From an optimization exercise on the open Yosys and OpenROAD flow, aimed at small area, a short achievable clock period and few clock cycles; shortcuts taken in it are not production practice. Function was checked by simulation only, so behaviour that the tests miss may differ from the original. The series may have gaps, and a smaller design here may also do less where the tests do not look. Power and IR drop assume default switching activity.

$ cat config.mk
export PLATFORM = sky130hd
export DESIGN_NAME = nanocpu
export DESIGN_NICKNAME = nanocpu
export VERILOG_FILES = /design/flow/design.v
export SDC_FILE = /design/flow/constraint.sdc
export NUM_CORES = 4
export LEC_CHECK = 0
export CAP_MARGIN = 20
export CORE_MARGIN = 2
export CORE_UTILIZATION = 40
export SLEW_MARGIN = 20
$ cat constraint.sdc
create_clock -name core_clock -period 11.5 [get_ports {clock}]
set_input_delay 2.3000 -clock core_clock [delete_from_list [all_inputs] [get_ports {clock}]]
set_output_delay 2.3000 -clock core_clock [all_outputs]
set_load 0.01 [all_outputs]
$ cat run.sh
#!/bin/bash
# synth_recipe.tcl (not shown) runs the flow's synth.tcl, then flattens the netlist and writes it again
# the make line also repeats each setting of config.mk as NAME=value (left out here)
make -C /OpenROAD-flow-scripts/flow DESIGN_CONFIG=/design/flow/config.mk WORK_HOME=/design/flow/orfs CLKGATE_MAP_FILE= SYNTH_SCRIPT=/design/flow/synth_recipe.tcl finish
$ cat design.v
`timescale 1ns / 1ps
module adder(S,Cout,A,B,Cin);
parameter WIDTH=31;
output	[WIDTH-1:0]	S;
output				Cout;
input	[WIDTH-1:0]	A;
input	[WIDTH-1:0]	B;
input				Cin;
assign {Cout,S}=A+B+Cin;
endmodule
`timescale 1ns / 1ps
module mux2_1(out,in0,in1,sel);
parameter WIDTH=32;
output	[WIDTH-1:0]	out;
input	[WIDTH-1:0]	in0;
input	[WIDTH-1:0]	in1;
input				sel;
assign out=sel?in1:in0;
endmodule
`timescale 1ns / 1ps
module extender(data32, data16,ext_ops);
output reg [31:0] data32;
input [15:0] data16;
input [1:0] ext_ops;
always @(*)
begin
    case(ext_ops)
    2'b01: data32 = {{16{data16[15]}},data16};
    2'b10: data32 = {data16,{16{1'b0}}};
    default: data32 = {{16{1'b0}},data16};
    endcase
end
endmodule
`timescale 1ns / 1ps
module alu(
    output reg [31:0] S,
    output wire z,
    output reg Cout,
    input wire [31:0] A,
    input wire [31:0] B,
    input wire Cin,
    input wire [2:0] alu_ops
    );
assign z=~|S;
always @(*)
begin
	case (alu_ops)
	3'b000: begin {Cout,S}=A+B+Cin; end
	3'b001: begin {Cout,S}=A-B; end
	3'b010: begin S=A|B; Cout=0; end
	3'b011: begin S=A&B; Cout=0; end
	3'b100: begin S=A^B; Cout=0; end
	3'b101: begin S=-A; Cout=0; end
	3'b110: begin S=~A; Cout=0; end
	default: begin S=~B; Cout=0; end	
	endcase
end
endmodule
`timescale 1ns / 1ps
module regfile(A, B, data, ra, rb, rw, we, clock);
output	[31:0]	A;
output	[31:0]	B;
input 	[31:0]	data;
input 	[4:0]	ra, rb, rw;
input			we;
input			clock;
reg		[31:0] regs[31:0];
assign A = regs[ra];
assign B = regs[rb];
always @(posedge clock)
begin
	if (we)
		regs[rw] <= data;
end
endmodule
`timescale 1ns / 1ps
module control(	
	sel_pc,
	sel_addpc,
	sel_wr,
	sel_b,
	sel_data,
	reg_wr,
	mem_wr,
	ext_ops,
	alu_ops,
	opcode,
	reserved,
	z_flag
	);
output reg sel_pc;
output reg sel_addpc;
output reg sel_wr;
output reg sel_b;
output reg sel_data;
output reg reg_wr;
output reg mem_wr;
output reg [1:0] ext_ops;
output reg [2:0] alu_ops;
input [5:0] opcode;
input [2:0] reserved;
input z_flag;
localparam ORI=6'b010000;
localparam ORUI=6'b010001;
localparam ADD=6'b000001;
localparam LW=6'b011000;
localparam SW=6'b011100;
localparam BEQ=6'b100100;
localparam JMP=6'b110000;
always @(*)
begin
	case (opcode)
		JMP : sel_pc=1;
		default : sel_pc=0;
	endcase
end
always @(*)
begin
	case (opcode)
		BEQ : sel_addpc=z_flag;
		default : sel_addpc=0;
	endcase
end
always @(*)
begin
	case (opcode)
		ORI : sel_wr=1;
		ORUI : sel_wr=1;
		LW : sel_wr=1;
		default : sel_wr=0;
	endcase
end
always @(*)
begin
	case (opcode)
		ORI : sel_b=1;
		ORUI : sel_b=1;
		LW : sel_b=1;
		SW : sel_b=1;
		default : sel_b=0;
	endcase
end
always @(*)
begin
	case (opcode)
		LW : sel_data=1;
		default : sel_data=0;
	endcase
end
always @(*)
begin
	case (opcode)
		ORI : reg_wr=1;
		ORUI : reg_wr=1;
		ADD : reg_wr=1;
		LW : reg_wr=1;
		default : reg_wr=0;
	endcase
end
always @(*)
begin
	case (opcode)
		SW : mem_wr=1;
		default : mem_wr=0;
	endcase
end
always @(*)
begin
	case (opcode)
		ORUI : ext_ops=2'b10;
		LW : ext_ops=2'b01;
		SW : ext_ops=2'b01;
		BEQ : ext_ops=2'b01;
		default : ext_ops=2'b00;
	endcase
end
always @(*)
begin
	case (opcode)
		ORI : alu_ops=3'b010;
		ORUI : alu_ops=3'b010;
		BEQ : alu_ops=3'b001;
		ADD : alu_ops=reserved;
		default : alu_ops=3'b000;
	endcase
end
endmodule
`timescale 1ns / 1ps
module nanocpu(p_address,p_data,d_address,d_wdata,d_rdata,mem_wr,clock,nreset);
output 	[31:0]	p_address;
input 	[31:0]	p_data;
output	[31:0]	d_address;
output			mem_wr;
output	[31:0]	d_wdata;
input	[31:0]	d_rdata;
input			clock;
input			nreset;
localparam ORI=6'b010000;
localparam ORUI=6'b010001;
localparam ADD=6'b000001;
localparam LW=6'b011000;
localparam SW=6'b011100;
localparam BEQ=6'b100100;
localparam JMP=6'b110000;
localparam R_SUM=3'd0, R_OR=3'd1, R_AND=3'd2, R_XOR=3'd3, R_Y=3'd4, R_MEM=3'd5;
reg	[29:0]	pc;
assign p_address = {pc, 2'b00};
wire	[5:0]	op = p_data[31:26];
wire	[4:0]	rs = p_data[25:21];
wire	[4:0]	rt = p_data[20:16];
wire	[4:0]	rd = p_data[15:11];
wire	[2:0]	fn = p_data[2:0];
wire	[15:0]	imm = p_data[15:0];
wire	d_ori  = (op == ORI);
wire	d_orui = (op == ORUI);
wire	d_add  = (op == ADD);
wire	d_lw   = (op == LW);
wire	d_sw   = (op == SW);
wire	d_beq  = (op == BEQ);
wire	d_jmp  = (op == JMP);
reg		v_q;
reg	[31:0]	a_q, y_q, b_q;
reg		cin_c_q, cin_k_q, c_inv_q, c_en_q;
reg	[2:0]	rsel_q;
reg		we_q, sw_q, beq_q;
reg	[4:0]	rw_q;
reg		c_q;
wire	[31:0]	ex_res;
wire		ex_we = v_q & we_q;
wire	[31:0]	rf_a, rf_b;
regfile	REGFILE(rf_a, rf_b, ex_res, rs, rt, rw_q, ex_we, clock);
wire	[31:0]	A = (ex_we && rw_q == rs) ? ex_res : rf_a;
wire	[31:0]	B = (ex_we && rw_q == rt) ? ex_res : rf_b;
reg	[31:0]	a_d, y_d;
reg		cin_c_d, cin_k_d, c_inv_d, c_en_d, we_d;
reg	[2:0]	rsel_d;
reg	[4:0]	rw_d;
always @(*)
begin
	a_d = A;
	y_d = B;
	cin_c_d = 1'b1; cin_k_d = 1'b0; c_inv_d = 1'b0; c_en_d = 1'b1;
	rsel_d = R_SUM; we_d = 1'b0; rw_d = rd;
	case (op)
	ORI:  begin y_d = {16'b0, imm}; rsel_d = R_OR; c_en_d = 1'b0; we_d = 1'b1; rw_d = rt; end
	ORUI: begin y_d = {imm, 16'b0}; rsel_d = R_OR; c_en_d = 1'b0; we_d = 1'b1; rw_d = rt; end
	LW:   begin y_d = {{16{imm[15]}}, imm}; rsel_d = R_MEM; we_d = 1'b1; rw_d = rt; end
	SW:   begin y_d = {{16{imm[15]}}, imm}; end
	BEQ:  begin y_d = ~B; cin_c_d = 1'b0; cin_k_d = 1'b1; c_inv_d = 1'b1; end
	ADD:  begin
		we_d = 1'b1;
		case (fn)
		3'b000: ;
		3'b001: begin y_d = ~B; cin_c_d = 1'b0; cin_k_d = 1'b1; c_inv_d = 1'b1; end
		3'b010: begin rsel_d = R_OR;  c_en_d = 1'b0; end
		3'b011: begin rsel_d = R_AND; c_en_d = 1'b0; end
		3'b100: begin rsel_d = R_XOR; c_en_d = 1'b0; end
		3'b101: begin a_d = 32'b0; y_d = ~A; cin_c_d = 1'b0; cin_k_d = 1'b1; c_en_d = 1'b0; end
		3'b110: begin y_d = ~A; rsel_d = R_Y; c_en_d = 1'b0; end
		default: begin y_d = ~B; rsel_d = R_Y; c_en_d = 1'b0; end
		endcase
		end
	default: ;
	endcase
end
wire	[32:0]	sum = {1'b0, a_q} + {1'b0, y_q} + {32'b0, cin_c_q ? c_q : cin_k_q};
wire		carry = sum[32];
reg	[31:0]	res;
always @(*)
begin
	case (rsel_q)
	R_SUM:	res = sum[31:0];
	R_OR:	res = a_q | y_q;
	R_AND:	res = a_q & y_q;
	R_XOR:	res = a_q ^ y_q;
	R_Y:	res = y_q;
	default: res = d_rdata;
	endcase
end
assign ex_res = res;
assign d_address = sum[31:0];
assign d_wdata = b_q;
assign mem_wr = v_q & sw_q;
wire	br_taken = v_q & beq_q & (&(a_q ^ y_q));
wire	[29:0]	pc_inc = pc + 30'd1;
wire	[29:0]	pc_br = pc + {{14{b_q[15]}}, b_q[15:0]};
wire	[29:0]	pc_jmp = {4'b0000, p_data[25:0]};
always @(posedge clock)
begin
	if (!nreset) begin
		pc <= 30'd0;
		v_q <= 1'b0;
		c_q <= 1'b0;
	end else begin
		pc <= br_taken ? pc_br : (d_jmp ? pc_jmp : pc_inc);
		v_q <= ~br_taken;
		if (v_q)
			c_q <= (carry ^ c_inv_q) & c_en_q;
	end
end
always @(posedge clock)
begin
	a_q <= a_d;
	y_q <= y_d;
	b_q <= d_beq ? {B[31:16], imm} : B;
	cin_c_q <= cin_c_d;
	cin_k_q <= cin_k_d;
	c_inv_q <= c_inv_d;
	c_en_q <= c_en_d;
	rsel_q <= rsel_d;
	we_q <= we_d;
	sw_q <= d_sw;
	beq_q <= d_beq;
	rw_q <= rw_d;
end
endmodule
Run 1, M2 wires:
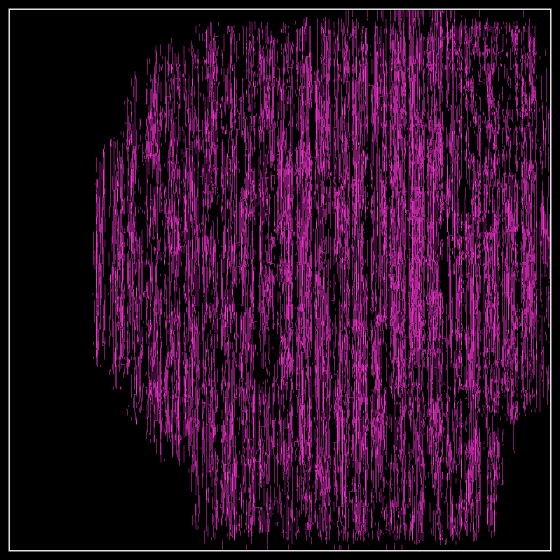
wire length on this layer: 91.8 mm
share of all routed wire: 48%
main direction: vertical
nets with wire on the layer: 3542

Run 1, sequential cells grouped by signal name:
The bar under the picture is 100 µm long.
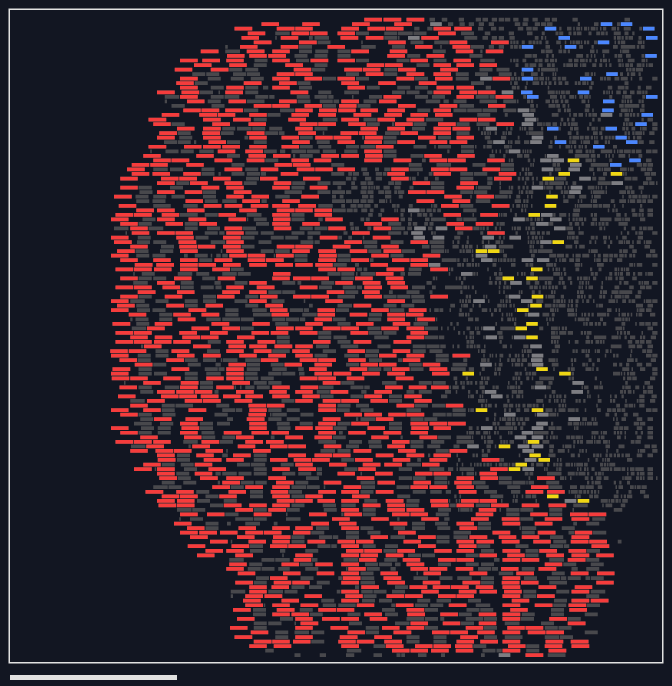
legend:
  yellow:
    name_in_the_netlist: `a_q`
    placed_flops: 32
  red:
    name_in_the_netlist: `REGFILE.regs`
    placed_flops: 1024
  blue:
    name_in_the_netlist: `pc`
    placed_flops: 30
    where: upper right

==> impl_metrics.py, run 1 <==
metrics = {
    "outcome": {
        "status": "complete, no violations",
    },
    "sta": {
        "finalSetupTns_ps": 0,
        "fin_crit_ps": 6870,
        "tightest_slew_ps": 1170,
        "relSlewSlack_pct": 21.81,
        "setup_slack_ps": 4630,
        "drv_slew": 0,
    },
    "setup_path": {
        "path_delay_family": "compound AO/OA/AOI/OAI gates",
        "crit_path_cell_trace": "mux2_2 -> fa_1 -> inv_1 -> fa_1 -> nand2b_1 -> a211oi_4 -> o21ai_1 -> a31o_1 -> o221a_2 -> o31a_1 -> xnor2_1 -> clkdlybuf4s50_1",
        "critPathCapture": "d_address[30]",
        "path_class": "reg -> out",
    },
    "synthesis": {
        "synth_top_area_cell": "edfxtp_1",
        "async_flop_share_pct": 0,
        "synthAdderAreaFrac_pct": 2.067,
        "synth_compound_area_share_pct": 6.622,
    },
    "pwr": {
        "pg_seq_mw": 5.34,
        "power_density_mw_per_mm2": 173.4,
        "power_mw": 11.79,
        "clockPowerShare_pct": 34.9,
        "pg_comb_mw": 2.33,
    },
    "final_layout": {
        "stdcell_area_mm2": 0.06797,
        "fin_nets": 4036,
        "clkCellAreaFrac_pct": 6.104,
        "multi_input_area_share_pct": 36.59,
    },
    "cts": {
        "hold_buffers": 0,
        "clock_path_buffers": 3,
        "cts-root-buf": "clkbuf_16",
    },
    "grt": {
        "grt.overflow.total": 0,
        "grt_pass1_vias": 37010,
        "top_usage_layer": "met2",
        "use_met1_pct": 35.03,
    },
    "worst_hold_path": {
        "hp-start": "c_en_q",
    },
    "placed_design": {
        "place_congestion": 0.9936,
        "place_inst": 5684,
    },
    "floorplan": {
        "ioPinCount": 163,
        "dieArea_mm2": 0.1526,
    },
    "detailed_routing": {
        "totalWireLength_mm": 193.0,
        "met1Wirelength_mm": 77.17,
        "viasPerCell": 6.408,
        "num_vias": 37860,
        "wl_per_cell_um": 32.67,
    },
}
Testbench counts for the RTL of run 1, summed over its fixed seeds: cycles 109,667.
Run 1, met1 routing:
Supply wires on this layer in gray.
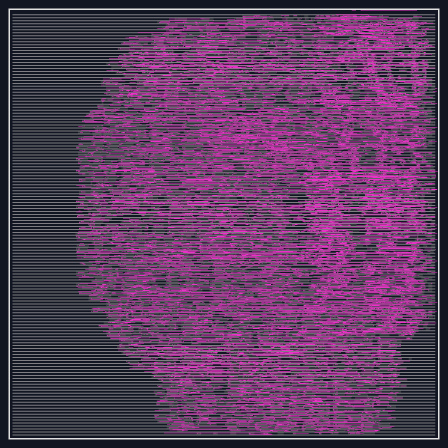
share of all routed wire: 40%
nets with wire on the layer: 3817

==> run 1 -> run 2 <==
--- a/design.v
+++ b/design.v
@@ -206,10 +206,13 @@
 reg	[29:0]	pc;
 assign p_address = {pc, 2'b00};
-wire	[5:0]	op = p_data[31:26];
-wire	[4:0]	rs = p_data[25:21];
-wire	[4:0]	rt = p_data[20:16];
-wire	[4:0]	rd = p_data[15:11];
-wire	[2:0]	fn = p_data[2:0];
-wire	[15:0]	imm = p_data[15:0];
+wire	f_jmp = (p_data[31:26] == JMP);
+reg	[31:0]	ir;
+reg		vd_q;
+wire	[5:0]	op = ir[31:26];
+wire	[4:0]	rs = ir[25:21];
+wire	[4:0]	rt = ir[20:16];
+wire	[4:0]	rd = ir[15:11];
+wire	[2:0]	fn = ir[2:0];
+wire	[15:0]	imm = ir[15:0];
 wire	d_ori  = (op == ORI);
 wire	d_orui = (op == ORUI);
@@ -218,5 +221,4 @@
 wire	d_sw   = (op == SW);
 wire	d_beq  = (op == BEQ);
-wire	d_jmp  = (op == JMP);
 reg		v_q;
 reg	[31:0]	a_q, y_q, b_q;
@@ -226,10 +228,19 @@
 reg	[4:0]	rw_q;
 reg		c_q;
+reg		v3_q, we3_q, ld3_q, sw3_q;
+reg	[4:0]	rw3_q;
+reg	[31:0]	res3_q, wd3_q;
 wire	[31:0]	ex_res;
-wire		ex_we = v_q & we_q;
+wire		ex_fw = v_q & we_q & (rsel_q != R_MEM);
+wire		ld2 = v_q & (rsel_q == R_MEM);
+wire		wb_we = v3_q & we3_q;
+wire	[31:0]	wb_data = ld3_q ? d_rdata : res3_q;
 wire	[31:0]	rf_a, rf_b;
-regfile	REGFILE(rf_a, rf_b, ex_res, rs, rt, rw_q, ex_we, clock);
-wire	[31:0]	A = (ex_we && rw_q == rs) ? ex_res : rf_a;
-wire	[31:0]	B = (ex_we && rw_q == rt) ? ex_res : rf_b;
+regfile	REGFILE(rf_a, rf_b, wb_data, rs, rt, rw3_q, wb_we, clock);
+wire	[31:0]	A = (ex_fw && rw_q == rs) ? ex_res : (wb_we && rw3_q == rs) ? wb_data : rf_a;
+wire	[31:0]	B = (ex_fw && rw_q == rt) ? ex_res : (wb_we && rw3_q == rt) ? wb_data : rf_b;
+wire	uses_rt = ~(d_ori | d_orui | d_lw);
+wire	stall = ld2 & ((rw_q == rs) | (uses_rt & (rw_q == rt)));
+wire	[29:0]	pc_br = pc + {{14{imm[15]}}, imm};
 reg	[31:0]	a_d, y_d;
 reg		cin_c_d, cin_k_d, c_inv_d, c_en_d, we_d;
@@ -270,29 +281,34 @@
 begin
 	case (rsel_q)
-	R_SUM:	res = sum[31:0];
 	R_OR:	res = a_q | y_q;
 	R_AND:	res = a_q & y_q;
 	R_XOR:	res = a_q ^ y_q;
 	R_Y:	res = y_q;
-	default: res = d_rdata;
+	default: res = sum[31:0];
 	endcase
 end
 assign ex_res = res;
-assign d_address = sum[31:0];
-assign d_wdata = b_q;
-assign mem_wr = v_q & sw_q;
 wire	br_taken = v_q & beq_q & (&(a_q ^ y_q));
-wire	[29:0]	pc_inc = pc + 30'd1;
-wire	[29:0]	pc_br = pc + {{14{b_q[15]}}, b_q[15:0]};
-wire	[29:0]	pc_jmp = {4'b0000, p_data[25:0]};
+assign d_address = res3_q;
+assign d_wdata = wd3_q;
+assign mem_wr = v3_q & sw3_q;
 always @(posedge clock)
 begin
 	if (!nreset) begin
 		pc <= 30'd0;
+		vd_q <= 1'b0;
 		v_q <= 1'b0;
+		v3_q <= 1'b0;
 		c_q <= 1'b0;
 	end else begin
-		pc <= br_taken ? pc_br : (d_jmp ? pc_jmp : pc_inc);
-		v_q <= ~br_taken;
+		if (br_taken) begin
+			pc <= b_q[29:0];
+			vd_q <= 1'b0;
+		end else if (!stall) begin
+			pc <= f_jmp ? {4'b0000, p_data[25:0]} : pc + 30'd1;
+			vd_q <= 1'b1;
+		end
+		v_q <= vd_q & ~br_taken & ~stall;
+		v3_q <= v_q;
 		if (v_q)
 			c_q <= (carry ^ c_inv_q) & c_en_q;
@@ -301,7 +317,9 @@
 always @(posedge clock)
 begin
+	if (!stall)
+		ir <= p_data;
 	a_q <= a_d;
 	y_q <= y_d;
-	b_q <= d_beq ? {B[31:16], imm} : B;
+	b_q <= d_beq ? {2'b00, pc_br} : B;
 	cin_c_q <= cin_c_d;
 	cin_k_q <= cin_k_d;
@@ -313,4 +331,10 @@
 	beq_q <= d_beq;
 	rw_q <= rw_d;
+	we3_q <= we_q;
+	ld3_q <= (rsel_q == R_MEM);
+	sw3_q <= sw_q;
+	rw3_q <= rw_q;
+	res3_q <= res;
+	wd3_q <= b_q;
 end
 endmodule
==> run 2 against run 1 <==
Critical path depth shrank 3. Highest routed layer unchanged. Combinational power is 12% lower. Clock power is 4% higher. Fmax is 39% higher. Setup slack better by 1900 ps. Hold slack got worse by 130 ps. Power is 2.9% higher. Non-clock buffer count rose by 5. Count of clock-buffer cells in the layout up 41. Cell area increased by 4.7%.
==> impl_metrics.py, run 2 <==
metrics = {
    "outcome": {
        "status": "complete, no violations",
    },
    "setup_path": {
        "slowest_stage": "dfxtp_4",
        "r2r_cells": 9,
        "path_delay_family": "multiplexers",
        "slowest_delay_ps": 870,
        "path_class": "reg -> reg",
        "crit_path_end_kind": "flip-flop",
        "critPathCapture": "y_q[20]",
        "crit_path_cell_trace": "buf_4 -> buf_4 -> mux4_2 -> mux4_2 -> mux2i_1 -> a21oi_1 -> a21oi_1 -> nor2_1 -> a22oi_1",
        "cp.required_ps": 12200,
        "start_kind": "flip-flop",
        "arrival_ps": 5630,
        "critical_path_depth": 9,
    },
    "detailed_routing": {
        "wl_met3_mm": 19.07,
        "drtPass1Iterations": 6,
        "drtIter0Drc": 5242,
        "wl_per_cell_um": 33.30,
        "viasPerCell": 6.460,
        "drc": 0,
        "num_vias": 40650,
        "met1Wirelength_mm": 82.33,
        "totalWireLength_mm": 209.5,
        "drtAntennaViolNets": 0,
    },
    "synthesis": {
        "synth_top_family_by_area": "multiplexers",
        "synth.area.mux_share_pct": 23.95,
        "yosysWarnings": 2,
        "syn_avg_cell_area_um2": 15.70,
        "synthAdderAreaFrac_pct": 1.965,
        "ys_seq_area_share_pct": 57.62,
        "synthXorXnorAreaFrac_pct": 0.8212,
        "async_flop_share_pct": 0,
        "synth_edf_count": 1056,
        "synth_top_area_cell": "edfxtp_1",
        "synth.distinct_cells": 86,
        "ys_seq_elements": 1283,
        "synth_compound_area_share_pct": 7.751,
        "yosys.area_share.simple_pct": 5.043,
        "syn_area_mm2": 0.06292,
    },
    "pwr": {
        "pg_seq_mw": 5.80,
        "power_density_mw_per_mm2": 170.4,
        "pg_comb_mw": 2.04,
        "pwr-share-seq_pct": 47.8,
        "clockPowerShare_pct": 35.3,
        "swShare_pct": 27.76,
        "power_mw": 12.13,
        "p_leak_nw": 23.48,
        "p_comb_share_pct": 16.8,
        "vdd_drop_max_mv": 0.1322,
        "top_power_group": "registers",
    },
    "cts": {
        "h-tree-depth": 4,
        "clk_pin_slew_ps": 70,
        "clock_path_buffers": 3,
        "post_cts_resized": 0,
        "cts-root-buf": "clkbuf_16",
        "hold_buffers": 0,
        "cts.sinks": 1283,
    },
    "final_layout": {
        "n_all_inverters": 106,
        "n_sequential_cell": 1283,
        "clkCellAreaFrac_pct": 5.989,
        "fin_nets": 4284,
        "area_growth_pct": 13.08,
        "diodes": 5,
        "buffer_area_share_pct": 3.401,
        "largest_reg_flops": 1024,
        "regMostFlops": "REGFILE.regs",
        "multi_input_area_share_pct": 35.42,
        "n_all_buffers": 264,
        "multi_input_area_mm2": 0.02520,
        "seq_share_pct": 51.00,
    },
    "grt": {
        "track_usage_pct": 25.77,
        "use_met2_pct": 41.22,
        "grt_pass1_vias": 39820,
        "grt_max_degree": 87,
        "top_usage_layer": "met2",
        "use_met1_pct": 34.75,
        "antenna_found_initial": 7,
        "grt.overflow.total": 0,
    },
    "worst_hold_path": {
        "hold_end": "wd3_q[31]",
        "min_path_cells": 0,
        "hold_path.class": "reg -> reg",
        "hp-start": "b_q[31]",
    },
    "placed_design": {
        "post-place-ws_ps": 6573,
        "place_inst": 6041,
        "place_congestion": 0.9773,
        "placed_area_mm2": 0.06688,
    },
    "floorplan": {
        "tap_cells": 2058,
        "coreArea_mm2": 0.1562,
        "start_util_pct": 40.28,
        "rows": 145,
        "ioPinCount": 163,
    },
    "sta": {
        "fin_crit_sh_pct": 42.92,
        "relSlewSlack_pct": 22.91,
        "drv_slew": 0,
        "fin_crit_ps": 4936,
        "setup_slack_ps": 6564,
        "finalSetupTns_ps": 0,
        "tightest_slew_ps": 1154,
    },
}
Testbench counts for the RTL of run 2, summed over its fixed seeds: cycles 119,108.
Run 2, M2 wires:
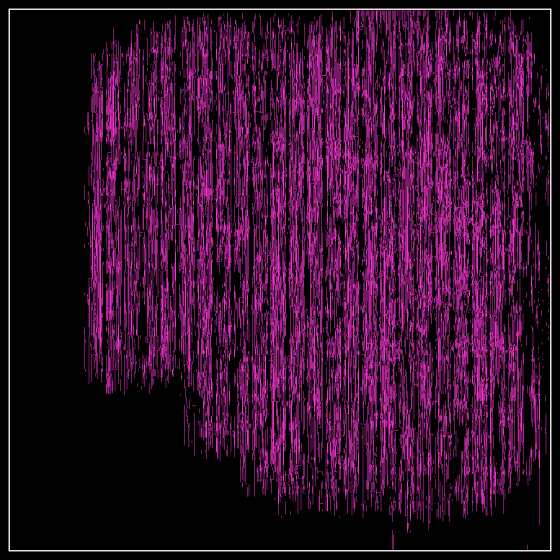
share of all routed wire: 47%
longest straight run: 121 µm

Run 2, met1 routing:
Supply wires on this layer in gray.
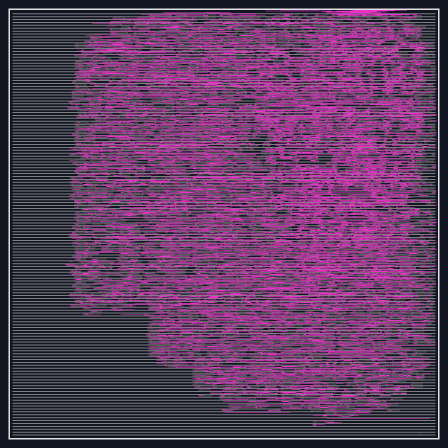
longest straight run: 104 µm
nets with wire on the layer: 4086
wire length on this layer: 82.3 mm
share of all routed wire: 39%

Run 2, wiring by layer:
The bar under the picture is 100 µm long.
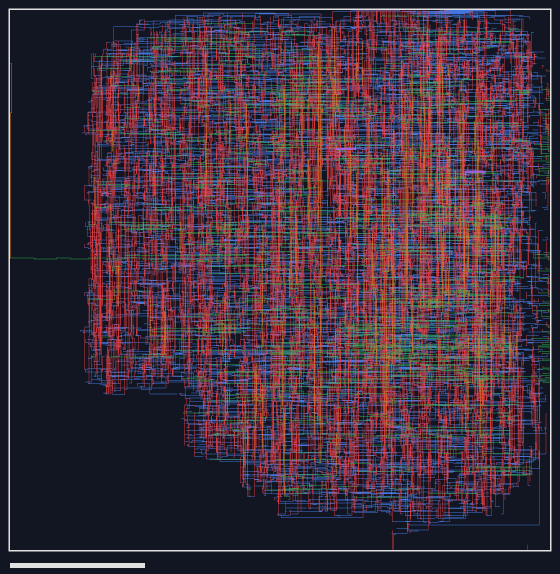
legend:
  green:
    layer: metal 3
    wire_length: 19100 µm
  red:
    layer: metal 2
    wire_length: 98.6 mm
  purple:
    layer: metal 5
    wire_length: 27.6 µm
  orange:
    layer: metal 4
    wire_length: 9470 µm
  blue:
    layer: metal 1
    wire_length: 82.3 mm

Run 2, full-chip view from the flow's report step:
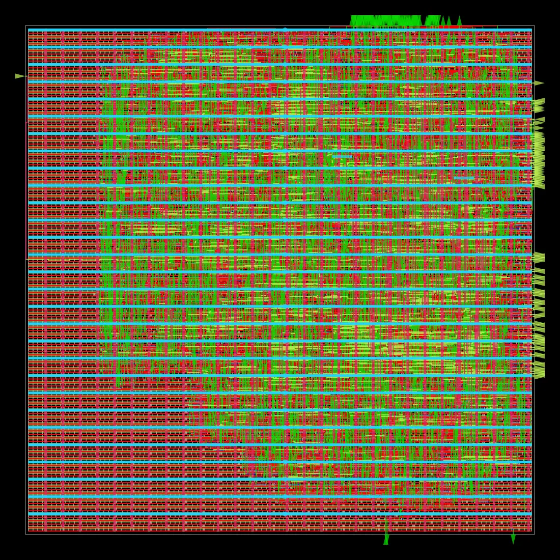
die width: 400.6 µm
cell area after layout: 0.07116 mm²
filler-free cell count of the finished design: 6292
Post-Route Utilization: 45.55%
die area: 0.1605 mm²

==> run 2 -> run 3 <==
--- a/design.v
+++ b/design.v
@@ -58,14 +58,26 @@
 endmodule
 `timescale 1ns / 1ps
-module regfile(A, B, data, ra, rb, rw, we, clock);
+module regfile(A, B, data, sa, sb, rw, we, clock);
 output	[31:0]	A;
 output	[31:0]	B;
 input 	[31:0]	data;
-input 	[4:0]	ra, rb, rw;
+input 	[31:0]	sa, sb;
+input 	[4:0]	rw;
 input			we;
 input			clock;
 reg		[31:0] regs[31:0];
-assign A = regs[ra];
-assign B = regs[rb];
+reg	[31:0]	ra_out, rb_out;
+integer i;
+always @(*)
+begin
+	ra_out = 32'b0;
+	rb_out = 32'b0;
+	for (i = 0; i < 32; i = i + 1) begin
+		ra_out = ra_out | (regs[i] & {32{sa[i]}});
+		rb_out = rb_out | (regs[i] & {32{sb[i]}});
+	end
+end
+assign A = ra_out;
+assign B = rb_out;
 always @(posedge clock)
 begin
@@ -209,4 +221,12 @@
 reg	[31:0]	ir;
 reg		vd_q;
+reg	[31:0]	sa_q, sb_q;
+reg	[31:0]	sa_d, sb_d;
+integer k;
+always @(*)
+	for (k = 0; k < 32; k = k + 1) begin
+		sa_d[k] = (p_data[25:21] == k);
+		sb_d[k] = (p_data[20:16] == k);
+	end
 wire	[5:0]	op = ir[31:26];
 wire	[4:0]	rs = ir[25:21];
@@ -228,5 +248,5 @@
 reg	[4:0]	rw_q;
 reg		c_q;
-reg		v3_q, we3_q, ld3_q, sw3_q;
+reg		v3_q, we3_q, ld3_q, mw3_q;
 reg	[4:0]	rw3_q;
 reg	[31:0]	res3_q, wd3_q;
@@ -237,5 +257,5 @@
 wire	[31:0]	wb_data = ld3_q ? d_rdata : res3_q;
 wire	[31:0]	rf_a, rf_b;
-regfile	REGFILE(rf_a, rf_b, wb_data, rs, rt, rw3_q, wb_we, clock);
+regfile	REGFILE(rf_a, rf_b, wb_data, sa_q, sb_q, rw3_q, wb_we, clock);
 wire	[31:0]	A = (ex_fw && rw_q == rs) ? ex_res : (wb_we && rw3_q == rs) ? wb_data : rf_a;
 wire	[31:0]	B = (ex_fw && rw_q == rt) ? ex_res : (wb_we && rw3_q == rt) ? wb_data : rf_b;
@@ -292,5 +312,5 @@
 assign d_address = res3_q;
 assign d_wdata = wd3_q;
-assign mem_wr = v3_q & sw3_q;
+assign mem_wr = mw3_q;
 always @(posedge clock)
 begin
@@ -300,4 +320,5 @@
 		v_q <= 1'b0;
 		v3_q <= 1'b0;
+		mw3_q <= 1'b0;
 		c_q <= 1'b0;
 	end else begin
@@ -311,4 +332,5 @@
 		v_q <= vd_q & ~br_taken & ~stall;
 		v3_q <= v_q;
+		mw3_q <= v_q & sw_q;
 		if (v_q)
 			c_q <= (carry ^ c_inv_q) & c_en_q;
@@ -317,6 +339,9 @@
 always @(posedge clock)
 begin
-	if (!stall)
+	if (!stall) begin
 		ir <= p_data;
+		sa_q <= sa_d;
+		sb_q <= sb_d;
+	end
 	a_q <= a_d;
 	y_q <= y_d;
@@ -333,5 +358,4 @@
 	we3_q <= we_q;
 	ld3_q <= (rsel_q == R_MEM);
-	sw3_q <= sw_q;
 	rw3_q <= rw_q;
 	res3_q <= res;
==> flow/run.sh (new file) <==
#!/bin/bash
# The standard layout, with timing repair aimed at a tighter setup margin.
set -euo pipefail
bash standard.sh SETUP_SLACK_MARGIN=7.5 finish > standard_flow.log 2>&1
==> standard.sh (new file) <==
#!/bin/bash
# synth_recipe.tcl (not shown) runs the flow's synth.tcl, then flattens the netlist and writes it again
# the make line also repeats each setting of config.mk as NAME=value (left out here)
make -C /OpenROAD-flow-scripts/flow DESIGN_CONFIG=/design/flow/config.mk WORK_HOME=/design/flow/orfs CLKGATE_MAP_FILE= SYNTH_SCRIPT=/design/flow/synth_recipe.tcl "${@:-finish}"
removed: run.sh
==> run 3 against run 2 <==
Synthesized cell count rose by 18%. Global-route usage rose by 12 points. Still clean. Sequential share of layout area rose by 3.8 points. Fmax rose by 19%. Non-clock buffer count rose by 86. Via count rose by 29%. Clock skew rose by 18 ps. Largest cell class unchanged. Flip-flop and latch count rose by 54. First-iteration DRC count rose by 100%. Die area fell by 4.6%.
==> impl_metrics.py, run 3 <==
metrics = {
    "detailed_routing": {
        "met1Wirelength_mm": 96.03,
        "drc": 0,
        "wl_per_cell_um": 42.52,
        "num_vias": 52320,
    },
    "synthesis": {
        "yosys.area_share.simple_pct": 8.587,
        "async_flop_share_pct": 0,
        "ys_seq_area_share_pct": 63.29,
        "synthAdderAreaFrac_pct": 2.060,
        "synth_top_family_by_area": "compound AO/OA/AOI/OAI gates",
        "syn_area_mm2": 0.06000,
        "ys_seq_elements": 1337,
        "synth_edf_count": 1120,
    },
    "final_layout": {
        "largest_reg_flops": 1024,
        "n_all_buffers": 350,
        "final_cells": 7022,
        "buffer_area_share_pct": 4.373,
        "stdcell_area_mm2": 0.06944,
        "multi_input_area_share_pct": 29.93,
        "n_all_inverters": 113,
        "area_growth_pct": 15.73,
    },
    "grt": {
        "grt_max_degree": 79,
        "grt_pass1_vias": 48640,
        "use_met1_pct": 44.46,
    },
    "pwr": {
        "pwr-share-seq_pct": 47.5,
        "p_leak_nw": 23.51,
        "p_comb_share_pct": 16.1,
        "power_mw": 12.86,
    },
    "setup_path": {
        "slowest_stage": "nor4_2",
        "slowest_delay_ps": 1000,
        "path_delay_family": "compound AO/OA/AOI/OAI gates",
        "cp.required_ps": 12220,
        "path_class": "reg -> reg",
    },
    "placed_design": {
        "place_inst": 6751,
        "post-place-ws_ps": 6805,
        "placed_area_mm2": 0.06465,
        "place_congestion": 0.9700,
    },
    "worst_hold_path": {
        "hp-start": "b_q[31]",
    },
    "sta": {
        "tightest_slew_ps": 1295,
        "fin_crit_sh_pct": 36.15,
    },
    "floorplan": {
        "coreArea_mm2": 0.1494,
        "ioPinCount": 163,
    },
    "cts": {
        "cts.sinks": 1337,
    },
    "outcome": {
        "status": "complete, no violations",
    },
}
Testbench counts for the RTL of run 3, summed over its fixed seeds: cycles 119,108.
Run 3, sequential cells grouped by signal name:
The bar under the picture is 100 µm long.
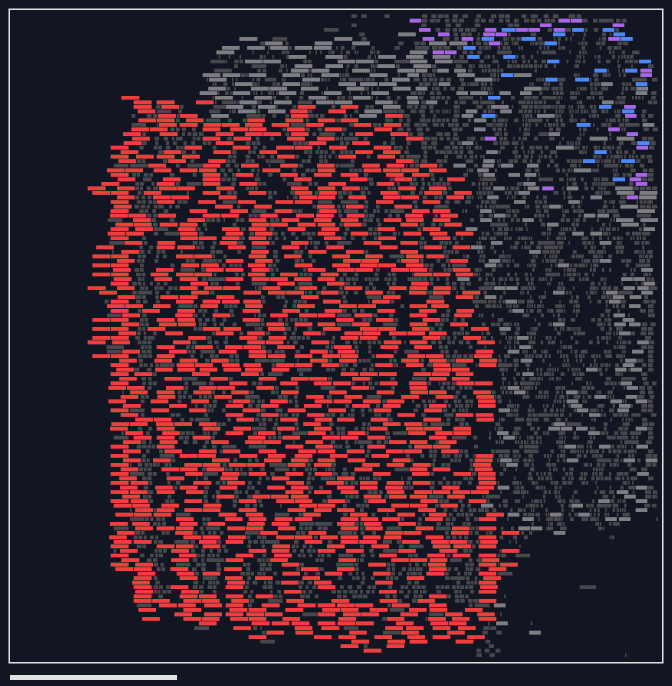
legend:
  blue:
    name_in_the_netlist: `pc`
    placed_flops: 30
    where: upper right
  purple:
    name_in_the_netlist: `wd3_q`
    placed_flops: 32
    where: upper right
  red:
    name_in_the_netlist: `REGFILE.regs`
    placed_flops: 1024
not colored: 251

Run 3, M2 wires:
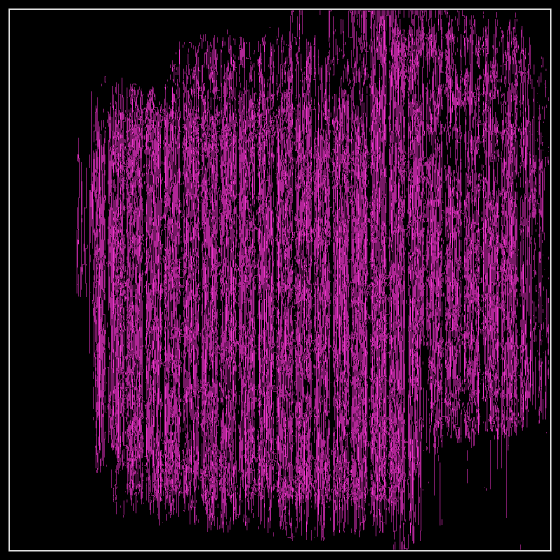
main direction: vertical
longest straight run: 118 µm
wire length on this layer: 120 mm
share of all routed wire: 40%
nets with wire on the layer: 4313

Run 3, full-chip view from the flow's report step:
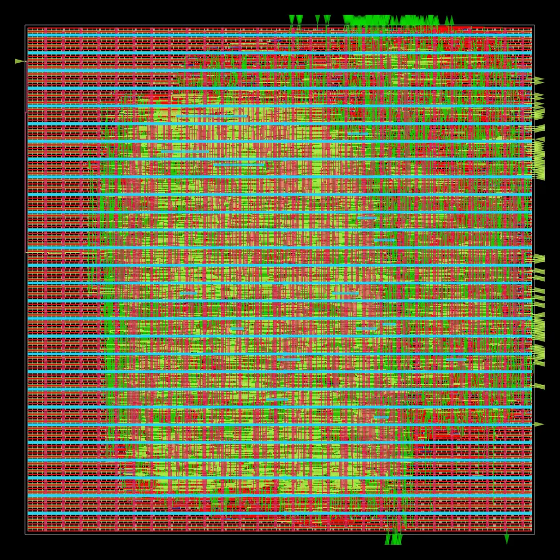
die area: 0.1531 mm²
DIE HEIGHT: 391.3 µm

Run 3, wiring by layer:
The bar under the picture is 100 µm long.
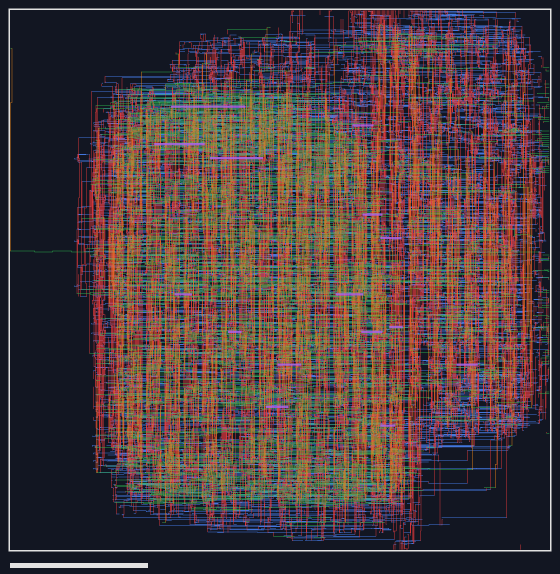
legend:
  purple:
    layer: metal 5
    wire_length: 278 µm
  orange:
    layer: metal 4
    wire_length: 32.3 mm
  red:
    layer: metal 2
    wire_length: 120 mm
  green:
    layer: metal 3
    wire_length: 49.9 mm
  blue:
    layer: metal 1
    wire_length: 96.0 mm

==> run 4: a larger rewrite; changed files in full <==
==> design.v <==
`timescale 1ns / 1ps
module prefix32(gg, pp, p0, A, B);
output	[31:0]	gg;
output	[31:0]	pp;
output	[31:0]	p0;
input	[31:0]	A;
input	[31:0]	B;
localparam N = 32;
localparam L = 5;
assign p0 = A ^ B;
wire	[(L+1)*N-1:0]	g;
wire	[(L+1)*N-1:0]	p;
assign g[N-1:0] = A & B;
assign p[N-1:0] = p0;
genvar l, i;
generate
for (l = 0; l < L; l = l + 1) begin : lvl
	for (i = 0; i < N; i = i + 1) begin : pos
		if (((i >> l) & 1) == 1) begin : comb
			localparam integer J = ((i >> l) << l) - 1;
			assign g[(l+1)*N+i] = g[l*N+i] | (p[l*N+i] & g[l*N+J]);
			assign p[(l+1)*N+i] = p[l*N+i] & p[l*N+J];
		end else begin : pass
			assign g[(l+1)*N+i] = g[l*N+i];
			assign p[(l+1)*N+i] = p[l*N+i];
		end
	end
end
endgenerate
assign gg = g[L*N +: N];
assign pp = p[L*N +: N];
endmodule
module addfold32(S, Cout, gg, pp, p0, Cin);
output	[31:0]	S;
output			Cout;
input	[31:0]	gg;
input	[31:0]	pp;
input	[31:0]	p0;
input			Cin;
wire	[32:0]	c = {gg | (pp & {32{Cin}}), Cin};
assign S = p0 ^ c[31:0];
assign Cout = c[32];
endmodule
`timescale 1ns / 1ps
module mux2_1(out,in0,in1,sel);
parameter WIDTH=32;
output	[WIDTH-1:0]	out;
input	[WIDTH-1:0]	in0;
input	[WIDTH-1:0]	in1;
input				sel;
assign out=sel?in1:in0;
endmodule
`timescale 1ns / 1ps
module agu(S, A, imm, Cin);
output	[31:0]	S;
input	[31:0]	A;
input	[15:0]	imm;
input			Cin;
wire	[15:0]	gg, pp, p0;
prefix16	PRE(gg, pp, p0, A[15:0], imm);
wire	[15:0]	hi = A[31:16];
wire	[15:0]	inc, dec;
incdec16	INCDEC(inc, dec, hi);
agu_sel	SEL(S, gg, pp, p0, hi, inc, dec, imm[15], Cin);
endmodule
module incdec16(inc, dec, A);
output	[15:0]	inc;
output	[15:0]	dec;
input	[15:0]	A;
reg	[15:0]	all1, all0;
integer i;
always @(*)
begin
	all1[0] = 1'b1;
	all0[0] = 1'b1;
	for (i = 1; i < 16; i = i + 1) begin
		all1[i] = all1[i-1] & A[i-1];
		all0[i] = all0[i-1] & ~A[i-1];
	end
end
assign inc = A ^ all1;
assign dec = A ^ all0;
endmodule
module agu_sel(S, gg, pp, p0, hi, inc, dec, s, Cin);
output	[31:0]	S;
input	[15:0]	gg, pp, p0;
input	[15:0]	hi, inc, dec;
input			s;
input			Cin;
wire	[16:0]	c = {gg | (pp & {16{Cin}}), Cin};
assign S[15:0] = p0 ^ c[15:0];
assign S[31:16] = (s ^ c[16]) ? (s ? dec : inc) : hi;
endmodule
module prefix16(gg, pp, p0, A, B);
output	[15:0]	gg;
output	[15:0]	pp;
output	[15:0]	p0;
input	[15:0]	A;
input	[15:0]	B;
localparam N = 16;
localparam L = 4;
assign p0 = A ^ B;
wire	[(L+1)*N-1:0]	g;
wire	[(L+1)*N-1:0]	p;
assign g[N-1:0] = A & B;
assign p[N-1:0] = p0;
genvar l, i;
generate
for (l = 0; l < L; l = l + 1) begin : lvl
	for (i = 0; i < N; i = i + 1) begin : pos
		if (((i >> l) & 1) == 1) begin : comb
			localparam integer J = ((i >> l) << l) - 1;
			assign g[(l+1)*N+i] = g[l*N+i] | (p[l*N+i] & g[l*N+J]);
			assign p[(l+1)*N+i] = p[l*N+i] & p[l*N+J];
		end else begin : pass
			assign g[(l+1)*N+i] = g[l*N+i];
			assign p[(l+1)*N+i] = p[l*N+i];
		end
	end
end
endgenerate
assign gg = g[L*N +: N];
assign pp = p[L*N +: N];
endmodule
`timescale 1ns / 1ps
module adder32(S, Cout, A, B, Cin);
output	[31:0]	S;
output			Cout;
input	[31:0]	A;
input	[31:0]	B;
input			Cin;
wire	[31:0]	gg, pp, p0;
prefix32	PRE(gg, pp, p0, A, B);
addfold32	FOLD(S, Cout, gg, pp, p0, Cin);
endmodule
`timescale 1ns / 1ps
module regfile(A, B, data, sa, sb, rw, we, clock);
output	[31:0]	A;
output	[31:0]	B;
input 	[31:0]	data;
input 	[31:0]	sa, sb;
input 	[4:0]	rw;
input			we;
input			clock;
reg		[31:0] regs[31:0];
reg	[31:0]	ra_out, rb_out;
integer i;
always @(*)
begin
	ra_out = 32'b0;
	rb_out = 32'b0;
	for (i = 0; i < 32; i = i + 1) begin
		ra_out = ra_out | (regs[i] & {32{sa[i]}});
		rb_out = rb_out | (regs[i] & {32{sb[i]}});
	end
end
assign A = ra_out;
assign B = rb_out;
always @(posedge clock)
begin
	if (we)
		regs[rw] <= data;
end
endmodule
`timescale 1ns / 1ps
module control(	
	sel_pc,
	sel_addpc,
	sel_wr,
	sel_b,
	sel_data,
	reg_wr,
	mem_wr,
	ext_ops,
	alu_ops,
	opcode,
	reserved,
	z_flag
	);
output reg sel_pc;
output reg sel_addpc;
output reg sel_wr;
output reg sel_b;
output reg sel_data;
output reg reg_wr;
output reg mem_wr;
output reg [1:0] ext_ops;
output reg [2:0] alu_ops;
input [5:0] opcode;
input [2:0] reserved;
input z_flag;
localparam ORI=6'b010000;
localparam ORUI=6'b010001;
localparam ADD=6'b000001;
localparam LW=6'b011000;
localparam SW=6'b011100;
localparam BEQ=6'b100100;
localparam JMP=6'b110000;
always @(*)
begin
	case (opcode)
		JMP : sel_pc=1;
		default : sel_pc=0;
	endcase
end
always @(*)
begin
	case (opcode)
		BEQ : sel_addpc=z_flag;
		default : sel_addpc=0;
	endcase
end
always @(*)
begin
	case (opcode)
		ORI : sel_wr=1;
		ORUI : sel_wr=1;
		LW : sel_wr=1;
		default : sel_wr=0;
	endcase
end
always @(*)
begin
	case (opcode)
		ORI : sel_b=1;
		ORUI : sel_b=1;
		LW : sel_b=1;
		SW : sel_b=1;
		default : sel_b=0;
	endcase
end
always @(*)
begin
	case (opcode)
		LW : sel_data=1;
		default : sel_data=0;
	endcase
end
always @(*)
begin
	case (opcode)
		ORI : reg_wr=1;
		ORUI : reg_wr=1;
		ADD : reg_wr=1;
		LW : reg_wr=1;
		default : reg_wr=0;
	endcase
end
always @(*)
begin
	case (opcode)
		SW : mem_wr=1;
		default : mem_wr=0;
	endcase
end
always @(*)
begin
	case (opcode)
		ORUI : ext_ops=2'b10;
		LW : ext_ops=2'b01;
		SW : ext_ops=2'b01;
		BEQ : ext_ops=2'b01;
		default : ext_ops=2'b00;
	endcase
end
always @(*)
begin
	case (opcode)
		ORI : alu_ops=3'b010;
		ORUI : alu_ops=3'b010;
		BEQ : alu_ops=3'b001;
		ADD : alu_ops=reserved;
		default : alu_ops=3'b000;
	endcase
end
endmodule
`timescale 1ns / 1ps
module nanocpu(p_address,p_data,d_address,d_wdata,d_rdata,mem_wr,clock,nreset);
output 	[31:0]	p_address;
input 	[31:0]	p_data;
output	[31:0]	d_address;
output			mem_wr;
output	[31:0]	d_wdata;
input	[31:0]	d_rdata;
input			clock;
input			nreset;
localparam ORI=6'b010000;
localparam ORUI=6'b010001;
localparam ADD=6'b000001;
localparam LW=6'b011000;
localparam SW=6'b011100;
localparam BEQ=6'b100100;
localparam JMP=6'b110000;
localparam R_SUM=3'd0, R_OR=3'd1, R_AND=3'd2, R_XOR=3'd3, R_Y=3'd4, R_MEM=3'd5;
reg	[29:0]	pc;
assign p_address = {pc, 2'b00};
wire	[5:0]	f_op = p_data[31:26];
wire	f_jmp = (f_op == JMP);
wire	f_mem = (f_op == LW) | (f_op == SW);
reg	[31:0]	ir;
reg		vd_q;
reg	[31:0]	sa_q, sb_q;
reg	[31:0]	sa_d, sb_d;
integer k;
always @(*)
	for (k = 0; k < 32; k = k + 1) begin
		sa_d[k] = (p_data[25:21] == k);
		sb_d[k] = (p_data[20:16] == k);
	end
wire	[5:0]	op = ir[31:26];
wire	[4:0]	rs = ir[25:21];
wire	[4:0]	rt = ir[20:16];
wire	[4:0]	rd = ir[15:11];
wire	[2:0]	fn = ir[2:0];
wire	[15:0]	imm = ir[15:0];
wire	d_ori  = (op == ORI);
wire	d_orui = (op == ORUI);
wire	d_add  = (op == ADD);
wire	d_lw   = (op == LW);
wire	d_sw   = (op == SW);
wire	d_beq  = (op == BEQ);
reg		v_q;
reg	[31:0]	a_q, y_q;
reg	[29:0]	bt_q;
reg		cin_q, c_inv_q, c_en_q;
reg	[2:0]	rsel_q;
reg		we_q, beq_q;
reg	[4:0]	rw_q;
reg		c_q;
reg	[31:0]	da_q, wd_q;
reg		mw_q;
wire	[31:0]	ex_res;
wire		ex_we = v_q & we_q;
wire	[31:0]	rf_a, rf_b;
regfile	REGFILE(rf_a, rf_b, ex_res, sa_q, sb_q, rw_q, ex_we, clock);
wire	byp_a = ex_we & (rw_q == rs);
wire	byp_b = ex_we & (rw_q == rt);
wire	[31:0]	A = rf_a;
wire	[31:0]	B = rf_b;
reg	stall;
reg	we_d;
wire	stall_d = vd_q & we_d & f_mem & (rw_d == p_data[25:21]);
wire	[29:0]	pc_br = pc + {{14{imm[15]}}, imm};
reg	[31:0]	a_d, y_d;
reg		ya_d, yb_d, yinv_d, a0_d;
reg		cin_c_d, cin_k_d, c_inv_d, c_en_d;
reg	[2:0]	rsel_d;
reg	[4:0]	rw_d;
always @(*)
begin
	a_d = A;
	y_d = B;
	ya_d = 1'b0; yb_d = 1'b1; yinv_d = 1'b0; a0_d = 1'b0;
	cin_c_d = 1'b1; cin_k_d = 1'b0; c_inv_d = 1'b0; c_en_d = 1'b1;
	rsel_d = R_SUM; we_d = 1'b0; rw_d = rd;
	case (op)
	ORI:  begin y_d = {16'b0, imm}; yb_d = 1'b0; rsel_d = R_OR; c_en_d = 1'b0; we_d = 1'b1; rw_d = rt; end
	ORUI: begin y_d = {imm, 16'b0}; yb_d = 1'b0; rsel_d = R_OR; c_en_d = 1'b0; we_d = 1'b1; rw_d = rt; end
	LW:   begin y_d = {{16{imm[15]}}, imm}; yb_d = 1'b0; rsel_d = R_MEM; we_d = 1'b1; rw_d = rt; end
	SW:   begin y_d = {{16{imm[15]}}, imm}; yb_d = 1'b0; end
	BEQ:  begin y_d = ~B; yinv_d = 1'b1; cin_c_d = 1'b0; cin_k_d = 1'b1; c_inv_d = 1'b1; end
	ADD:  begin
		we_d = 1'b1;
		case (fn)
		3'b000: ;
		3'b001: begin y_d = ~B; yinv_d = 1'b1; cin_c_d = 1'b0; cin_k_d = 1'b1; c_inv_d = 1'b1; end
		3'b010: begin rsel_d = R_OR;  c_en_d = 1'b0; end
		3'b011: begin rsel_d = R_AND; c_en_d = 1'b0; end
		3'b100: begin rsel_d = R_XOR; c_en_d = 1'b0; end
		3'b101: begin a_d = 32'b0; a0_d = 1'b1; y_d = ~A; ya_d = 1'b1; yb_d = 1'b0; yinv_d = 1'b1; cin_c_d = 1'b0; cin_k_d = 1'b1; c_en_d = 1'b0; end
		3'b110: begin y_d = ~A; ya_d = 1'b1; yb_d = 1'b0; yinv_d = 1'b1; rsel_d = R_Y; c_en_d = 1'b0; end
		default: begin y_d = ~B; yinv_d = 1'b1; rsel_d = R_Y; c_en_d = 1'b0; end
		endcase
		end
	default: ;
	endcase
end
wire	use_ex_y = (ya_d & byp_a) | (yb_d & byp_b);
wire	use_ex_a = byp_a & ~a0_d;
wire	[31:0]	sum;
wire		carry;
adder32	ALUADD(sum, carry, a_q, y_q, cin_q);
wire		c_new = v_q ? ((carry ^ c_inv_q) & c_en_q) : c_q;
reg	[31:0]	res_o;
always @(*)
begin
	case (rsel_q)
	R_OR:	res_o = a_q | y_q;
	R_AND:	res_o = a_q & y_q;
	R_XOR:	res_o = a_q ^ y_q;
	R_Y:	res_o = y_q;
	default: res_o = d_rdata;
	endcase
end
assign ex_res = (rsel_q == R_SUM) ? sum : res_o;
wire	br_taken = v_q & beq_q & (&(a_q ^ y_q));
wire	[31:0]	ag_sum;
agu	AGU(ag_sum, rf_a, imm, c_new);
assign d_address = da_q;
assign d_wdata = wd_q;
assign mem_wr = mw_q;
always @(posedge clock)
begin
	if (!nreset) begin
		pc <= 30'd0;
		vd_q <= 1'b0;
		v_q <= 1'b0;
		mw_q <= 1'b0;
		c_q <= 1'b0;
		stall <= 1'b0;
	end else begin
		if (br_taken) begin
			pc <= bt_q;
			vd_q <= 1'b0;
		end else if (!stall) begin
			pc <= f_jmp ? {4'b0000, p_data[25:0]} : pc + 30'd1;
			vd_q <= 1'b1;
		end
		v_q <= vd_q & ~br_taken & ~stall;
		mw_q <= vd_q & ~br_taken & ~stall & d_sw;
		c_q <= c_new;
		stall <= ~stall & ~br_taken & stall_d;
	end
end
always @(posedge clock)
begin
	if (!stall) begin
		ir <= p_data;
		sa_q <= sa_d;
		sb_q <= sb_d;
	end
	a_q <= use_ex_a ? ex_res : a_d;
	y_q <= use_ex_y ? (ex_res ^ {32{yinv_d}}) : y_d;
	bt_q <= pc_br;
	cin_q <= cin_c_d ? c_new : cin_k_d;
	c_inv_q <= c_inv_d;
	c_en_q <= c_en_d;
	rsel_q <= rsel_d;
	we_q <= we_d;
	beq_q <= d_beq;
	rw_q <= rw_d;
	da_q <= ag_sum;
	wd_q <= byp_b ? ex_res : B;
end
endmodule
==> flow/run.sh <==
#!/bin/bash
# The standard layout, with drive-strength-2 port buffers and timing repair
# aimed at a tighter setup margin.
set -euo pipefail
bash standard.sh 'BUFFER_PORTS_ARGS=-buffer_cell sky130_fd_sc_hd__buf_2' SETUP_SLACK_MARGIN=7.8 finish > standard_flow.log 2>&1
==> config.mk <==
export PLATFORM = sky130hd
export DESIGN_NAME = nanocpu
export DESIGN_NICKNAME = nanocpu
export VERILOG_FILES = /design/flow/design.v
export SDC_FILE = /design/flow/constraint.sdc
export NUM_CORES = 4
export LEC_CHECK = 0
export CAP_MARGIN = 20
export CORE_MARGIN = 2
export CORE_UTILIZATION = 50
export CTS_BUF_LIST = sky130_fd_sc_hd__clkbuf_8
export CTS_CLUSTER_SIZE = 24
export SLEW_MARGIN = 20
export SYNTH_HIERARCHICAL = 1
==> run 4 against run 3 <==
Still clean. Wire length is 23% lower. Sequential power up 1%. Hold slack better by 110 ps. Clock power fell by 15%. Count of clock-buffer cells in the layout grew 50. Utilization grew 13 points. Critical path depth rose by 12. First-iteration DRC count is 37% lower. Sequential share of layout area down 2.8 points. Synthesized cell count up 3.9%. Critical endpoint is now da_q[31]. Highest routed layer unchanged.
==> impl_metrics.py, run 4 <==
metrics = {
    "worst_hold_path": {
        "hp-start": "bt_q[19]",
        "min_path_cells": 2,
        "hold_end": "pc[19]",
    },
    "grt": {
        "grt.overflow.total": 0,
        "use_met2_pct": 53.61,
        "grt_pass1_vias": 46920,
        "grt_pass1_wl_mm": 325.6,
        "grt_max_degree": 77,
        "antenna_found_initial": 10,
        "top_usage_layer": "met2",
        "use_met1_pct": 45.72,
    },
    "final_layout": {
        "most-common-layout-cells": "edfxtp_1 (1120), a22oi_1 (1012), nand4_1 (287), inv_1 (255), clkbuf_8 (232)",
        "clkCellAreaFrac_pct": 5.658,
        "seq_share_pct": 51.98,
        "n_all_inverters": 194,
        "layout-drive-gt1-share_pct": 21.69,
        "n_clock_buffer": 228,
        "multi_input_area_share_pct": 32.88,
        "final_cells": 7077,
        "area_growth_pct": 17.33,
        "multi_input_area_mm2": 0.02400,
        "buffer_area_share_pct": 5.595,
        "regArea_mm2": 0.03794,
        "largest_reg_flops": 1024,
        "largest_cell_class": "flip-flops and latches",
        "n_all_buffers": 443,
    },
    "setup_path": {
        "path_delay_family": "adder cells",
        "cp-startpoint": "sa_q[17]",
        "start_kind": "flip-flop",
        "arrival_ps": 5320,
        "critical_path_depth": 21,
        "slowest_delay_ps": 690,
        "slowest_stage": "or4_4",
        "r2r_start": "sa_q[17]",
        "path_class": "reg -> reg",
        "crit_path_end_kind": "flip-flop",
        "critical_path.max_fanout": 5,
        "worst-path-buf-inv": 1,
        "cp.required_ps": 12320,
    },
    "cts": {
        "postCtsSetupRepairBufs": 101,
        "clk_pin_slew_ps": 60,
        "post_cts_resized": 327,
        "clk_latency_ps": 980,
        "cts_tree": "done",
        "h-tree-depth": 4,
        "cts.sinks": 1326,
        "clock_path_buffers": 3,
        "hold_buffers": 0,
    },
    "sta": {
        "drv_slew": 0,
        "timing.fmax_ghz": 0.2222,
        "tightest_slew_ps": 1135,
        "fin_crit_sh_pct": 39.14,
        "finalSetupViolCount": 0,
        "setup_slack_ps": 6999,
        "hold_ws_ps": 439.8,
        "hold_viol_final": 0,
        "finalSetupTns_ps": 0,
        "rsz0062_at_grt": "true",
        "fin_skew_ps": 85.14,
    },
    "pwr": {
        "top_power_group": "registers",
        "power_density_mw_per_mm2": 181.8,
        "power_mw": 13.27,
        "p_clk_mw": 3.98,
        "p_comb_share_pct": 23.5,
        "pwr-share-seq_pct": 46.6,
        "swShare_pct": 31.35,
        "clockPowerShare_pct": 30.0,
        "p_int_mw": 9.113,
        "p_leak_nw": 25.50,
        "p_sw_mw": 4.161,
    },
    "synthesis": {
        "synth.area.mux_share_pct": 2.880,
        "synthAdderAreaFrac_pct": 3.451,
        "syn_area_mm2": 0.06222,
        "synthCells": 4903,
        "yosysWarnings": 9,
        "synth_top_family_by_area": "compound AO/OA/AOI/OAI gates",
        "synthTopCellsByArea": "edfxtp_1 (54%), a22oi_1 (12%), dfxtp_1 (6.6%)",
        "ys_seq_elements": 1326,
        "synthXorXnorAreaFrac_pct": 1.830,
        "yosysMostFrequentCell": "edfxtp_1",
        "yosys.area_share.simple_pct": 8.392,
        "synth_ff_type": "edfxtp_1",
        "ys_seq_area_share_pct": 60.69,
        "synth_edf_count": 1120,
        "synth_largest_type_area_fraction_pct": 54.06,
        "async_flop_share_pct": 0,
    },
    "detailed_routing": {
        "wl_per_cell_um": 32.59,
        "num_vias": 48570,
        "drtPass1Iterations": 8,
        "drtAntennaViolNets": 0,
        "wl_met3_mm": 26.04,
        "drc": 0,
        "met1Wirelength_mm": 84.34,
        "dr.max_layer_used": "met5",
        "met2_length_mm": 103.2,
        "viasPerCell": 6.864,
    },
    "floorplan": {
        "rows": 129,
        "coreArea_mm2": 0.1236,
        "dieArea_mm2": 0.1273,
        "start_util_pct": 50.32,
    },
    "run": {
        "maxCapViolCount": 0,
    },
    "placed_design": {
        "place_congestion": 0.9311,
        "place_inst": 6520,
        "post-place-ws_ps": 6863,
        "placed_area_mm2": 0.06533,
    },
    "outcome": {
        "status": "complete, no violations",
    },
}
Testbench counts for the RTL of run 4, summed over its fixed seeds: cycles 114,575.
Run 4, met1 routing:
Supply wires on this layer in gray.
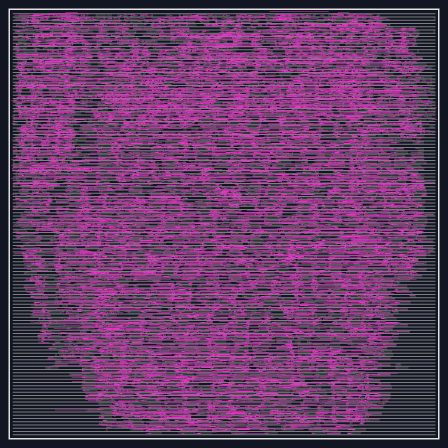
wire length on this layer: 84.3 mm
main direction: horizontal
share of all routed wire: 37%
longest straight run: 183 µm
nets with wire on the layer: 5183

Run 4, full-chip view from the flow's report step:
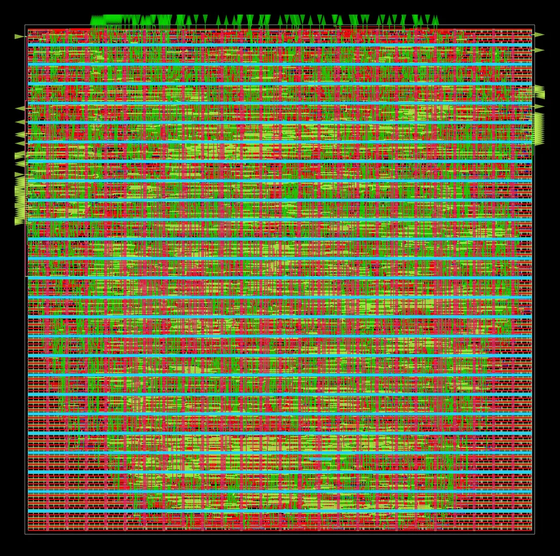
DIE HEIGHT: 356.8 µm
Post-Route Utilization: 59.04%
cell area after layout: 0.07300 mm²
# IOs: 163
detailed-route wire length: 230.7 mm

Run 4, wiring by layer:
The bar under the picture is 100 µm long.
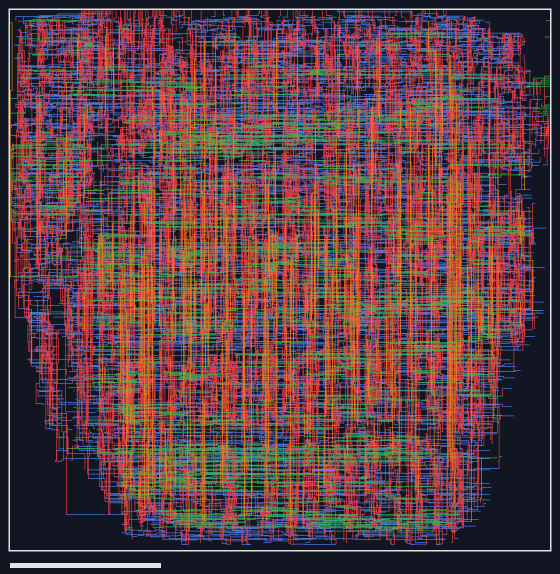
legend:
  red:
    layer: metal 2
    wire_length: 103 mm
  purple:
    layer: metal 5
    wire_length: 13.8 µm
  green:
    layer: metal 3
    wire_length: 26.0 mm
  orange:
    layer: metal 4
    wire_length: 17100 µm
  blue:
    layer: metal 1
    wire_length: 84.3 mm

Run 4, M2 wires:
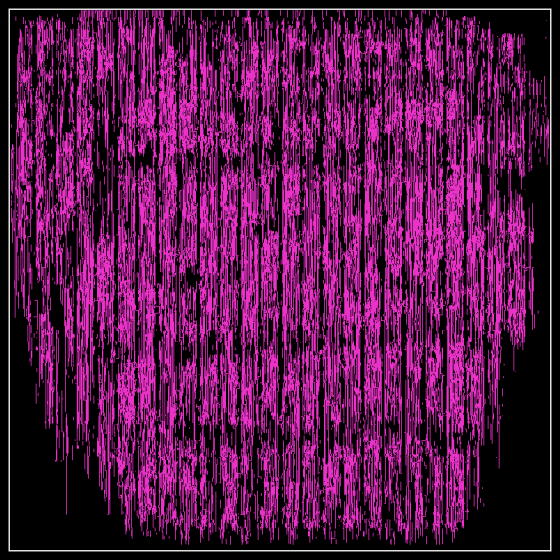
share of all routed wire: 45%
wire length on this layer: 103 mm
main direction: vertical

==> run 4 -> run 5 <==
--- a/design.v
+++ b/design.v
@@ -68,15 +68,27 @@
 output	[15:0]	dec;
 input	[15:0]	A;
-reg	[15:0]	all1, all0;
-integer i;
-always @(*)
-begin
-	all1[0] = 1'b1;
-	all0[0] = 1'b1;
-	for (i = 1; i < 16; i = i + 1) begin
-		all1[i] = all1[i-1] & A[i-1];
-		all0[i] = all0[i-1] & ~A[i-1];
+localparam N = 16;
+localparam L = 4;
+wire	[(L+1)*N-1:0]	p1;
+wire	[(L+1)*N-1:0]	p0;
+assign p1[N-1:0] = A;
+assign p0[N-1:0] = ~A;
+genvar l, i;
+generate
+for (l = 0; l < L; l = l + 1) begin : lvl
+	for (i = 0; i < N; i = i + 1) begin : pos
+		if (((i >> l) & 1) == 1) begin : comb
+			localparam integer J = ((i >> l) << l) - 1;
+			assign p1[(l+1)*N+i] = p1[l*N+i] & p1[l*N+J];
+			assign p0[(l+1)*N+i] = p0[l*N+i] & p0[l*N+J];
+		end else begin : pass
+			assign p1[(l+1)*N+i] = p1[l*N+i];
+			assign p0[(l+1)*N+i] = p0[l*N+i];
+		end
 	end
 end
+endgenerate
+wire	[N-1:0]	all1 = {p1[L*N +: N-1], 1'b1};
+wire	[N-1:0]	all0 = {p0[L*N +: N-1], 1'b1};
 assign inc = A ^ all1;
 assign dec = A ^ all0;
@@ -144,17 +156,4 @@
 input			clock;
 reg		[31:0] regs[31:0];
-reg	[31:0]	ra_out, rb_out;
-integer i;
-always @(*)
-begin
-	ra_out = 32'b0;
-	rb_out = 32'b0;
-	for (i = 0; i < 32; i = i + 1) begin
-		ra_out = ra_out | (regs[i] & {32{sa[i]}});
-		rb_out = rb_out | (regs[i] & {32{sb[i]}});
-	end
-end
-assign A = ra_out;
-assign B = rb_out;
 always @(posedge clock)
 begin
@@ -162,4 +161,49 @@
 		regs[rw] <= data;
 end
+genvar b, r;
+generate
+for (b = 0; b < 32; b = b + 1) begin : bits
+	wire	[31:0]	col;
+	for (r = 0; r < 32; r = r + 1) begin : rows
+		assign col[r] = regs[r][b];
+	end
+	rf_mux32	MA(A[b], col, sa);
+	rf_mux32	MB(B[b], col, sb);
+end
+endgenerate
+endmodule
+module rf_mux32(y, d, s);
+output			y;
+input	[31:0]	d;
+input	[31:0]	s;
+wire	[3:0]	u;
+wire	[1:0]	v;
+genvar i;
+generate
+for (i = 0; i < 4; i = i + 1) begin : l1
+	rf_or8	G(u[i], d[8*i +: 8], s[8*i +: 8]);
+end
+for (i = 0; i < 2; i = i + 1) begin : l2
+	rf_nor2	G(v[i], u[2*i], u[2*i+1]);
+end
+endgenerate
+rf_nand2	L3(y, v[0], v[1]);
+endmodule
+module rf_or8(y, d, s);
+output			y;
+input	[7:0]	d;
+input	[7:0]	s;
+wire	[3:0]	t = ~((d[7:4] & s[7:4]) | (d[3:0] & s[3:0]));
+assign y = ~&t;
+endmodule
+module rf_nor2(y, a, b);
+output	y;
+input	a, b;
+assign y = ~(a | b);
+endmodule
+module rf_nand2(y, a, b);
+output	y;
+input	a, b;
+assign y = ~(a & b);
 endmodule
 `timescale 1ns / 1ps
@@ -413,5 +457,8 @@
 			pc <= bt_q;
 			vd_q <= 1'b0;
-		end else if (!stall) begin
+		end else if (stall) begin
+			pc <= pc - 30'd1;
+			vd_q <= 1'b0;
+		end else begin
 			pc <= f_jmp ? {4'b0000, p_data[25:0]} : pc + 30'd1;
 			vd_q <= 1'b1;
@@ -425,9 +472,7 @@
 always @(posedge clock)
 begin
-	if (!stall) begin
-		ir <= p_data;
-		sa_q <= sa_d;
-		sb_q <= sb_d;
-	end
+	ir <= p_data;
+	sa_q <= sa_d;
+	sb_q <= sb_d;
 	a_q <= use_ex_a ? ex_res : a_d;
 	y_q <= use_ex_y ? (ex_res ^ {32{yinv_d}}) : y_d;
==> flow/run.sh (replaced) <==
#!/bin/bash
# The standard layout, with drive-strength-2 port buffers, a clock tree with
# larger sink clusters and no dummy loads, and timing repair aimed at a
# tighter setup margin.
set -euo pipefail
bash standard.sh \
  'BUFFER_PORTS_ARGS=-buffer_cell sky130_fd_sc_hd__buf_2' \
  'CTS_ARGS=-sink_clustering_enable -repair_clock_nets -sink_clustering_size 28 -sink_clustering_max_diameter 80 -dont_use_dummy_load' \
  SETUP_SLACK_MARGIN=7.8 \
  finish > standard_flow.log 2>&1
--- a/config.mk
+++ b/config.mk
@@ -8,7 +8,6 @@
 export CAP_MARGIN = 20
 export CORE_MARGIN = 2
-export CORE_UTILIZATION = 50
-export CTS_BUF_LIST = sky130_fd_sc_hd__clkbuf_8
-export CTS_CLUSTER_SIZE = 24
+export CORE_UTILIZATION = 55
+export PLACE_DENSITY = 0.65
 export SLEW_MARGIN = 20
 export SYNTH_HIERARCHICAL = 1
==> run 5 against run 4 <==
Still clean on timing, DRC and antenna. Clock power is 37% lower. Wire length is 2.8% lower. Sequential share of layout area is 2.5 points higher. Synthesized cell count is 1.7% higher. Setup slack better by 790 ps. First-iteration DRC count is 9.9% higher. Fmax is 21% higher. Synthesized area is 1.4% lower. Hold slack better by 11 ps. Combinational power is 9.9% lower. Via count is 1.1% lower. Cell area is 7.2% lower. Critical endpoint is now da_q[25]. Largest cell class unchanged.
==> impl_metrics.py, run 5 <==
metrics = {
    "outcome": {
        "status": "complete, no violations",
    },
    "synthesis": {
        "yosys.area_share.simple_pct": 9.964,
        "syn_area_mm2": 0.06133,
        "synth_top_family_by_area": "compound AO/OA/AOI/OAI gates",
        "synthCells": 4988,
        "synth_largest_type_area_fraction_pct": 50.14,
        "synthTopCellsByArea": "edfxtp_1 (50%), a22oi_1 (13%), dfxtp_1 (9.9%)",
        "ys_seq_elements": 1326,
        "yosysMostFrequentCell": "a22oi_1",
        "synthXorXnorAreaFrac_pct": 2.885,
        "ys_seq_area_share_pct": 60.00,
        "async_flop_share_pct": 0,
        "synth_ff_type": "edfxtp_1",
    },
    "pwr": {
        "p_sw_mw": 3.647,
        "p_clk_mw": 2.51,
        "clockPowerShare_pct": 22.1,
        "top_power_group": "registers",
        "power_density_mw_per_mm2": 167.7,
        "swShare_pct": 32.10,
    },
    "cts": {
        "post_cts_resized": 145,
        "clock_path_buffers": 3,
        "cts_tree": "done",
        "postCtsSetupRepairBufs": 12,
        "clk_latency_ps": 710,
    },
    "detailed_routing": {
        "wl_per_cell_um": 33.34,
        "wl_met3_mm": 27.57,
        "dr.max_layer_used": "met5",
        "drtPass1Iterations": 6,
        "viasPerCell": 7.144,
    },
    "final_layout": {
        "largest_reg_flops": 1024,
        "most-common-layout-cells": "a22oi_1 (1076), edfxtp_1 (1024), nor2_1 (348), nand4_1 (290), dfxtp_1 (255)",
        "multi_input_area_mm2": 0.02434,
        "area_growth_pct": 10.42,
        "seq_share_pct": 54.48,
        "n_clock_buffer": 66,
        "largest_cell_class": "flip-flops and latches",
        "buffer_area_share_pct": 3.669,
    },
    "grt": {
        "use_met2_pct": 56.51,
        "top_usage_layer": "met2",
        "antenna_found_initial": 9,
    },
    "sta": {
        "timing.fmax_ghz": 0.2697,
        "setup_slack_ps": 7793,
        "finalSetupTns_ps": 0,
        "fin_crit_sh_pct": 32.24,
    },
    "setup_path": {
        "slowest_delay_ps": 680,
        "path_delay_family": "simple AND/OR/NAND/NOR gates",
        "cp-startpoint": "sa_q[2]",
        "start_kind": "flip-flop",
        "critical_path.max_fanout": 17,
        "critical_path_depth": 11,
        "r2r_start": "sa_q[2]",
    },
    "placed_design": {
        "post-place-ws_ps": 6935,
        "place_congestion": 0.9854,
    },
    "worst_hold_path": {
        "hold_end": "pc[3]",
    },
    "floorplan": {
        "dieArea_mm2": 0.1142,
        "start_util_pct": 55.42,
    },
}
Testbench counts for the RTL of run 5, summed over its fixed seeds: cycles 114,647.
Run 5, wiring by layer:
The bar under the picture is 100 µm long.
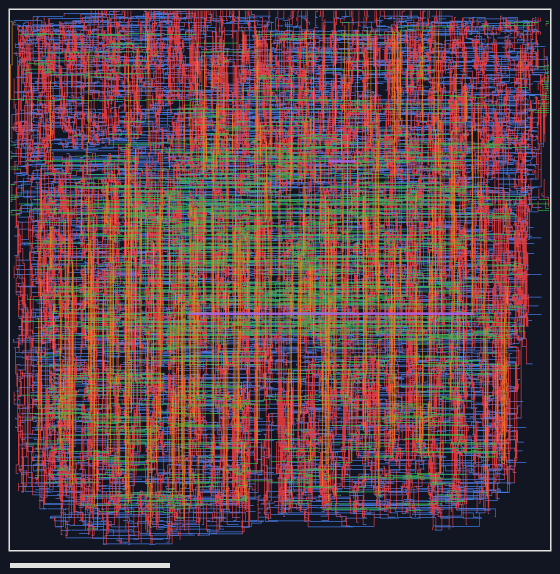
legend:
  green:
    layer: metal 3
    wire_length: 27.6 mm
  blue:
    layer: metal 1
    wire_length: 81.8 mm
  purple:
    layer: metal 5
    wire_length: 192 µm
  red:
    layer: metal 2
    wire_length: 97.0 mm
  orange:
    layer: metal 4
    wire_length: 17600 µm

Run 5, full-chip view from the flow's report step:
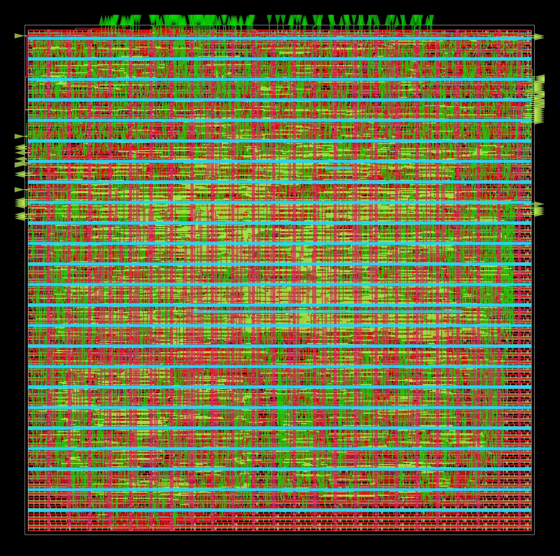
cell area after layout: 0.06772 mm²
Cell Rows: 122
Post-Route Utilization: 61.19%
detailed-route wire length: 224.1 mm
DIE HEIGHT: 337.9 µm

Run 5, met1 routing:
Supply wires on this layer in gray.
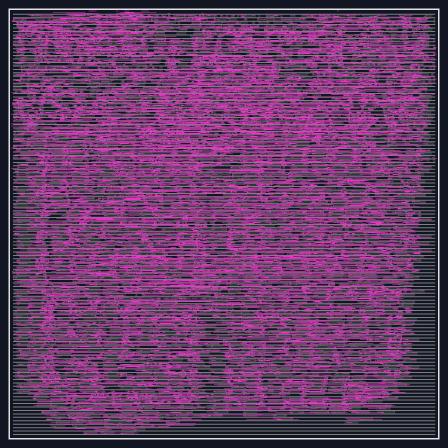
nets with wire on the layer: 5087
share of all routed wire: 36%
main direction: horizontal

Run 5, M2 wires:
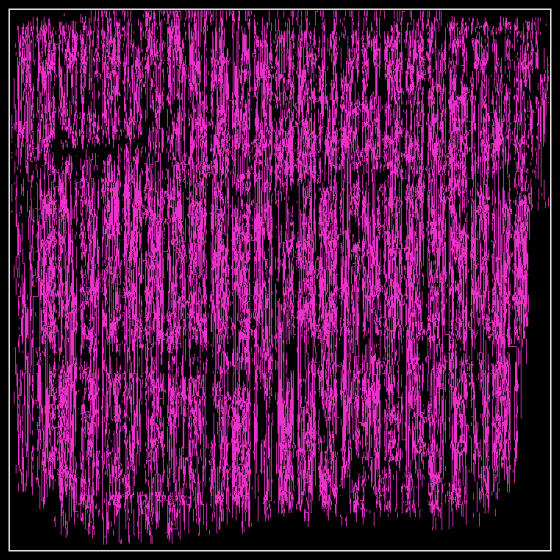
wire length on this layer: 97.0 mm
longest straight run: 128 µm
share of all routed wire: 43%
main direction: vertical
nets with wire on the layer: 4633

==> run 5 -> run 6 <==
--- a/flow/run.sh
+++ b/flow/run.sh
@@ -7,4 +7,4 @@
   'BUFFER_PORTS_ARGS=-buffer_cell sky130_fd_sc_hd__buf_2' \
   'CTS_ARGS=-sink_clustering_enable -repair_clock_nets -sink_clustering_size 28 -sink_clustering_max_diameter 80 -dont_use_dummy_load' \
-  SETUP_SLACK_MARGIN=7.8 \
+  SETUP_SLACK_MARGIN=8.0 \
   finish > standard_flow.log 2>&1
==> run 6 against run 5 <==
Wire length rose by 4.6%. Sequential share of layout area down 0.99 points. Count of clock-buffer cells in the layout down 6. Via count grew 2.0%.
==> impl_metrics.py, run 6 <==
metrics = {
    "detailed_routing": {
        "drtPass1Iterations": 6,
        "wl_met3_mm": 31.73,
        "totalWireLength_mm": 234.3,
        "met2_length_mm": 101.0,
        "dr.max_layer_used": "met5",
        "wl_per_cell_um": 34.63,
        "met1Wirelength_mm": 84.11,
        "viasPerCell": 7.238,
    },
    "final_layout": {
        "largest_cell_class": "flip-flops and latches",
        "area_growth_pct": 12.74,
        "final_cells": 6768,
        "most-common-layout-cells": "a22oi_1 (1060), edfxtp_1 (1024), nor2_1 (348), nand4_1 (290), dfxtp_1 (233)",
        "multi_input_cells": 3373,
        "n_all_inverters": 127,
        "largest_reg_flops": 1024,
        "buffer_area_share_pct": 4.911,
        "final_util_pct": 62.48,
        "n_clock_buffer": 60,
        "seq_share_pct": 53.49,
        "clkCellAreaFrac_pct": 2.172,
        "multi_input_area_mm2": 0.02492,
    },
    "pwr": {
        "clockPowerShare_pct": 20.8,
        "p_int_mw": 7.770,
        "p_sw_mw": 3.760,
        "p_clk_mw": 2.40,
        "top_power_group": "registers",
        "power_density_mw_per_mm2": 166.8,
        "swShare_pct": 32.61,
    },
    "cts": {
        "clock_path_buffers": 3,
        "postCtsSetupRepairBufs": 59,
        "post_cts_resized": 360,
        "clk_latency_ps": 750,
        "cts_tree": "done",
        "hold_buffers": 0,
        "cts.sinks": 1326,
    },
    "synthesis": {
        "synthXorXnorAreaFrac_pct": 2.885,
        "synthTopCellsByArea": "edfxtp_1 (50%), a22oi_1 (13%), dfxtp_1 (9.9%)",
        "ys_seq_area_share_pct": 60.00,
        "syn_area_mm2": 0.06133,
        "synth_top_family_by_area": "compound AO/OA/AOI/OAI gates",
        "synth_largest_type_area_fraction_pct": 50.14,
        "synth_compound_area_share_pct": 19.54,
        "async_flop_share_pct": 0,
        "yosysWarnings": 8,
        "yosys.area_share.simple_pct": 9.964,
        "synth_ff_type": "edfxtp_1",
        "synthCells": 4988,
        "ys_seq_elements": 1326,
        "yosysMostFrequentCell": "a22oi_1",
    },
    "floorplan": {
        "rows": 122,
        "start_util_pct": 55.42,
        "die_h_um": 337.9,
        "ioPinCount": 163,
    },
    "outcome": {
        "status": "complete, no violations",
    },
    "sta": {
        "fin_skew_ps": 77.21,
        "setup_slack_ps": 7673,
        "timing.fmax_ghz": 0.2613,
        "finalSetupTns_ps": 0,
        "tightest_slew_ps": 1352,
        "relSlewSlack_pct": 9.898,
        "fin_crit_sh_pct": 33.28,
        "fin_crit_ps": 3827,
    },
    "setup_path": {
        "cp.required_ps": 11750,
        "path_delay_family": "compound AO/OA/AOI/OAI gates",
        "critical_path_depth": 3,
        "cp-startpoint": "d_rdata[13]",
        "r2r_cells": 16,
        "r2r_start": "sa_q[22]",
        "slowest_delay_ps": 870,
        "critical_path.max_fanout": 17,
        "start_kind": "input port",
    },
    "worst_hold_path": {
        "hold_end": "pc[10]",
    },
    "placed_design": {
        "post-place-ws_ps": 7182,
        "place_congestion": 0.9443,
    },
    "grt": {
        "grt_pass1_wl_mm": 318.6,
        "antenna_found_initial": 10,
        "top_usage_layer": "met2",
        "track_usage_pct": 39.07,
        "use_met2_pct": 58.31,
        "grt_max_degree": 73,
    },
    "run": {
        "maxCapViolCount": 0,
    },
}
Run 6, sequential cells grouped by signal name:
The bar under the picture is 100 µm long.
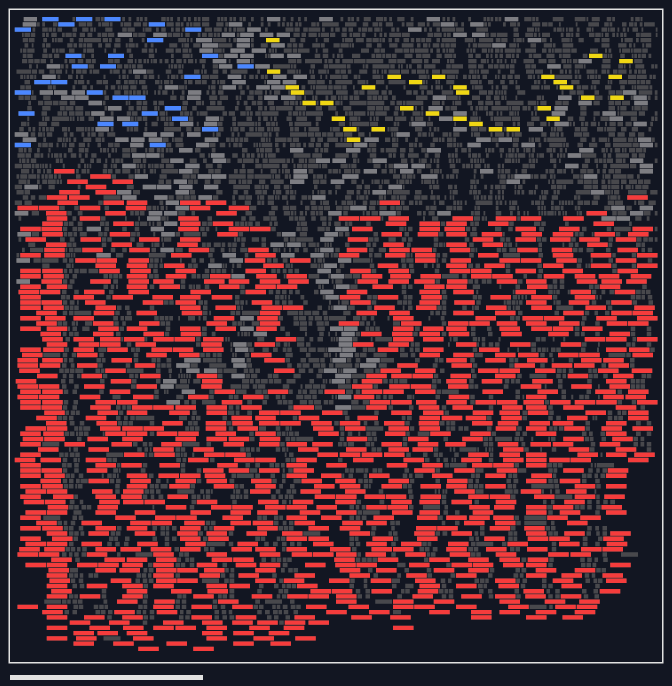
legend:
  yellow:
    name_in_the_netlist: `a_q`
    placed_flops: 32
  red:
    name_in_the_netlist: `REGFILE.regs`
    placed_flops: 1024
  blue:
    name_in_the_netlist: `pc`
    placed_flops: 30
    where: upper left

Run 6, M2 wires:
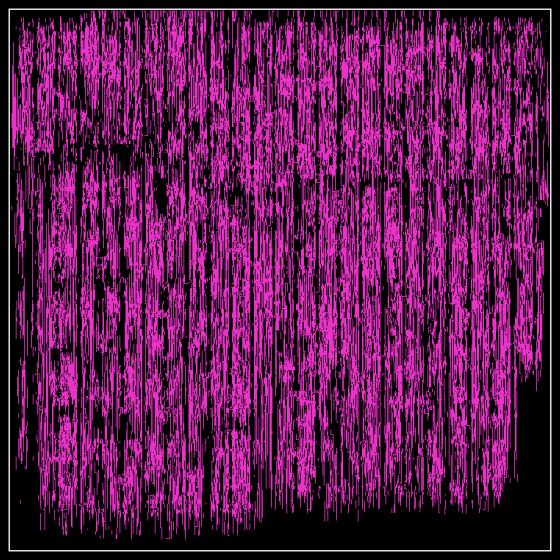
share of all routed wire: 43%
main direction: vertical
wire length on this layer: 101 mm
nets with wire on the layer: 4715
longest straight run: 129 µm

Run 6, full-chip view from the flow's report step:
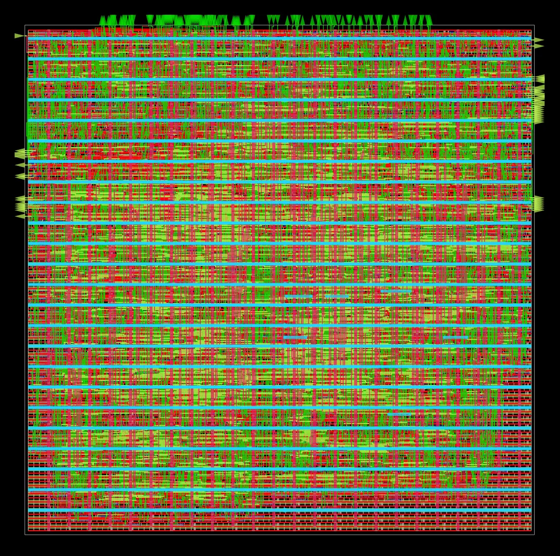
die area: 0.1142 mm²
cell area after layout: 0.06914 mm²

Run 6, met1 routing:
Supply wires on this layer in gray.
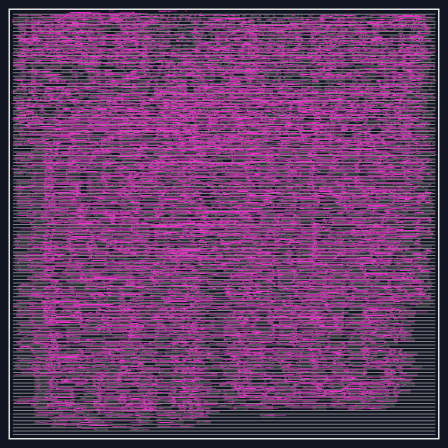
nets with wire on the layer: 5127
share of all routed wire: 36%

==> run 6 -> run 7 <==
--- a/flow/run.sh
+++ b/flow/run.sh
@@ -7,4 +7,4 @@
   'BUFFER_PORTS_ARGS=-buffer_cell sky130_fd_sc_hd__buf_2' \
   'CTS_ARGS=-sink_clustering_enable -repair_clock_nets -sink_clustering_size 28 -sink_clustering_max_diameter 80 -dont_use_dummy_load' \
-  SETUP_SLACK_MARGIN=8.0 \
+  SETUP_SLACK_MARGIN=7.8 \
   finish > standard_flow.log 2>&1
--- a/config.mk
+++ b/config.mk
@@ -8,6 +8,6 @@
 export CAP_MARGIN = 20
 export CORE_MARGIN = 2
-export CORE_UTILIZATION = 55
-export PLACE_DENSITY = 0.65
+export CORE_UTILIZATION = 62
+export PLACE_DENSITY = 0.72
 export SLEW_MARGIN = 20
 export SYNTH_HIERARCHICAL = 1
==> run 7 against run 6 <==
Power is 2.5% lower. Die area shrank 11%. Fmax down 1.0%. Wire length decreased by 7.8%. Flip-flop and latch count unchanged. First-iteration DRC count is 7.5% higher. Clock skew down 1.6 ps. Synthesized area stayed put. Sequential share of layout area is 1.1 points higher. Synthesized cell count stayed put. Critical path type is now reg -> reg. Largest cell class unchanged.
==> impl_metrics.py, run 7 <==
metrics = {
    "outcome": {
        "status": "complete, no violations",
    },
    "cts": {
        "cts.sinks": 1326,
        "post_cts_resized": 211,
        "cts_tree": "done",
        "postCtsSetupRepairBufs": 38,
        "clk_latency_ps": 750,
        "hold_buffers": 0,
        "clock_path_buffers": 3,
    },
    "setup_path": {
        "path_delay_family": "simple AND/OR/NAND/NOR gates",
        "critical_path_depth": 11,
        "slowest_delay_ps": 670,
        "r2r_cells": 11,
        "critical_path.max_fanout": 17,
        "r2r_start": "sa_q[7]",
        "cp.required_ps": 12130,
    },
    "placed_design": {
        "post-place-ws_ps": 6955,
        "place_congestion": 1.044,
    },
    "final_layout": {
        "most-common-layout-cells": "a22oi_1 (1073), edfxtp_1 (1024), nor2_1 (351), nand4_1 (290), dfxtp_1 (249)",
        "n_clock_buffer": 60,
        "multi_input_cells": 3366,
        "area_growth_pct": 10.19,
        "clkCellAreaFrac_pct": 2.222,
    },
    "pwr": {
        "swShare_pct": 32.12,
        "p_clk_mw": 2.37,
        "clockPowerShare_pct": 21.1,
        "p_int_mw": 7.628,
        "power_density_mw_per_mm2": 166.3,
    },
    "synthesis": {
        "yosysWarnings": 8,
        "syn_area_mm2": 0.06133,
        "synthTopCellsByArea": "edfxtp_1 (50%), a22oi_1 (13%), dfxtp_1 (9.9%)",
        "synth_compound_area_share_pct": 19.54,
    },
    "grt": {
        "track_usage_pct": 41.22,
        "grt_max_degree": 95,
        "top_usage_layer": "met2",
    },
    "floorplan": {
        "ioPinCount": 163,
    },
    "sta": {
        "fin_skew_ps": 75.58,
        "tightest_slew_ps": 990.8,
        "relSlewSlack_pct": 33.95,
        "timing.fmax_ghz": 0.2586,
    },
    "detailed_routing": {
        "totalWireLength_mm": 216.1,
        "met2_length_mm": 94.11,
        "wl_met3_mm": 28.63,
        "drtPass1Iterations": 7,
        "met1Wirelength_mm": 74.74,
    },
}
Run 7, full-chip view from the flow's report step:
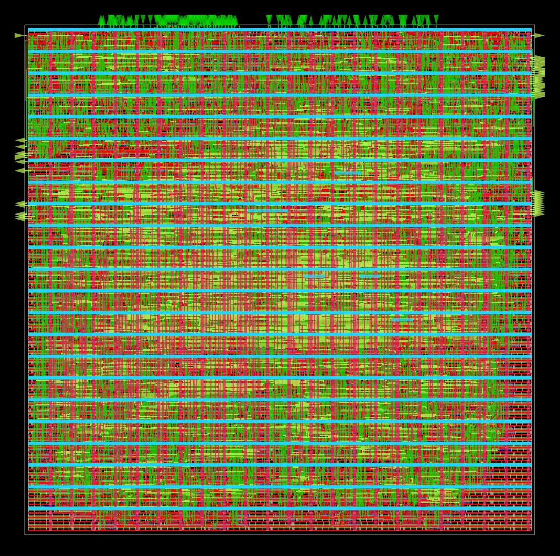
Post-Route Utilization: 68.77%
die width: 318.5 µm
Cell Rows: 115
filler-free cell count of the finished design: 6538

Run 7, M2 wires:
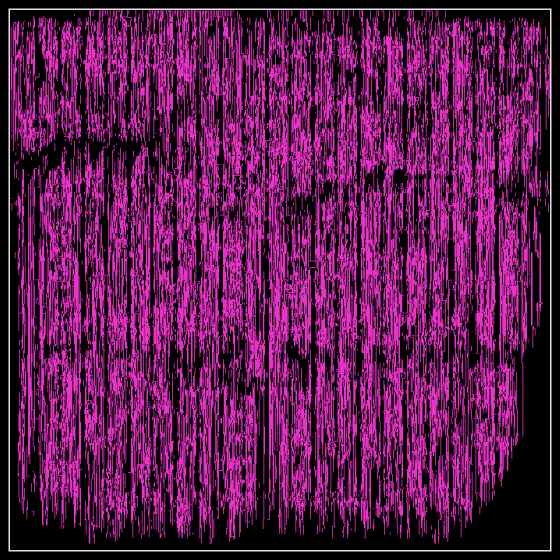
main direction: vertical
longest straight run: 161 µm
nets with wire on the layer: 4693
wire length on this layer: 94.1 mm
share of all routed wire: 44%

Run 7, met1 routing:
Supply wires on this layer in gray.
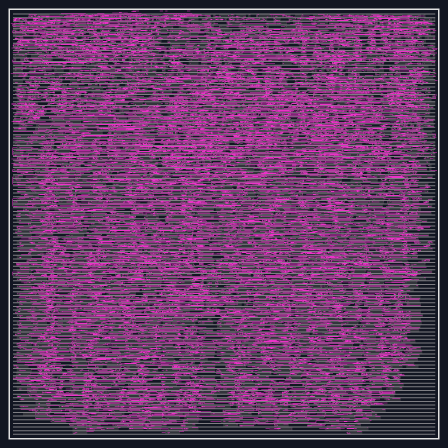
wire length on this layer: 74.7 mm
nets with wire on the layer: 5103

Run 7, sequential cells grouped by signal name:
The bar under the picture is 100 µm long.
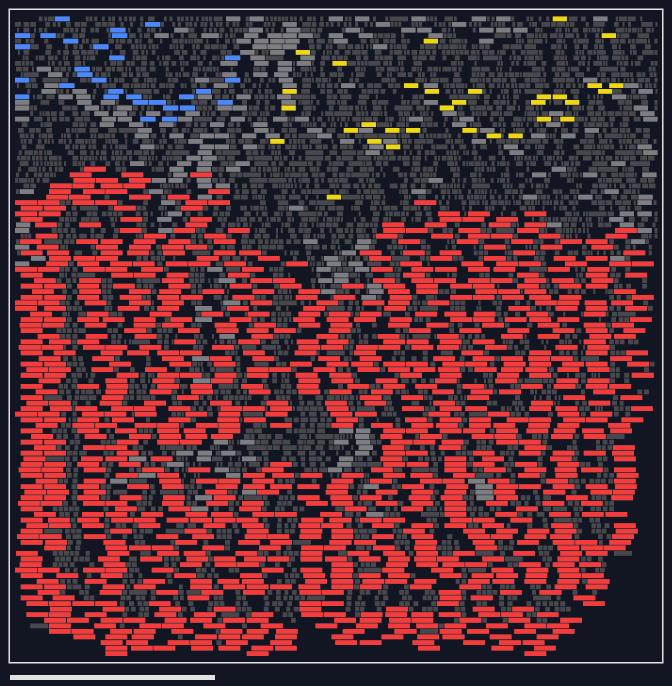
legend:
  yellow:
    name_in_the_netlist: `a_q`
    placed_flops: 32
  blue:
    name_in_the_netlist: `pc`
    placed_flops: 30
    where: upper left
  red:
    name_in_the_netlist: `REGFILE.regs`
    placed_flops: 1024

==> run 7 -> run 8 <==
--- a/design.v
+++ b/design.v
@@ -385,5 +385,6 @@
 reg	we_d;
 wire	stall_d = vd_q & we_d & f_mem & (rw_d == p_data[25:21]);
-wire	[29:0]	pc_br = pc + {{14{imm[15]}}, imm};
+wire	[15:0]	br_off = imm | {16{~d_beq}};
+wire	[29:0]	pc_br = pc + {{14{br_off[15]}}, br_off};
 reg	[31:0]	a_d, y_d;
 reg		ya_d, yb_d, yinv_d, a0_d;
@@ -458,5 +459,5 @@
 			vd_q <= 1'b0;
 		end else if (stall) begin
-			pc <= pc - 30'd1;
+			pc <= pc_br;
 			vd_q <= 1'b0;
 		end else begin
--- a/config.mk
+++ b/config.mk
@@ -8,6 +8,6 @@
 export CAP_MARGIN = 20
 export CORE_MARGIN = 2
-export CORE_UTILIZATION = 62
-export PLACE_DENSITY = 0.72
+export CORE_UTILIZATION = 55
+export PLACE_DENSITY = 0.65
 export SLEW_MARGIN = 20
 export SYNTH_HIERARCHICAL = 1
==> run 8 against run 7 <==
Via count fell by 2.1%. Critical endpoint is now da_q[24]. Synthesized cell count decreased by 1.7%. Fmax is 3.1% higher. Die area up 12%. Sequential power barely moved. Still clean on timing, DRC and antenna. Utilization decreased by 7.4 points. Clock skew grew 1.8 ps. Critical path type unchanged. First-iteration DRC count fell by 5.4%. Power rose by 0.72%. Register-to-register slack gained 120 ps. Largest power group unchanged.
==> impl_metrics.py, run 8 <==
metrics = {
    "grt": {
        "grt.overflow.total": 0,
        "top_usage_layer": "met2",
        "track_usage_pct": 37.90,
        "use_met3_pct": 9.000,
        "antenna_found_initial": 15,
        "grt_max_degree": 84,
        "use_met2_pct": 56.06,
    },
    "synthesis": {
        "synthTopCellsByArea": "edfxtp_1 (50%), a22oi_1 (14%), dfxtp_1 (9.9%)",
        "synth.distinct_cells": 97,
        "synth_top_area_cell": "edfxtp_1",
        "yosysMostFrequentCell": "a22oi_1",
        "synthAdderAreaFrac_pct": 3.142,
        "synth_ff_type": "edfxtp_1",
        "synth_edf_count": 1024,
        "ys_seq_elements": 1326,
        "syn_area_mm2": 0.06116,
        "syn_avg_cell_area_um2": 12.47,
        "synth_compound_area_share_pct": 19.45,
        "async_flop_share_pct": 0,
        "yosysWarnings": 8,
        "yosys.area_share.simple_pct": 9.834,
        "synth_common_cells": "a22oi_1 (1104), edfxtp_1 (1024), nor2_1 (391), dfxtp_1 (302), nand4_1 (287)",
    },
    "final_layout": {
        "n_all_buffers": 361,
        "n_clock_buffer": 60,
        "regMostFlops": "REGFILE.regs",
        "multi_input_area_mm2": 0.02454,
        "largest_reg_flops": 1024,
        "diodes": 4,
        "area_growth_pct": 10.98,
        "most-common-layout-cells": "a22oi_1 (1084), edfxtp_1 (1024), nor2_1 (331), nand4_1 (287), dfxtp_1 (267)",
        "layout-drive-gt1-share_pct": 15.25,
        "regArea_mm2": 0.03686,
        "fillCellCount": 8756,
        "final_cells": 6660,
        "n_all_inverters": 104,
        "multi_input_cells": 3317,
        "seq_share_pct": 54.30,
        "stdcell_area_mm2": 0.06788,
        "clkCellAreaFrac_pct": 2.212,
    },
    "pwr": {
        "clockPowerShare_pct": 21.0,
        "vdd_drop_max_mv": 0.1625,
        "swShare_pct": 32.18,
        "p_clk_mw": 2.38,
        "pg_comb_mw": 2.87,
        "p_int_mw": 7.677,
        "power_density_mw_per_mm2": 166.8,
        "p_leak_nw": 23.42,
        "top_power_group": "registers",
        "pwr-share-seq_pct": 53.6,
    },
    "sta": {
        "tightest_slew_ps": 1089,
        "finalSetupViolCount": 0,
        "hold_ws_ps": 465.7,
        "fin_skew_ps": 77.39,
        "fin_crit_ps": 3750,
        "setup_slack_ps": 7750,
        "drv_slew": 0,
        "hold_viol_final": 0,
        "timing.fmax_ghz": 0.2667,
        "finalSetupTns_ps": 0,
        "relSlewSlack_pct": 27.29,
    },
    "cts": {
        "hold_buffers": 0,
        "clk_latency_ps": 750,
        "h-tree-depth": 2,
        "cts_tree": "done",
        "post_cts_resized": 157,
        "clock_path_buffers": 3,
        "postCtsSetupRepairBufs": 21,
        "clk_pin_slew_ps": 110,
        "cts.sinks": 1326,
    },
    "setup_path": {
        "start_kind": "flip-flop",
        "crit_path_end_kind": "flip-flop",
        "cp.required_ps": 12070,
        "path_class": "reg -> reg",
        "slowest_delay_ps": 430,
        "r2r_cells": 13,
        "slowest_stage": "ha_1",
        "r2r_start": "sa_q[4]",
        "worst-path-buf-inv": 3,
        "path_delay_family": "simple AND/OR/NAND/NOR gates",
        "critical_path_depth": 13,
        "critPathCapture": "da_q[24]",
        "critical_path.max_fanout": 32,
        "rr_endpoint": "da_q[24]",
    },
    "floorplan": {
        "ioPinCount": 163,
        "coreArea_mm2": 0.1105,
        "rows": 122,
        "tap_cells": 1488,
    },
    "detailed_routing": {
        "met2_length_mm": 96.61,
        "wl_met3_mm": 27.27,
        "met1Wirelength_mm": 80.42,
        "viasPerCell": 7.150,
        "drtPass1Iterations": 6,
    },
    "worst_hold_path": {
        "hp-start": "bt_q[11]",
        "hold_end": "pc[11]",
    },
    "placed_design": {
        "post-place-ws_ps": 6731,
        "placed_area_mm2": 0.06460,
        "place_congestion": 0.9481,
        "dp_hpwl_mm": 133.7,
        "port_buffers": 160,
    },
    "outcome": {
        "status": "complete, no violations",
    },
}
Testbench counts for the RTL of run 8, summed over its fixed seeds: cycles 114,647.
Run 8, M2 wires:
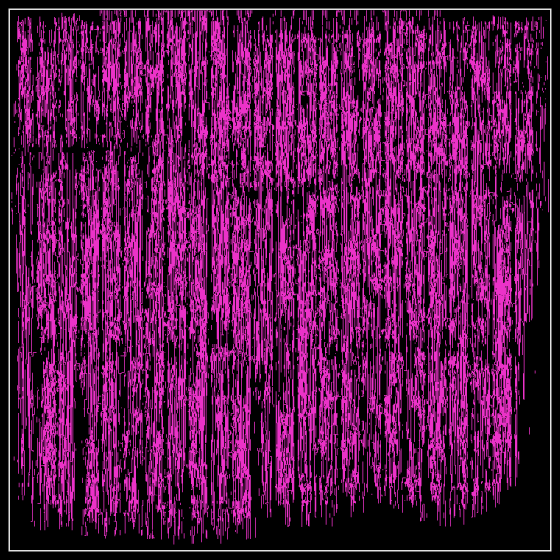
wire length on this layer: 96.6 mm
longest straight run: 140 µm
share of all routed wire: 44%
main direction: vertical
nets with wire on the layer: 4594

Run 8, met1 routing:
Supply wires on this layer in gray.
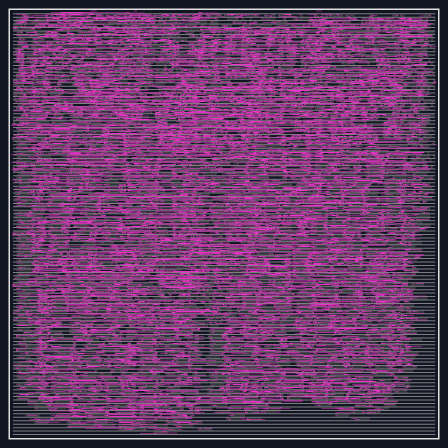
share of all routed wire: 36%
wire length on this layer: 80.4 mm
nets with wire on the layer: 4974
longest straight run: 160 µm
main direction: horizontal

Run 8, full-chip view from the flow's report step:
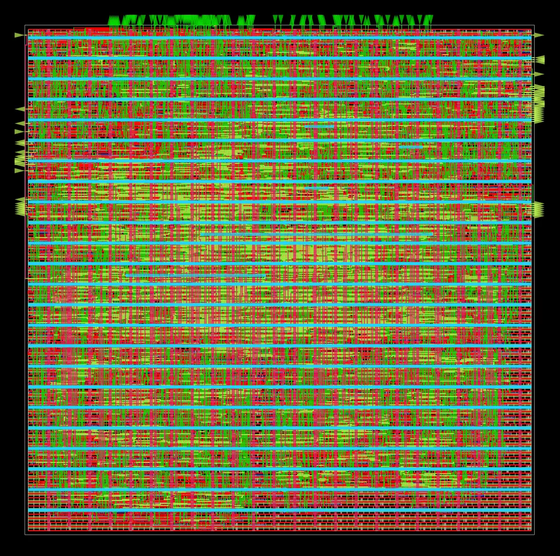
Post-Route Utilization: 61.42%
die width: 337.5 µm
die area: 0.1139 mm²
detailed-route wire length: 221.4 mm

Run 8, wiring by layer:
The bar under the picture is 100 µm long.
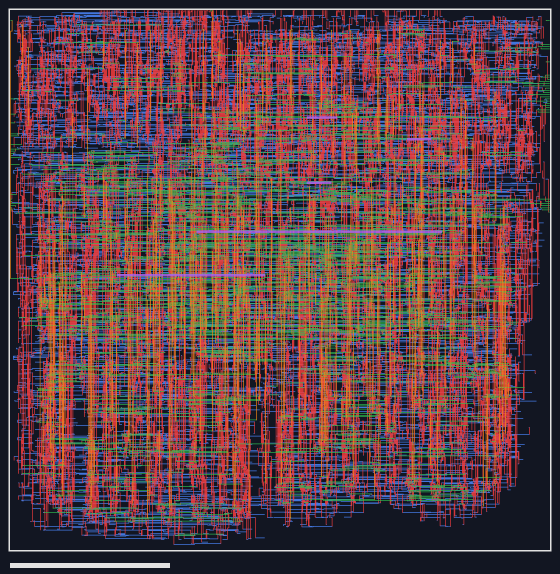
legend:
  red:
    layer: metal 2
    wire_length: 96.6 mm
  blue:
    layer: metal 1
    wire_length: 80.4 mm
  purple:
    layer: metal 5
    wire_length: 288 µm
  orange:
    layer: metal 4
    wire_length: 16800 µm
  green:
    layer: metal 3
    wire_length: 27.3 mm

==> run 8 -> run 9 <==
--- a/flow/run.sh
+++ b/flow/run.sh
@@ -7,4 +7,4 @@
   'BUFFER_PORTS_ARGS=-buffer_cell sky130_fd_sc_hd__buf_2' \
   'CTS_ARGS=-sink_clustering_enable -repair_clock_nets -sink_clustering_size 28 -sink_clustering_max_diameter 80 -dont_use_dummy_load' \
-  SETUP_SLACK_MARGIN=7.8 \
+  SETUP_SLACK_MARGIN=7.6 \
   finish > standard_flow.log 2>&1
==> run 9 against run 8 <==
The layout now fails its checks (capacitance limit, slew limit). Wire length increased by 0.27%. Critical path depth increased by 3. Flip-flop and latch count unchanged. Fmax decreased by 2.7%. Via count decreased by 0.29%. Register-to-register slack got worse by 110 ps. First-iteration DRC count decreased by 5.1%. Hold slack got worse by 17 ps. Die area unchanged. Combinational power decreased by 2%. Cell count decreased by 0.11%. Setup slack got worse by 110 ps. Largest power group unchanged.
==> impl_metrics.py, run 9 <==
metrics = {
    "synthesis": {
        "syn_area_mm2": 0.06116,
        "ys_seq_elements": 1326,
        "async_flop_share_pct": 0,
        "syn_avg_cell_area_um2": 12.47,
        "synth.distinct_cells": 97,
        "synth_ff_type": "edfxtp_1",
        "yosysWarnings": 8,
        "synth_edf_count": 1024,
        "synth_top_area_cell": "edfxtp_1",
        "yosys.area_share.simple_pct": 9.834,
        "synth_common_cells": "a22oi_1 (1104), edfxtp_1 (1024), nor2_1 (391), dfxtp_1 (302), nand4_1 (287)",
        "synthCells": 4903,
        "synthAdderAreaFrac_pct": 3.142,
    },
    "sta": {
        "fin_crit_ps": 3856,
        "finalSetupViolCount": 0,
        "setup_slack_ps": 7644,
        "finalSetupTns_ps": 0,
        "drv_slew": 6,
        "timing.fmax_ghz": 0.2594,
        "relSlewSlack_pct": -12.93,
        "fin_skew_ps": 75.46,
        "hold_viol_final": 0,
        "tightest_slew_ps": 1694,
    },
    "floorplan": {
        "tap_cells": 1488,
        "ioPinCount": 163,
        "coreArea_mm2": 0.1105,
        "die_x_um": 337.5,
    },
    "pwr": {
        "pg_comb_mw": 2.81,
        "swShare_pct": 32.08,
        "p_int_mw": 7.648,
        "vdd_drop_max_mv": 0.1344,
        "p_leak_nw": 23.34,
        "p_clk_mw": 2.38,
    },
    "detailed_routing": {
        "viasPerCell": 7.137,
        "met2_length_mm": 97.94,
        "wl_met3_mm": 27.40,
        "drtPass1Iterations": 9,
    },
    "final_layout": {
        "layout-drive-gt1-share_pct": 13.89,
        "multi_input_area_mm2": 0.02420,
        "seq_share_pct": 54.68,
        "clkCellAreaFrac_pct": 2.229,
        "regMostFlops": "REGFILE.regs",
        "n_all_inverters": 104,
        "diodes": 3,
        "n_clock_buffer": 60,
        "multi_input_cells": 3317,
        "most-common-layout-cells": "a22oi_1 (1090), edfxtp_1 (1024), nor2_1 (333), nand4_1 (287), dfxtp_1 (286)",
        "regArea_mm2": 0.03684,
        "fillCellCount": 8894,
        "area_growth_pct": 10.15,
        "largest_reg_flops": 1024,
    },
    "grt": {
        "use_met2_pct": 56.22,
        "top_usage_layer": "met2",
        "antenna_found_initial": 12,
        "use_met3_pct": 9.803,
        "grt_max_degree": 96,
        "track_usage_pct": 37.77,
    },
    "cts": {
        "clock_path_buffers": 3,
        "hold_buffers": 0,
        "clk_pin_slew_ps": 110,
        "cts_tree": "done",
        "post_cts_resized": 102,
        "postCtsSetupRepairBufs": 5,
        "clk_latency_ps": 750,
    },
    "setup_path": {
        "slowest_stage": "a311o_1",
        "critical_path.max_fanout": 32,
        "path_class": "reg -> reg",
        "r2r_cells": 16,
        "rr_endpoint": "da_q[30]",
        "crit_path_end_kind": "flip-flop",
        "path_delay_family": "simple AND/OR/NAND/NOR gates",
        "cp.required_ps": 12090,
        "critical_path_depth": 16,
        "start_kind": "flip-flop",
        "slowest_delay_ps": 360,
    },
    "placed_design": {
        "post-place-ws_ps": 6792,
        "place_congestion": 0.9526,
        "placed_area_mm2": 0.06464,
        "dp_hpwl_mm": 135.4,
        "port_buffers": 160,
    },
    "run": {
        "maxCapViolCount": 1,
    },
    "outcome": {
        "failed_checks": "capacitance limit, slew limit",
        "status": "finished with violations",
    },
    "worst_hold_path": {
        "hp-start": "bt_q[12]",
        "hold_end": "pc[12]",
    },
}
Run 9, full-chip view from the flow's report step:
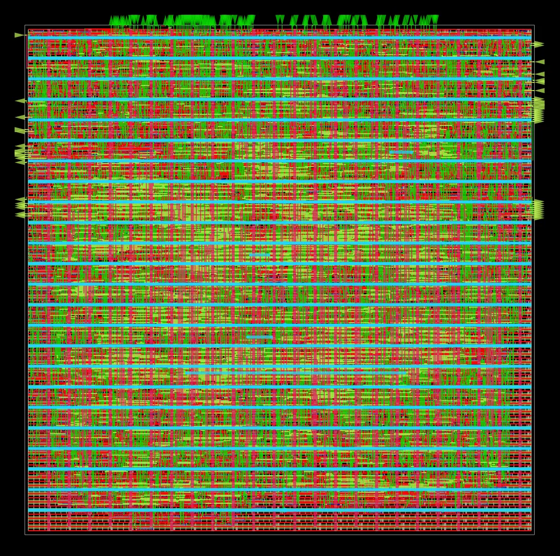
filler-free cell count of the finished design: 6653
DIE HEIGHT: 337.5 µm
cell area after layout: 0.06737 mm²
Post-Route Utilization: 60.96%
Cell Rows: 122

Run 9, sequential cells grouped by signal name:
The bar under the picture is 100 µm long.
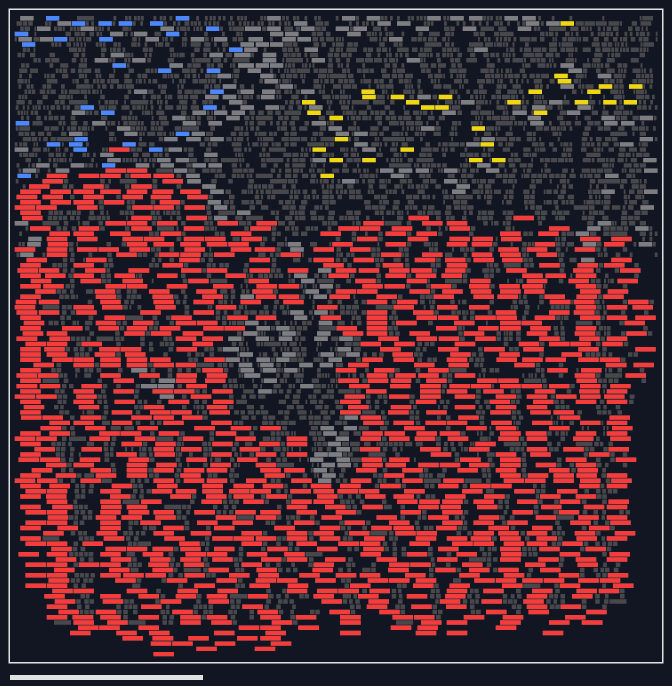
legend:
  yellow:
    name_in_the_netlist: `a_q`
    placed_flops: 32
  blue:
    name_in_the_netlist: `pc`
    placed_flops: 30
    where: upper left
  red:
    name_in_the_netlist: `REGFILE.regs`
    placed_flops: 1024
not colored: 240

Run 9, met1 routing:
Supply wires on this layer in gray.
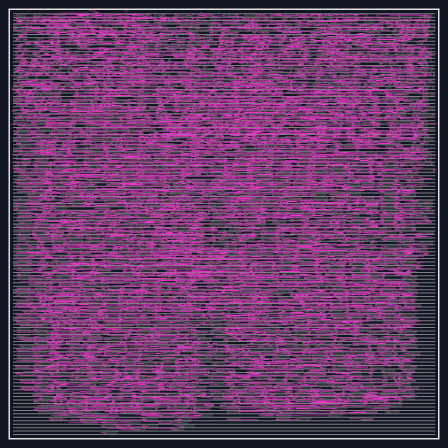
wire length on this layer: 81.2 mm
nets with wire on the layer: 5010
longest straight run: 142 µm

Run 9, wiring by layer:
The bar under the picture is 100 µm long.
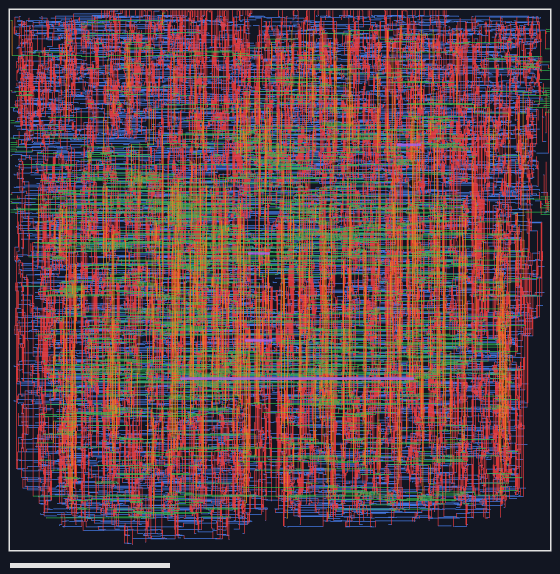
legend:
  red:
    layer: metal 2
    wire_length: 97.9 mm
  orange:
    layer: metal 4
    wire_length: 15300 µm
  green:
    layer: metal 3
    wire_length: 27.4 mm
  purple:
    layer: metal 5
    wire_length: 186 µm
  blue:
    layer: metal 1
    wire_length: 81.2 mm

==> run 9 -> run 10 <==
==> flow/run.sh (replaced) <==
#!/bin/bash
# The standard layout, with drive-strength-1 port buffers, a clock tree with
# larger sink clusters and no dummy loads, and timing repair aimed at a
# tighter setup margin.
set -euo pipefail
bash standard.sh \
  'BUFFER_PORTS_ARGS=-buffer_cell sky130_fd_sc_hd__buf_1' \
  'CTS_ARGS=-sink_clustering_enable -repair_clock_nets -sink_clustering_size 28 -sink_clustering_max_diameter 80 -dont_use_dummy_load' \
  SETUP_SLACK_MARGIN=7.8 \
  finish > standard_flow.log 2>&1
==> run 10 against run 9 <==
Now clean on timing, DRC and antenna. Power up 0.91%. Flip-flop and latch count unchanged. Wire length increased by 0.41%. Largest power group unchanged. Synthesized cell count stayed put. Clock power about the same. Cell count is 0.36% higher. Utilization increased by 0.56 points. Combinational power increased by 3%. Global-route usage is 0.055 points higher. Sequential power is essentially flat. First-iteration DRC count fell by 7.2%. Sequential share of layout area fell by 0.44 points.
==> impl_metrics.py, run 10 <==
metrics = {
    "final_layout": {
        "diodes": 5,
        "n_all_inverters": 104,
        "area_growth_pct": 11.16,
        "most-common-layout-cells": "a22oi_1 (1088), edfxtp_1 (1024), nor2_1 (328), nand4_1 (287), dfxtp_1 (261)",
        "largest_reg_flops": 1024,
        "regArea_mm2": 0.03687,
        "multi_input_area_mm2": 0.02453,
        "multi_input_cells": 3317,
        "fillCellCount": 8759,
        "n_clock_buffer": 61,
        "seq_share_pct": 54.24,
        "largest_cell_class": "flip-flops and latches",
        "layout-drive-gt1-share_pct": 12.48,
        "clkCellAreaFrac_pct": 2.245,
        "multi_input_area_share_pct": 36.09,
        "n_sequential_cell": 1326,
        "regMostFlops": "REGFILE.regs",
    },
    "sta": {
        "rsz0062_at_grt": "true",
        "fin_skew_ps": 68.39,
        "hold_ws_ps": 433.6,
        "hold_viol_final": 0,
        "drv_slew": 0,
        "finalSetupViolCount": 0,
        "finalSetupTns_ps": 0,
        "fin_crit_ps": 4013,
        "relSlewSlack_pct": 7.906,
        "setup_slack_ps": 7487,
        "tightest_slew_ps": 1381,
        "timing.fmax_ghz": 0.2492,
    },
    "pwr": {
        "p_leak_nw": 23.07,
        "p_clk_mw": 2.40,
        "vdd_drop_max_mv": 0.1541,
        "pg_comb_mw": 2.89,
        "p_int_mw": 7.690,
        "clockPowerShare_pct": 21.1,
        "swShare_pct": 32.32,
    },
    "grt": {
        "grt_max_degree": 90,
        "use_met2_pct": 56.85,
        "use_met3_pct": 9.665,
        "antenna_found_initial": 11,
        "use_met1_pct": 49.08,
        "grt_pass1_wl_mm": 308.5,
        "track_usage_pct": 37.83,
        "grt_pass1_vias": 43780,
        "top_usage_layer": "met2",
    },
    "synthesis": {
        "synth_ff_type": "edfxtp_1",
        "yosysWarnings": 8,
        "synthCells": 4903,
        "synth_edf_count": 1024,
        "synth_top_area_cell": "edfxtp_1",
        "syn_avg_cell_area_um2": 12.47,
        "synthXorXnorAreaFrac_pct": 2.477,
        "synth.distinct_cells": 97,
        "ys_seq_elements": 1326,
        "synthAdderAreaFrac_pct": 3.142,
        "synth_common_cells": "a22oi_1 (1104), edfxtp_1 (1024), nor2_1 (391), dfxtp_1 (302), nand4_1 (287)",
        "yosys.area_share.simple_pct": 9.834,
        "async_flop_share_pct": 0,
        "synthTopCellsByArea": "edfxtp_1 (50%), a22oi_1 (14%), dfxtp_1 (9.9%)",
        "syn_area_mm2": 0.06116,
    },
    "worst_hold_path": {
        "hold_path.class": "reg -> reg",
        "hp-start": "bt_q[11]",
        "hold_end": "pc[11]",
    },
    "detailed_routing": {
        "drc": 0,
        "drtAntennaViolNets": 0,
        "viasPerCell": 7.148,
        "wl_met3_mm": 28.10,
        "drtPass1Iterations": 7,
        "met2_length_mm": 97.29,
    },
    "cts": {
        "hold_buffers": 0,
        "post_cts_resized": 173,
        "clock_path_buffers": 3,
        "cts-root-buf": "clkbuf_16",
        "cts_tree": "done",
        "clk_pin_slew_ps": 110,
        "clk_latency_ps": 750,
        "postCtsSetupRepairBufs": 24,
    },
    "floorplan": {
        "tap_cells": 1488,
        "coreArea_mm2": 0.1105,
        "rows": 122,
        "die_x_um": 337.5,
        "die_h_um": 337.5,
        "ioPinCount": 163,
    },
    "setup_path": {
        "cp-startpoint": "d_rdata[22]",
        "slowest_stage": "a22oi_1",
        "r2r_start": "sa_q[18]",
        "r2r_cells": 17,
        "worst-path-buf-inv": 1,
        "path_delay_family": "compound AO/OA/AOI/OAI gates",
        "slowest_delay_ps": 1030,
        "crit_path_end_kind": "flip-flop",
        "path_class": "in -> reg",
        "critical_path_depth": 3,
        "critical_path.max_fanout": 17,
        "cp.required_ps": 11750,
        "rr_endpoint": "da_q[29]",
        "start_kind": "input port",
    },
    "run": {
        "maxCapViolCount": 0,
    },
    "placed_design": {
        "placed_area_mm2": 0.06445,
        "port_buffers": 160,
        "place_congestion": 0.9558,
        "post-place-ws_ps": 6803,
        "place_inst": 6554,
        "dp_hpwl_mm": 133.6,
    },
    "outcome": {
        "status": "complete, no violations",
    },
}
Run 10, full-chip view from the flow's report step:
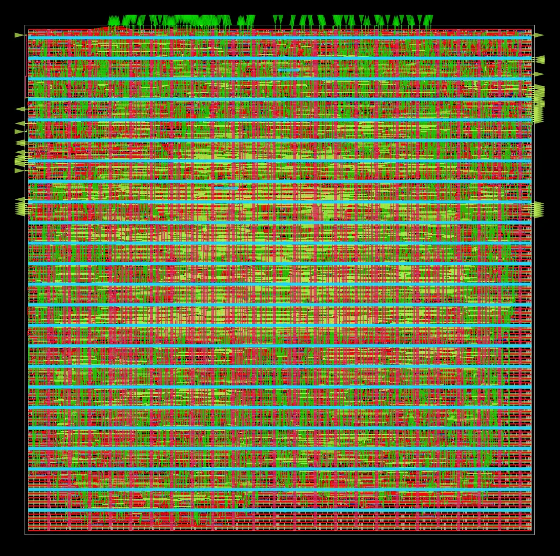
detailed-route wire length: 222.9 mm
cell area after layout: 0.06798 mm²
filler-free cell count of the finished design: 6677
Post-Route Utilization: 61.51%

Run 10, sequential cells grouped by signal name:
The bar under the picture is 100 µm long.
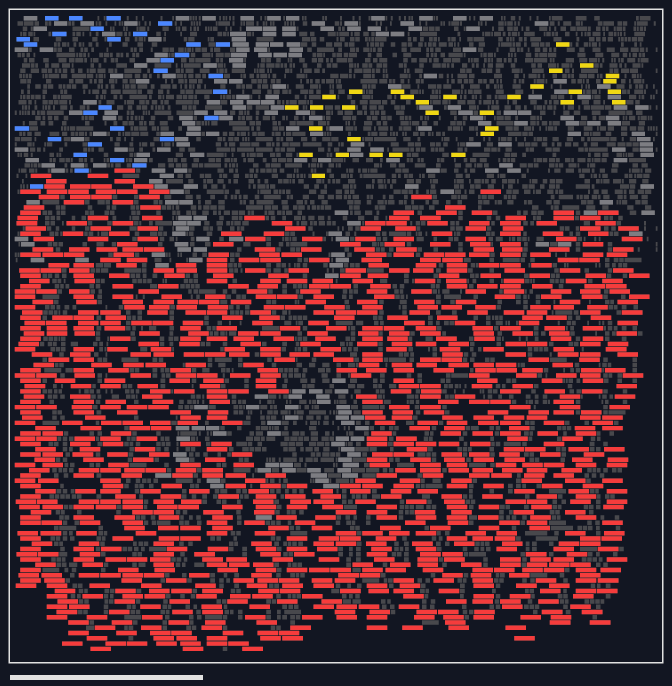
legend:
  blue:
    name_in_the_netlist: `pc`
    placed_flops: 30
    where: upper left
  red:
    name_in_the_netlist: `REGFILE.regs`
    placed_flops: 1024
  yellow:
    name_in_the_netlist: `a_q`
    placed_flops: 32

Run 10, M2 wires:
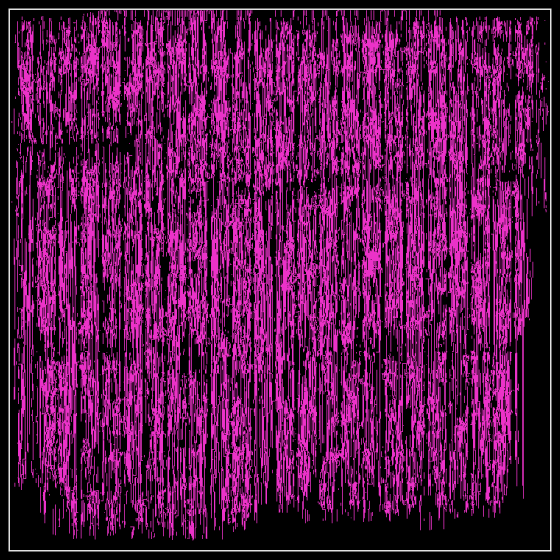
nets with wire on the layer: 4576
main direction: vertical

Run 10, met1 routing:
Supply wires on this layer in gray.
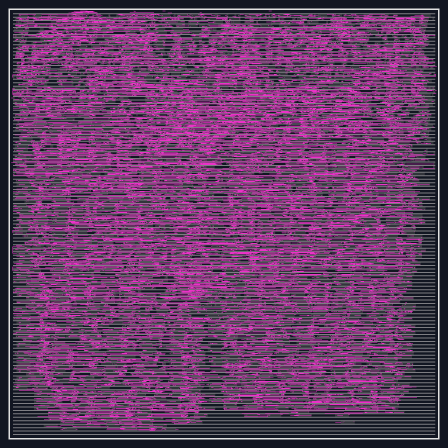
longest straight run: 92.9 µm
share of all routed wire: 36%

-- what the ideal ports hide --
In the flow no input, the clock included, has a driving cell. The finished layouts below were timed again as built, in two steps.
Step 1 (the two cells are an assumption about what drives the block):
set clk [get_ports {clock}]
set_driving_cell -lib_cell sky130_fd_sc_hd__clkbuf_16 $clk
set_driving_cell -lib_cell sky130_fd_sc_hd__buf_2 [delete_from_list [all_inputs] $clk]
Step 2, shift: input delay + t, output delay - t, t = (earliest + latest rising clock arrival at the registers) / 2. This alone moves slack from input paths to output paths.
Three values: no drivers, after step 1, after step 2; two values: the first two.
run | t, ns | slack for setup (ns) | worst slew at a driven data input, ns
run 1 | 0.812 | 4.630 / 4.546 / 5.052 | 0.08
run 2 | 0.845 | 6.564 / 6.564 / 6.493 | 0.08
run 3 | 0.893 | 7.343 / 7.343 / 6.712 | 0.07
run 4 | 1.022 | 6.999 / 6.999 / 6.999 | 0.05
run 5 | 0.756 | 7.793 / 7.757 / 7.237 | 0.04
run 6 | 0.796 | 7.672 / 7.724 / 6.939 | 0.04
run 7 | 0.788 | 7.633 / 7.633 / 7.303 | 0.04
run 8 | 0.787 | 7.750 / 7.719 / 7.204 | 0.04
run 9 | 0.791 | 7.644 / 7.644 / 7.102 | 0.06
run 10 | 0.801 | 7.487 / 7.548 / 6.747 | 0.05
For run 10, which loses most, drivers alone change the setup slack by +0.061 ns; drivers and shift together by -0.740 ns.
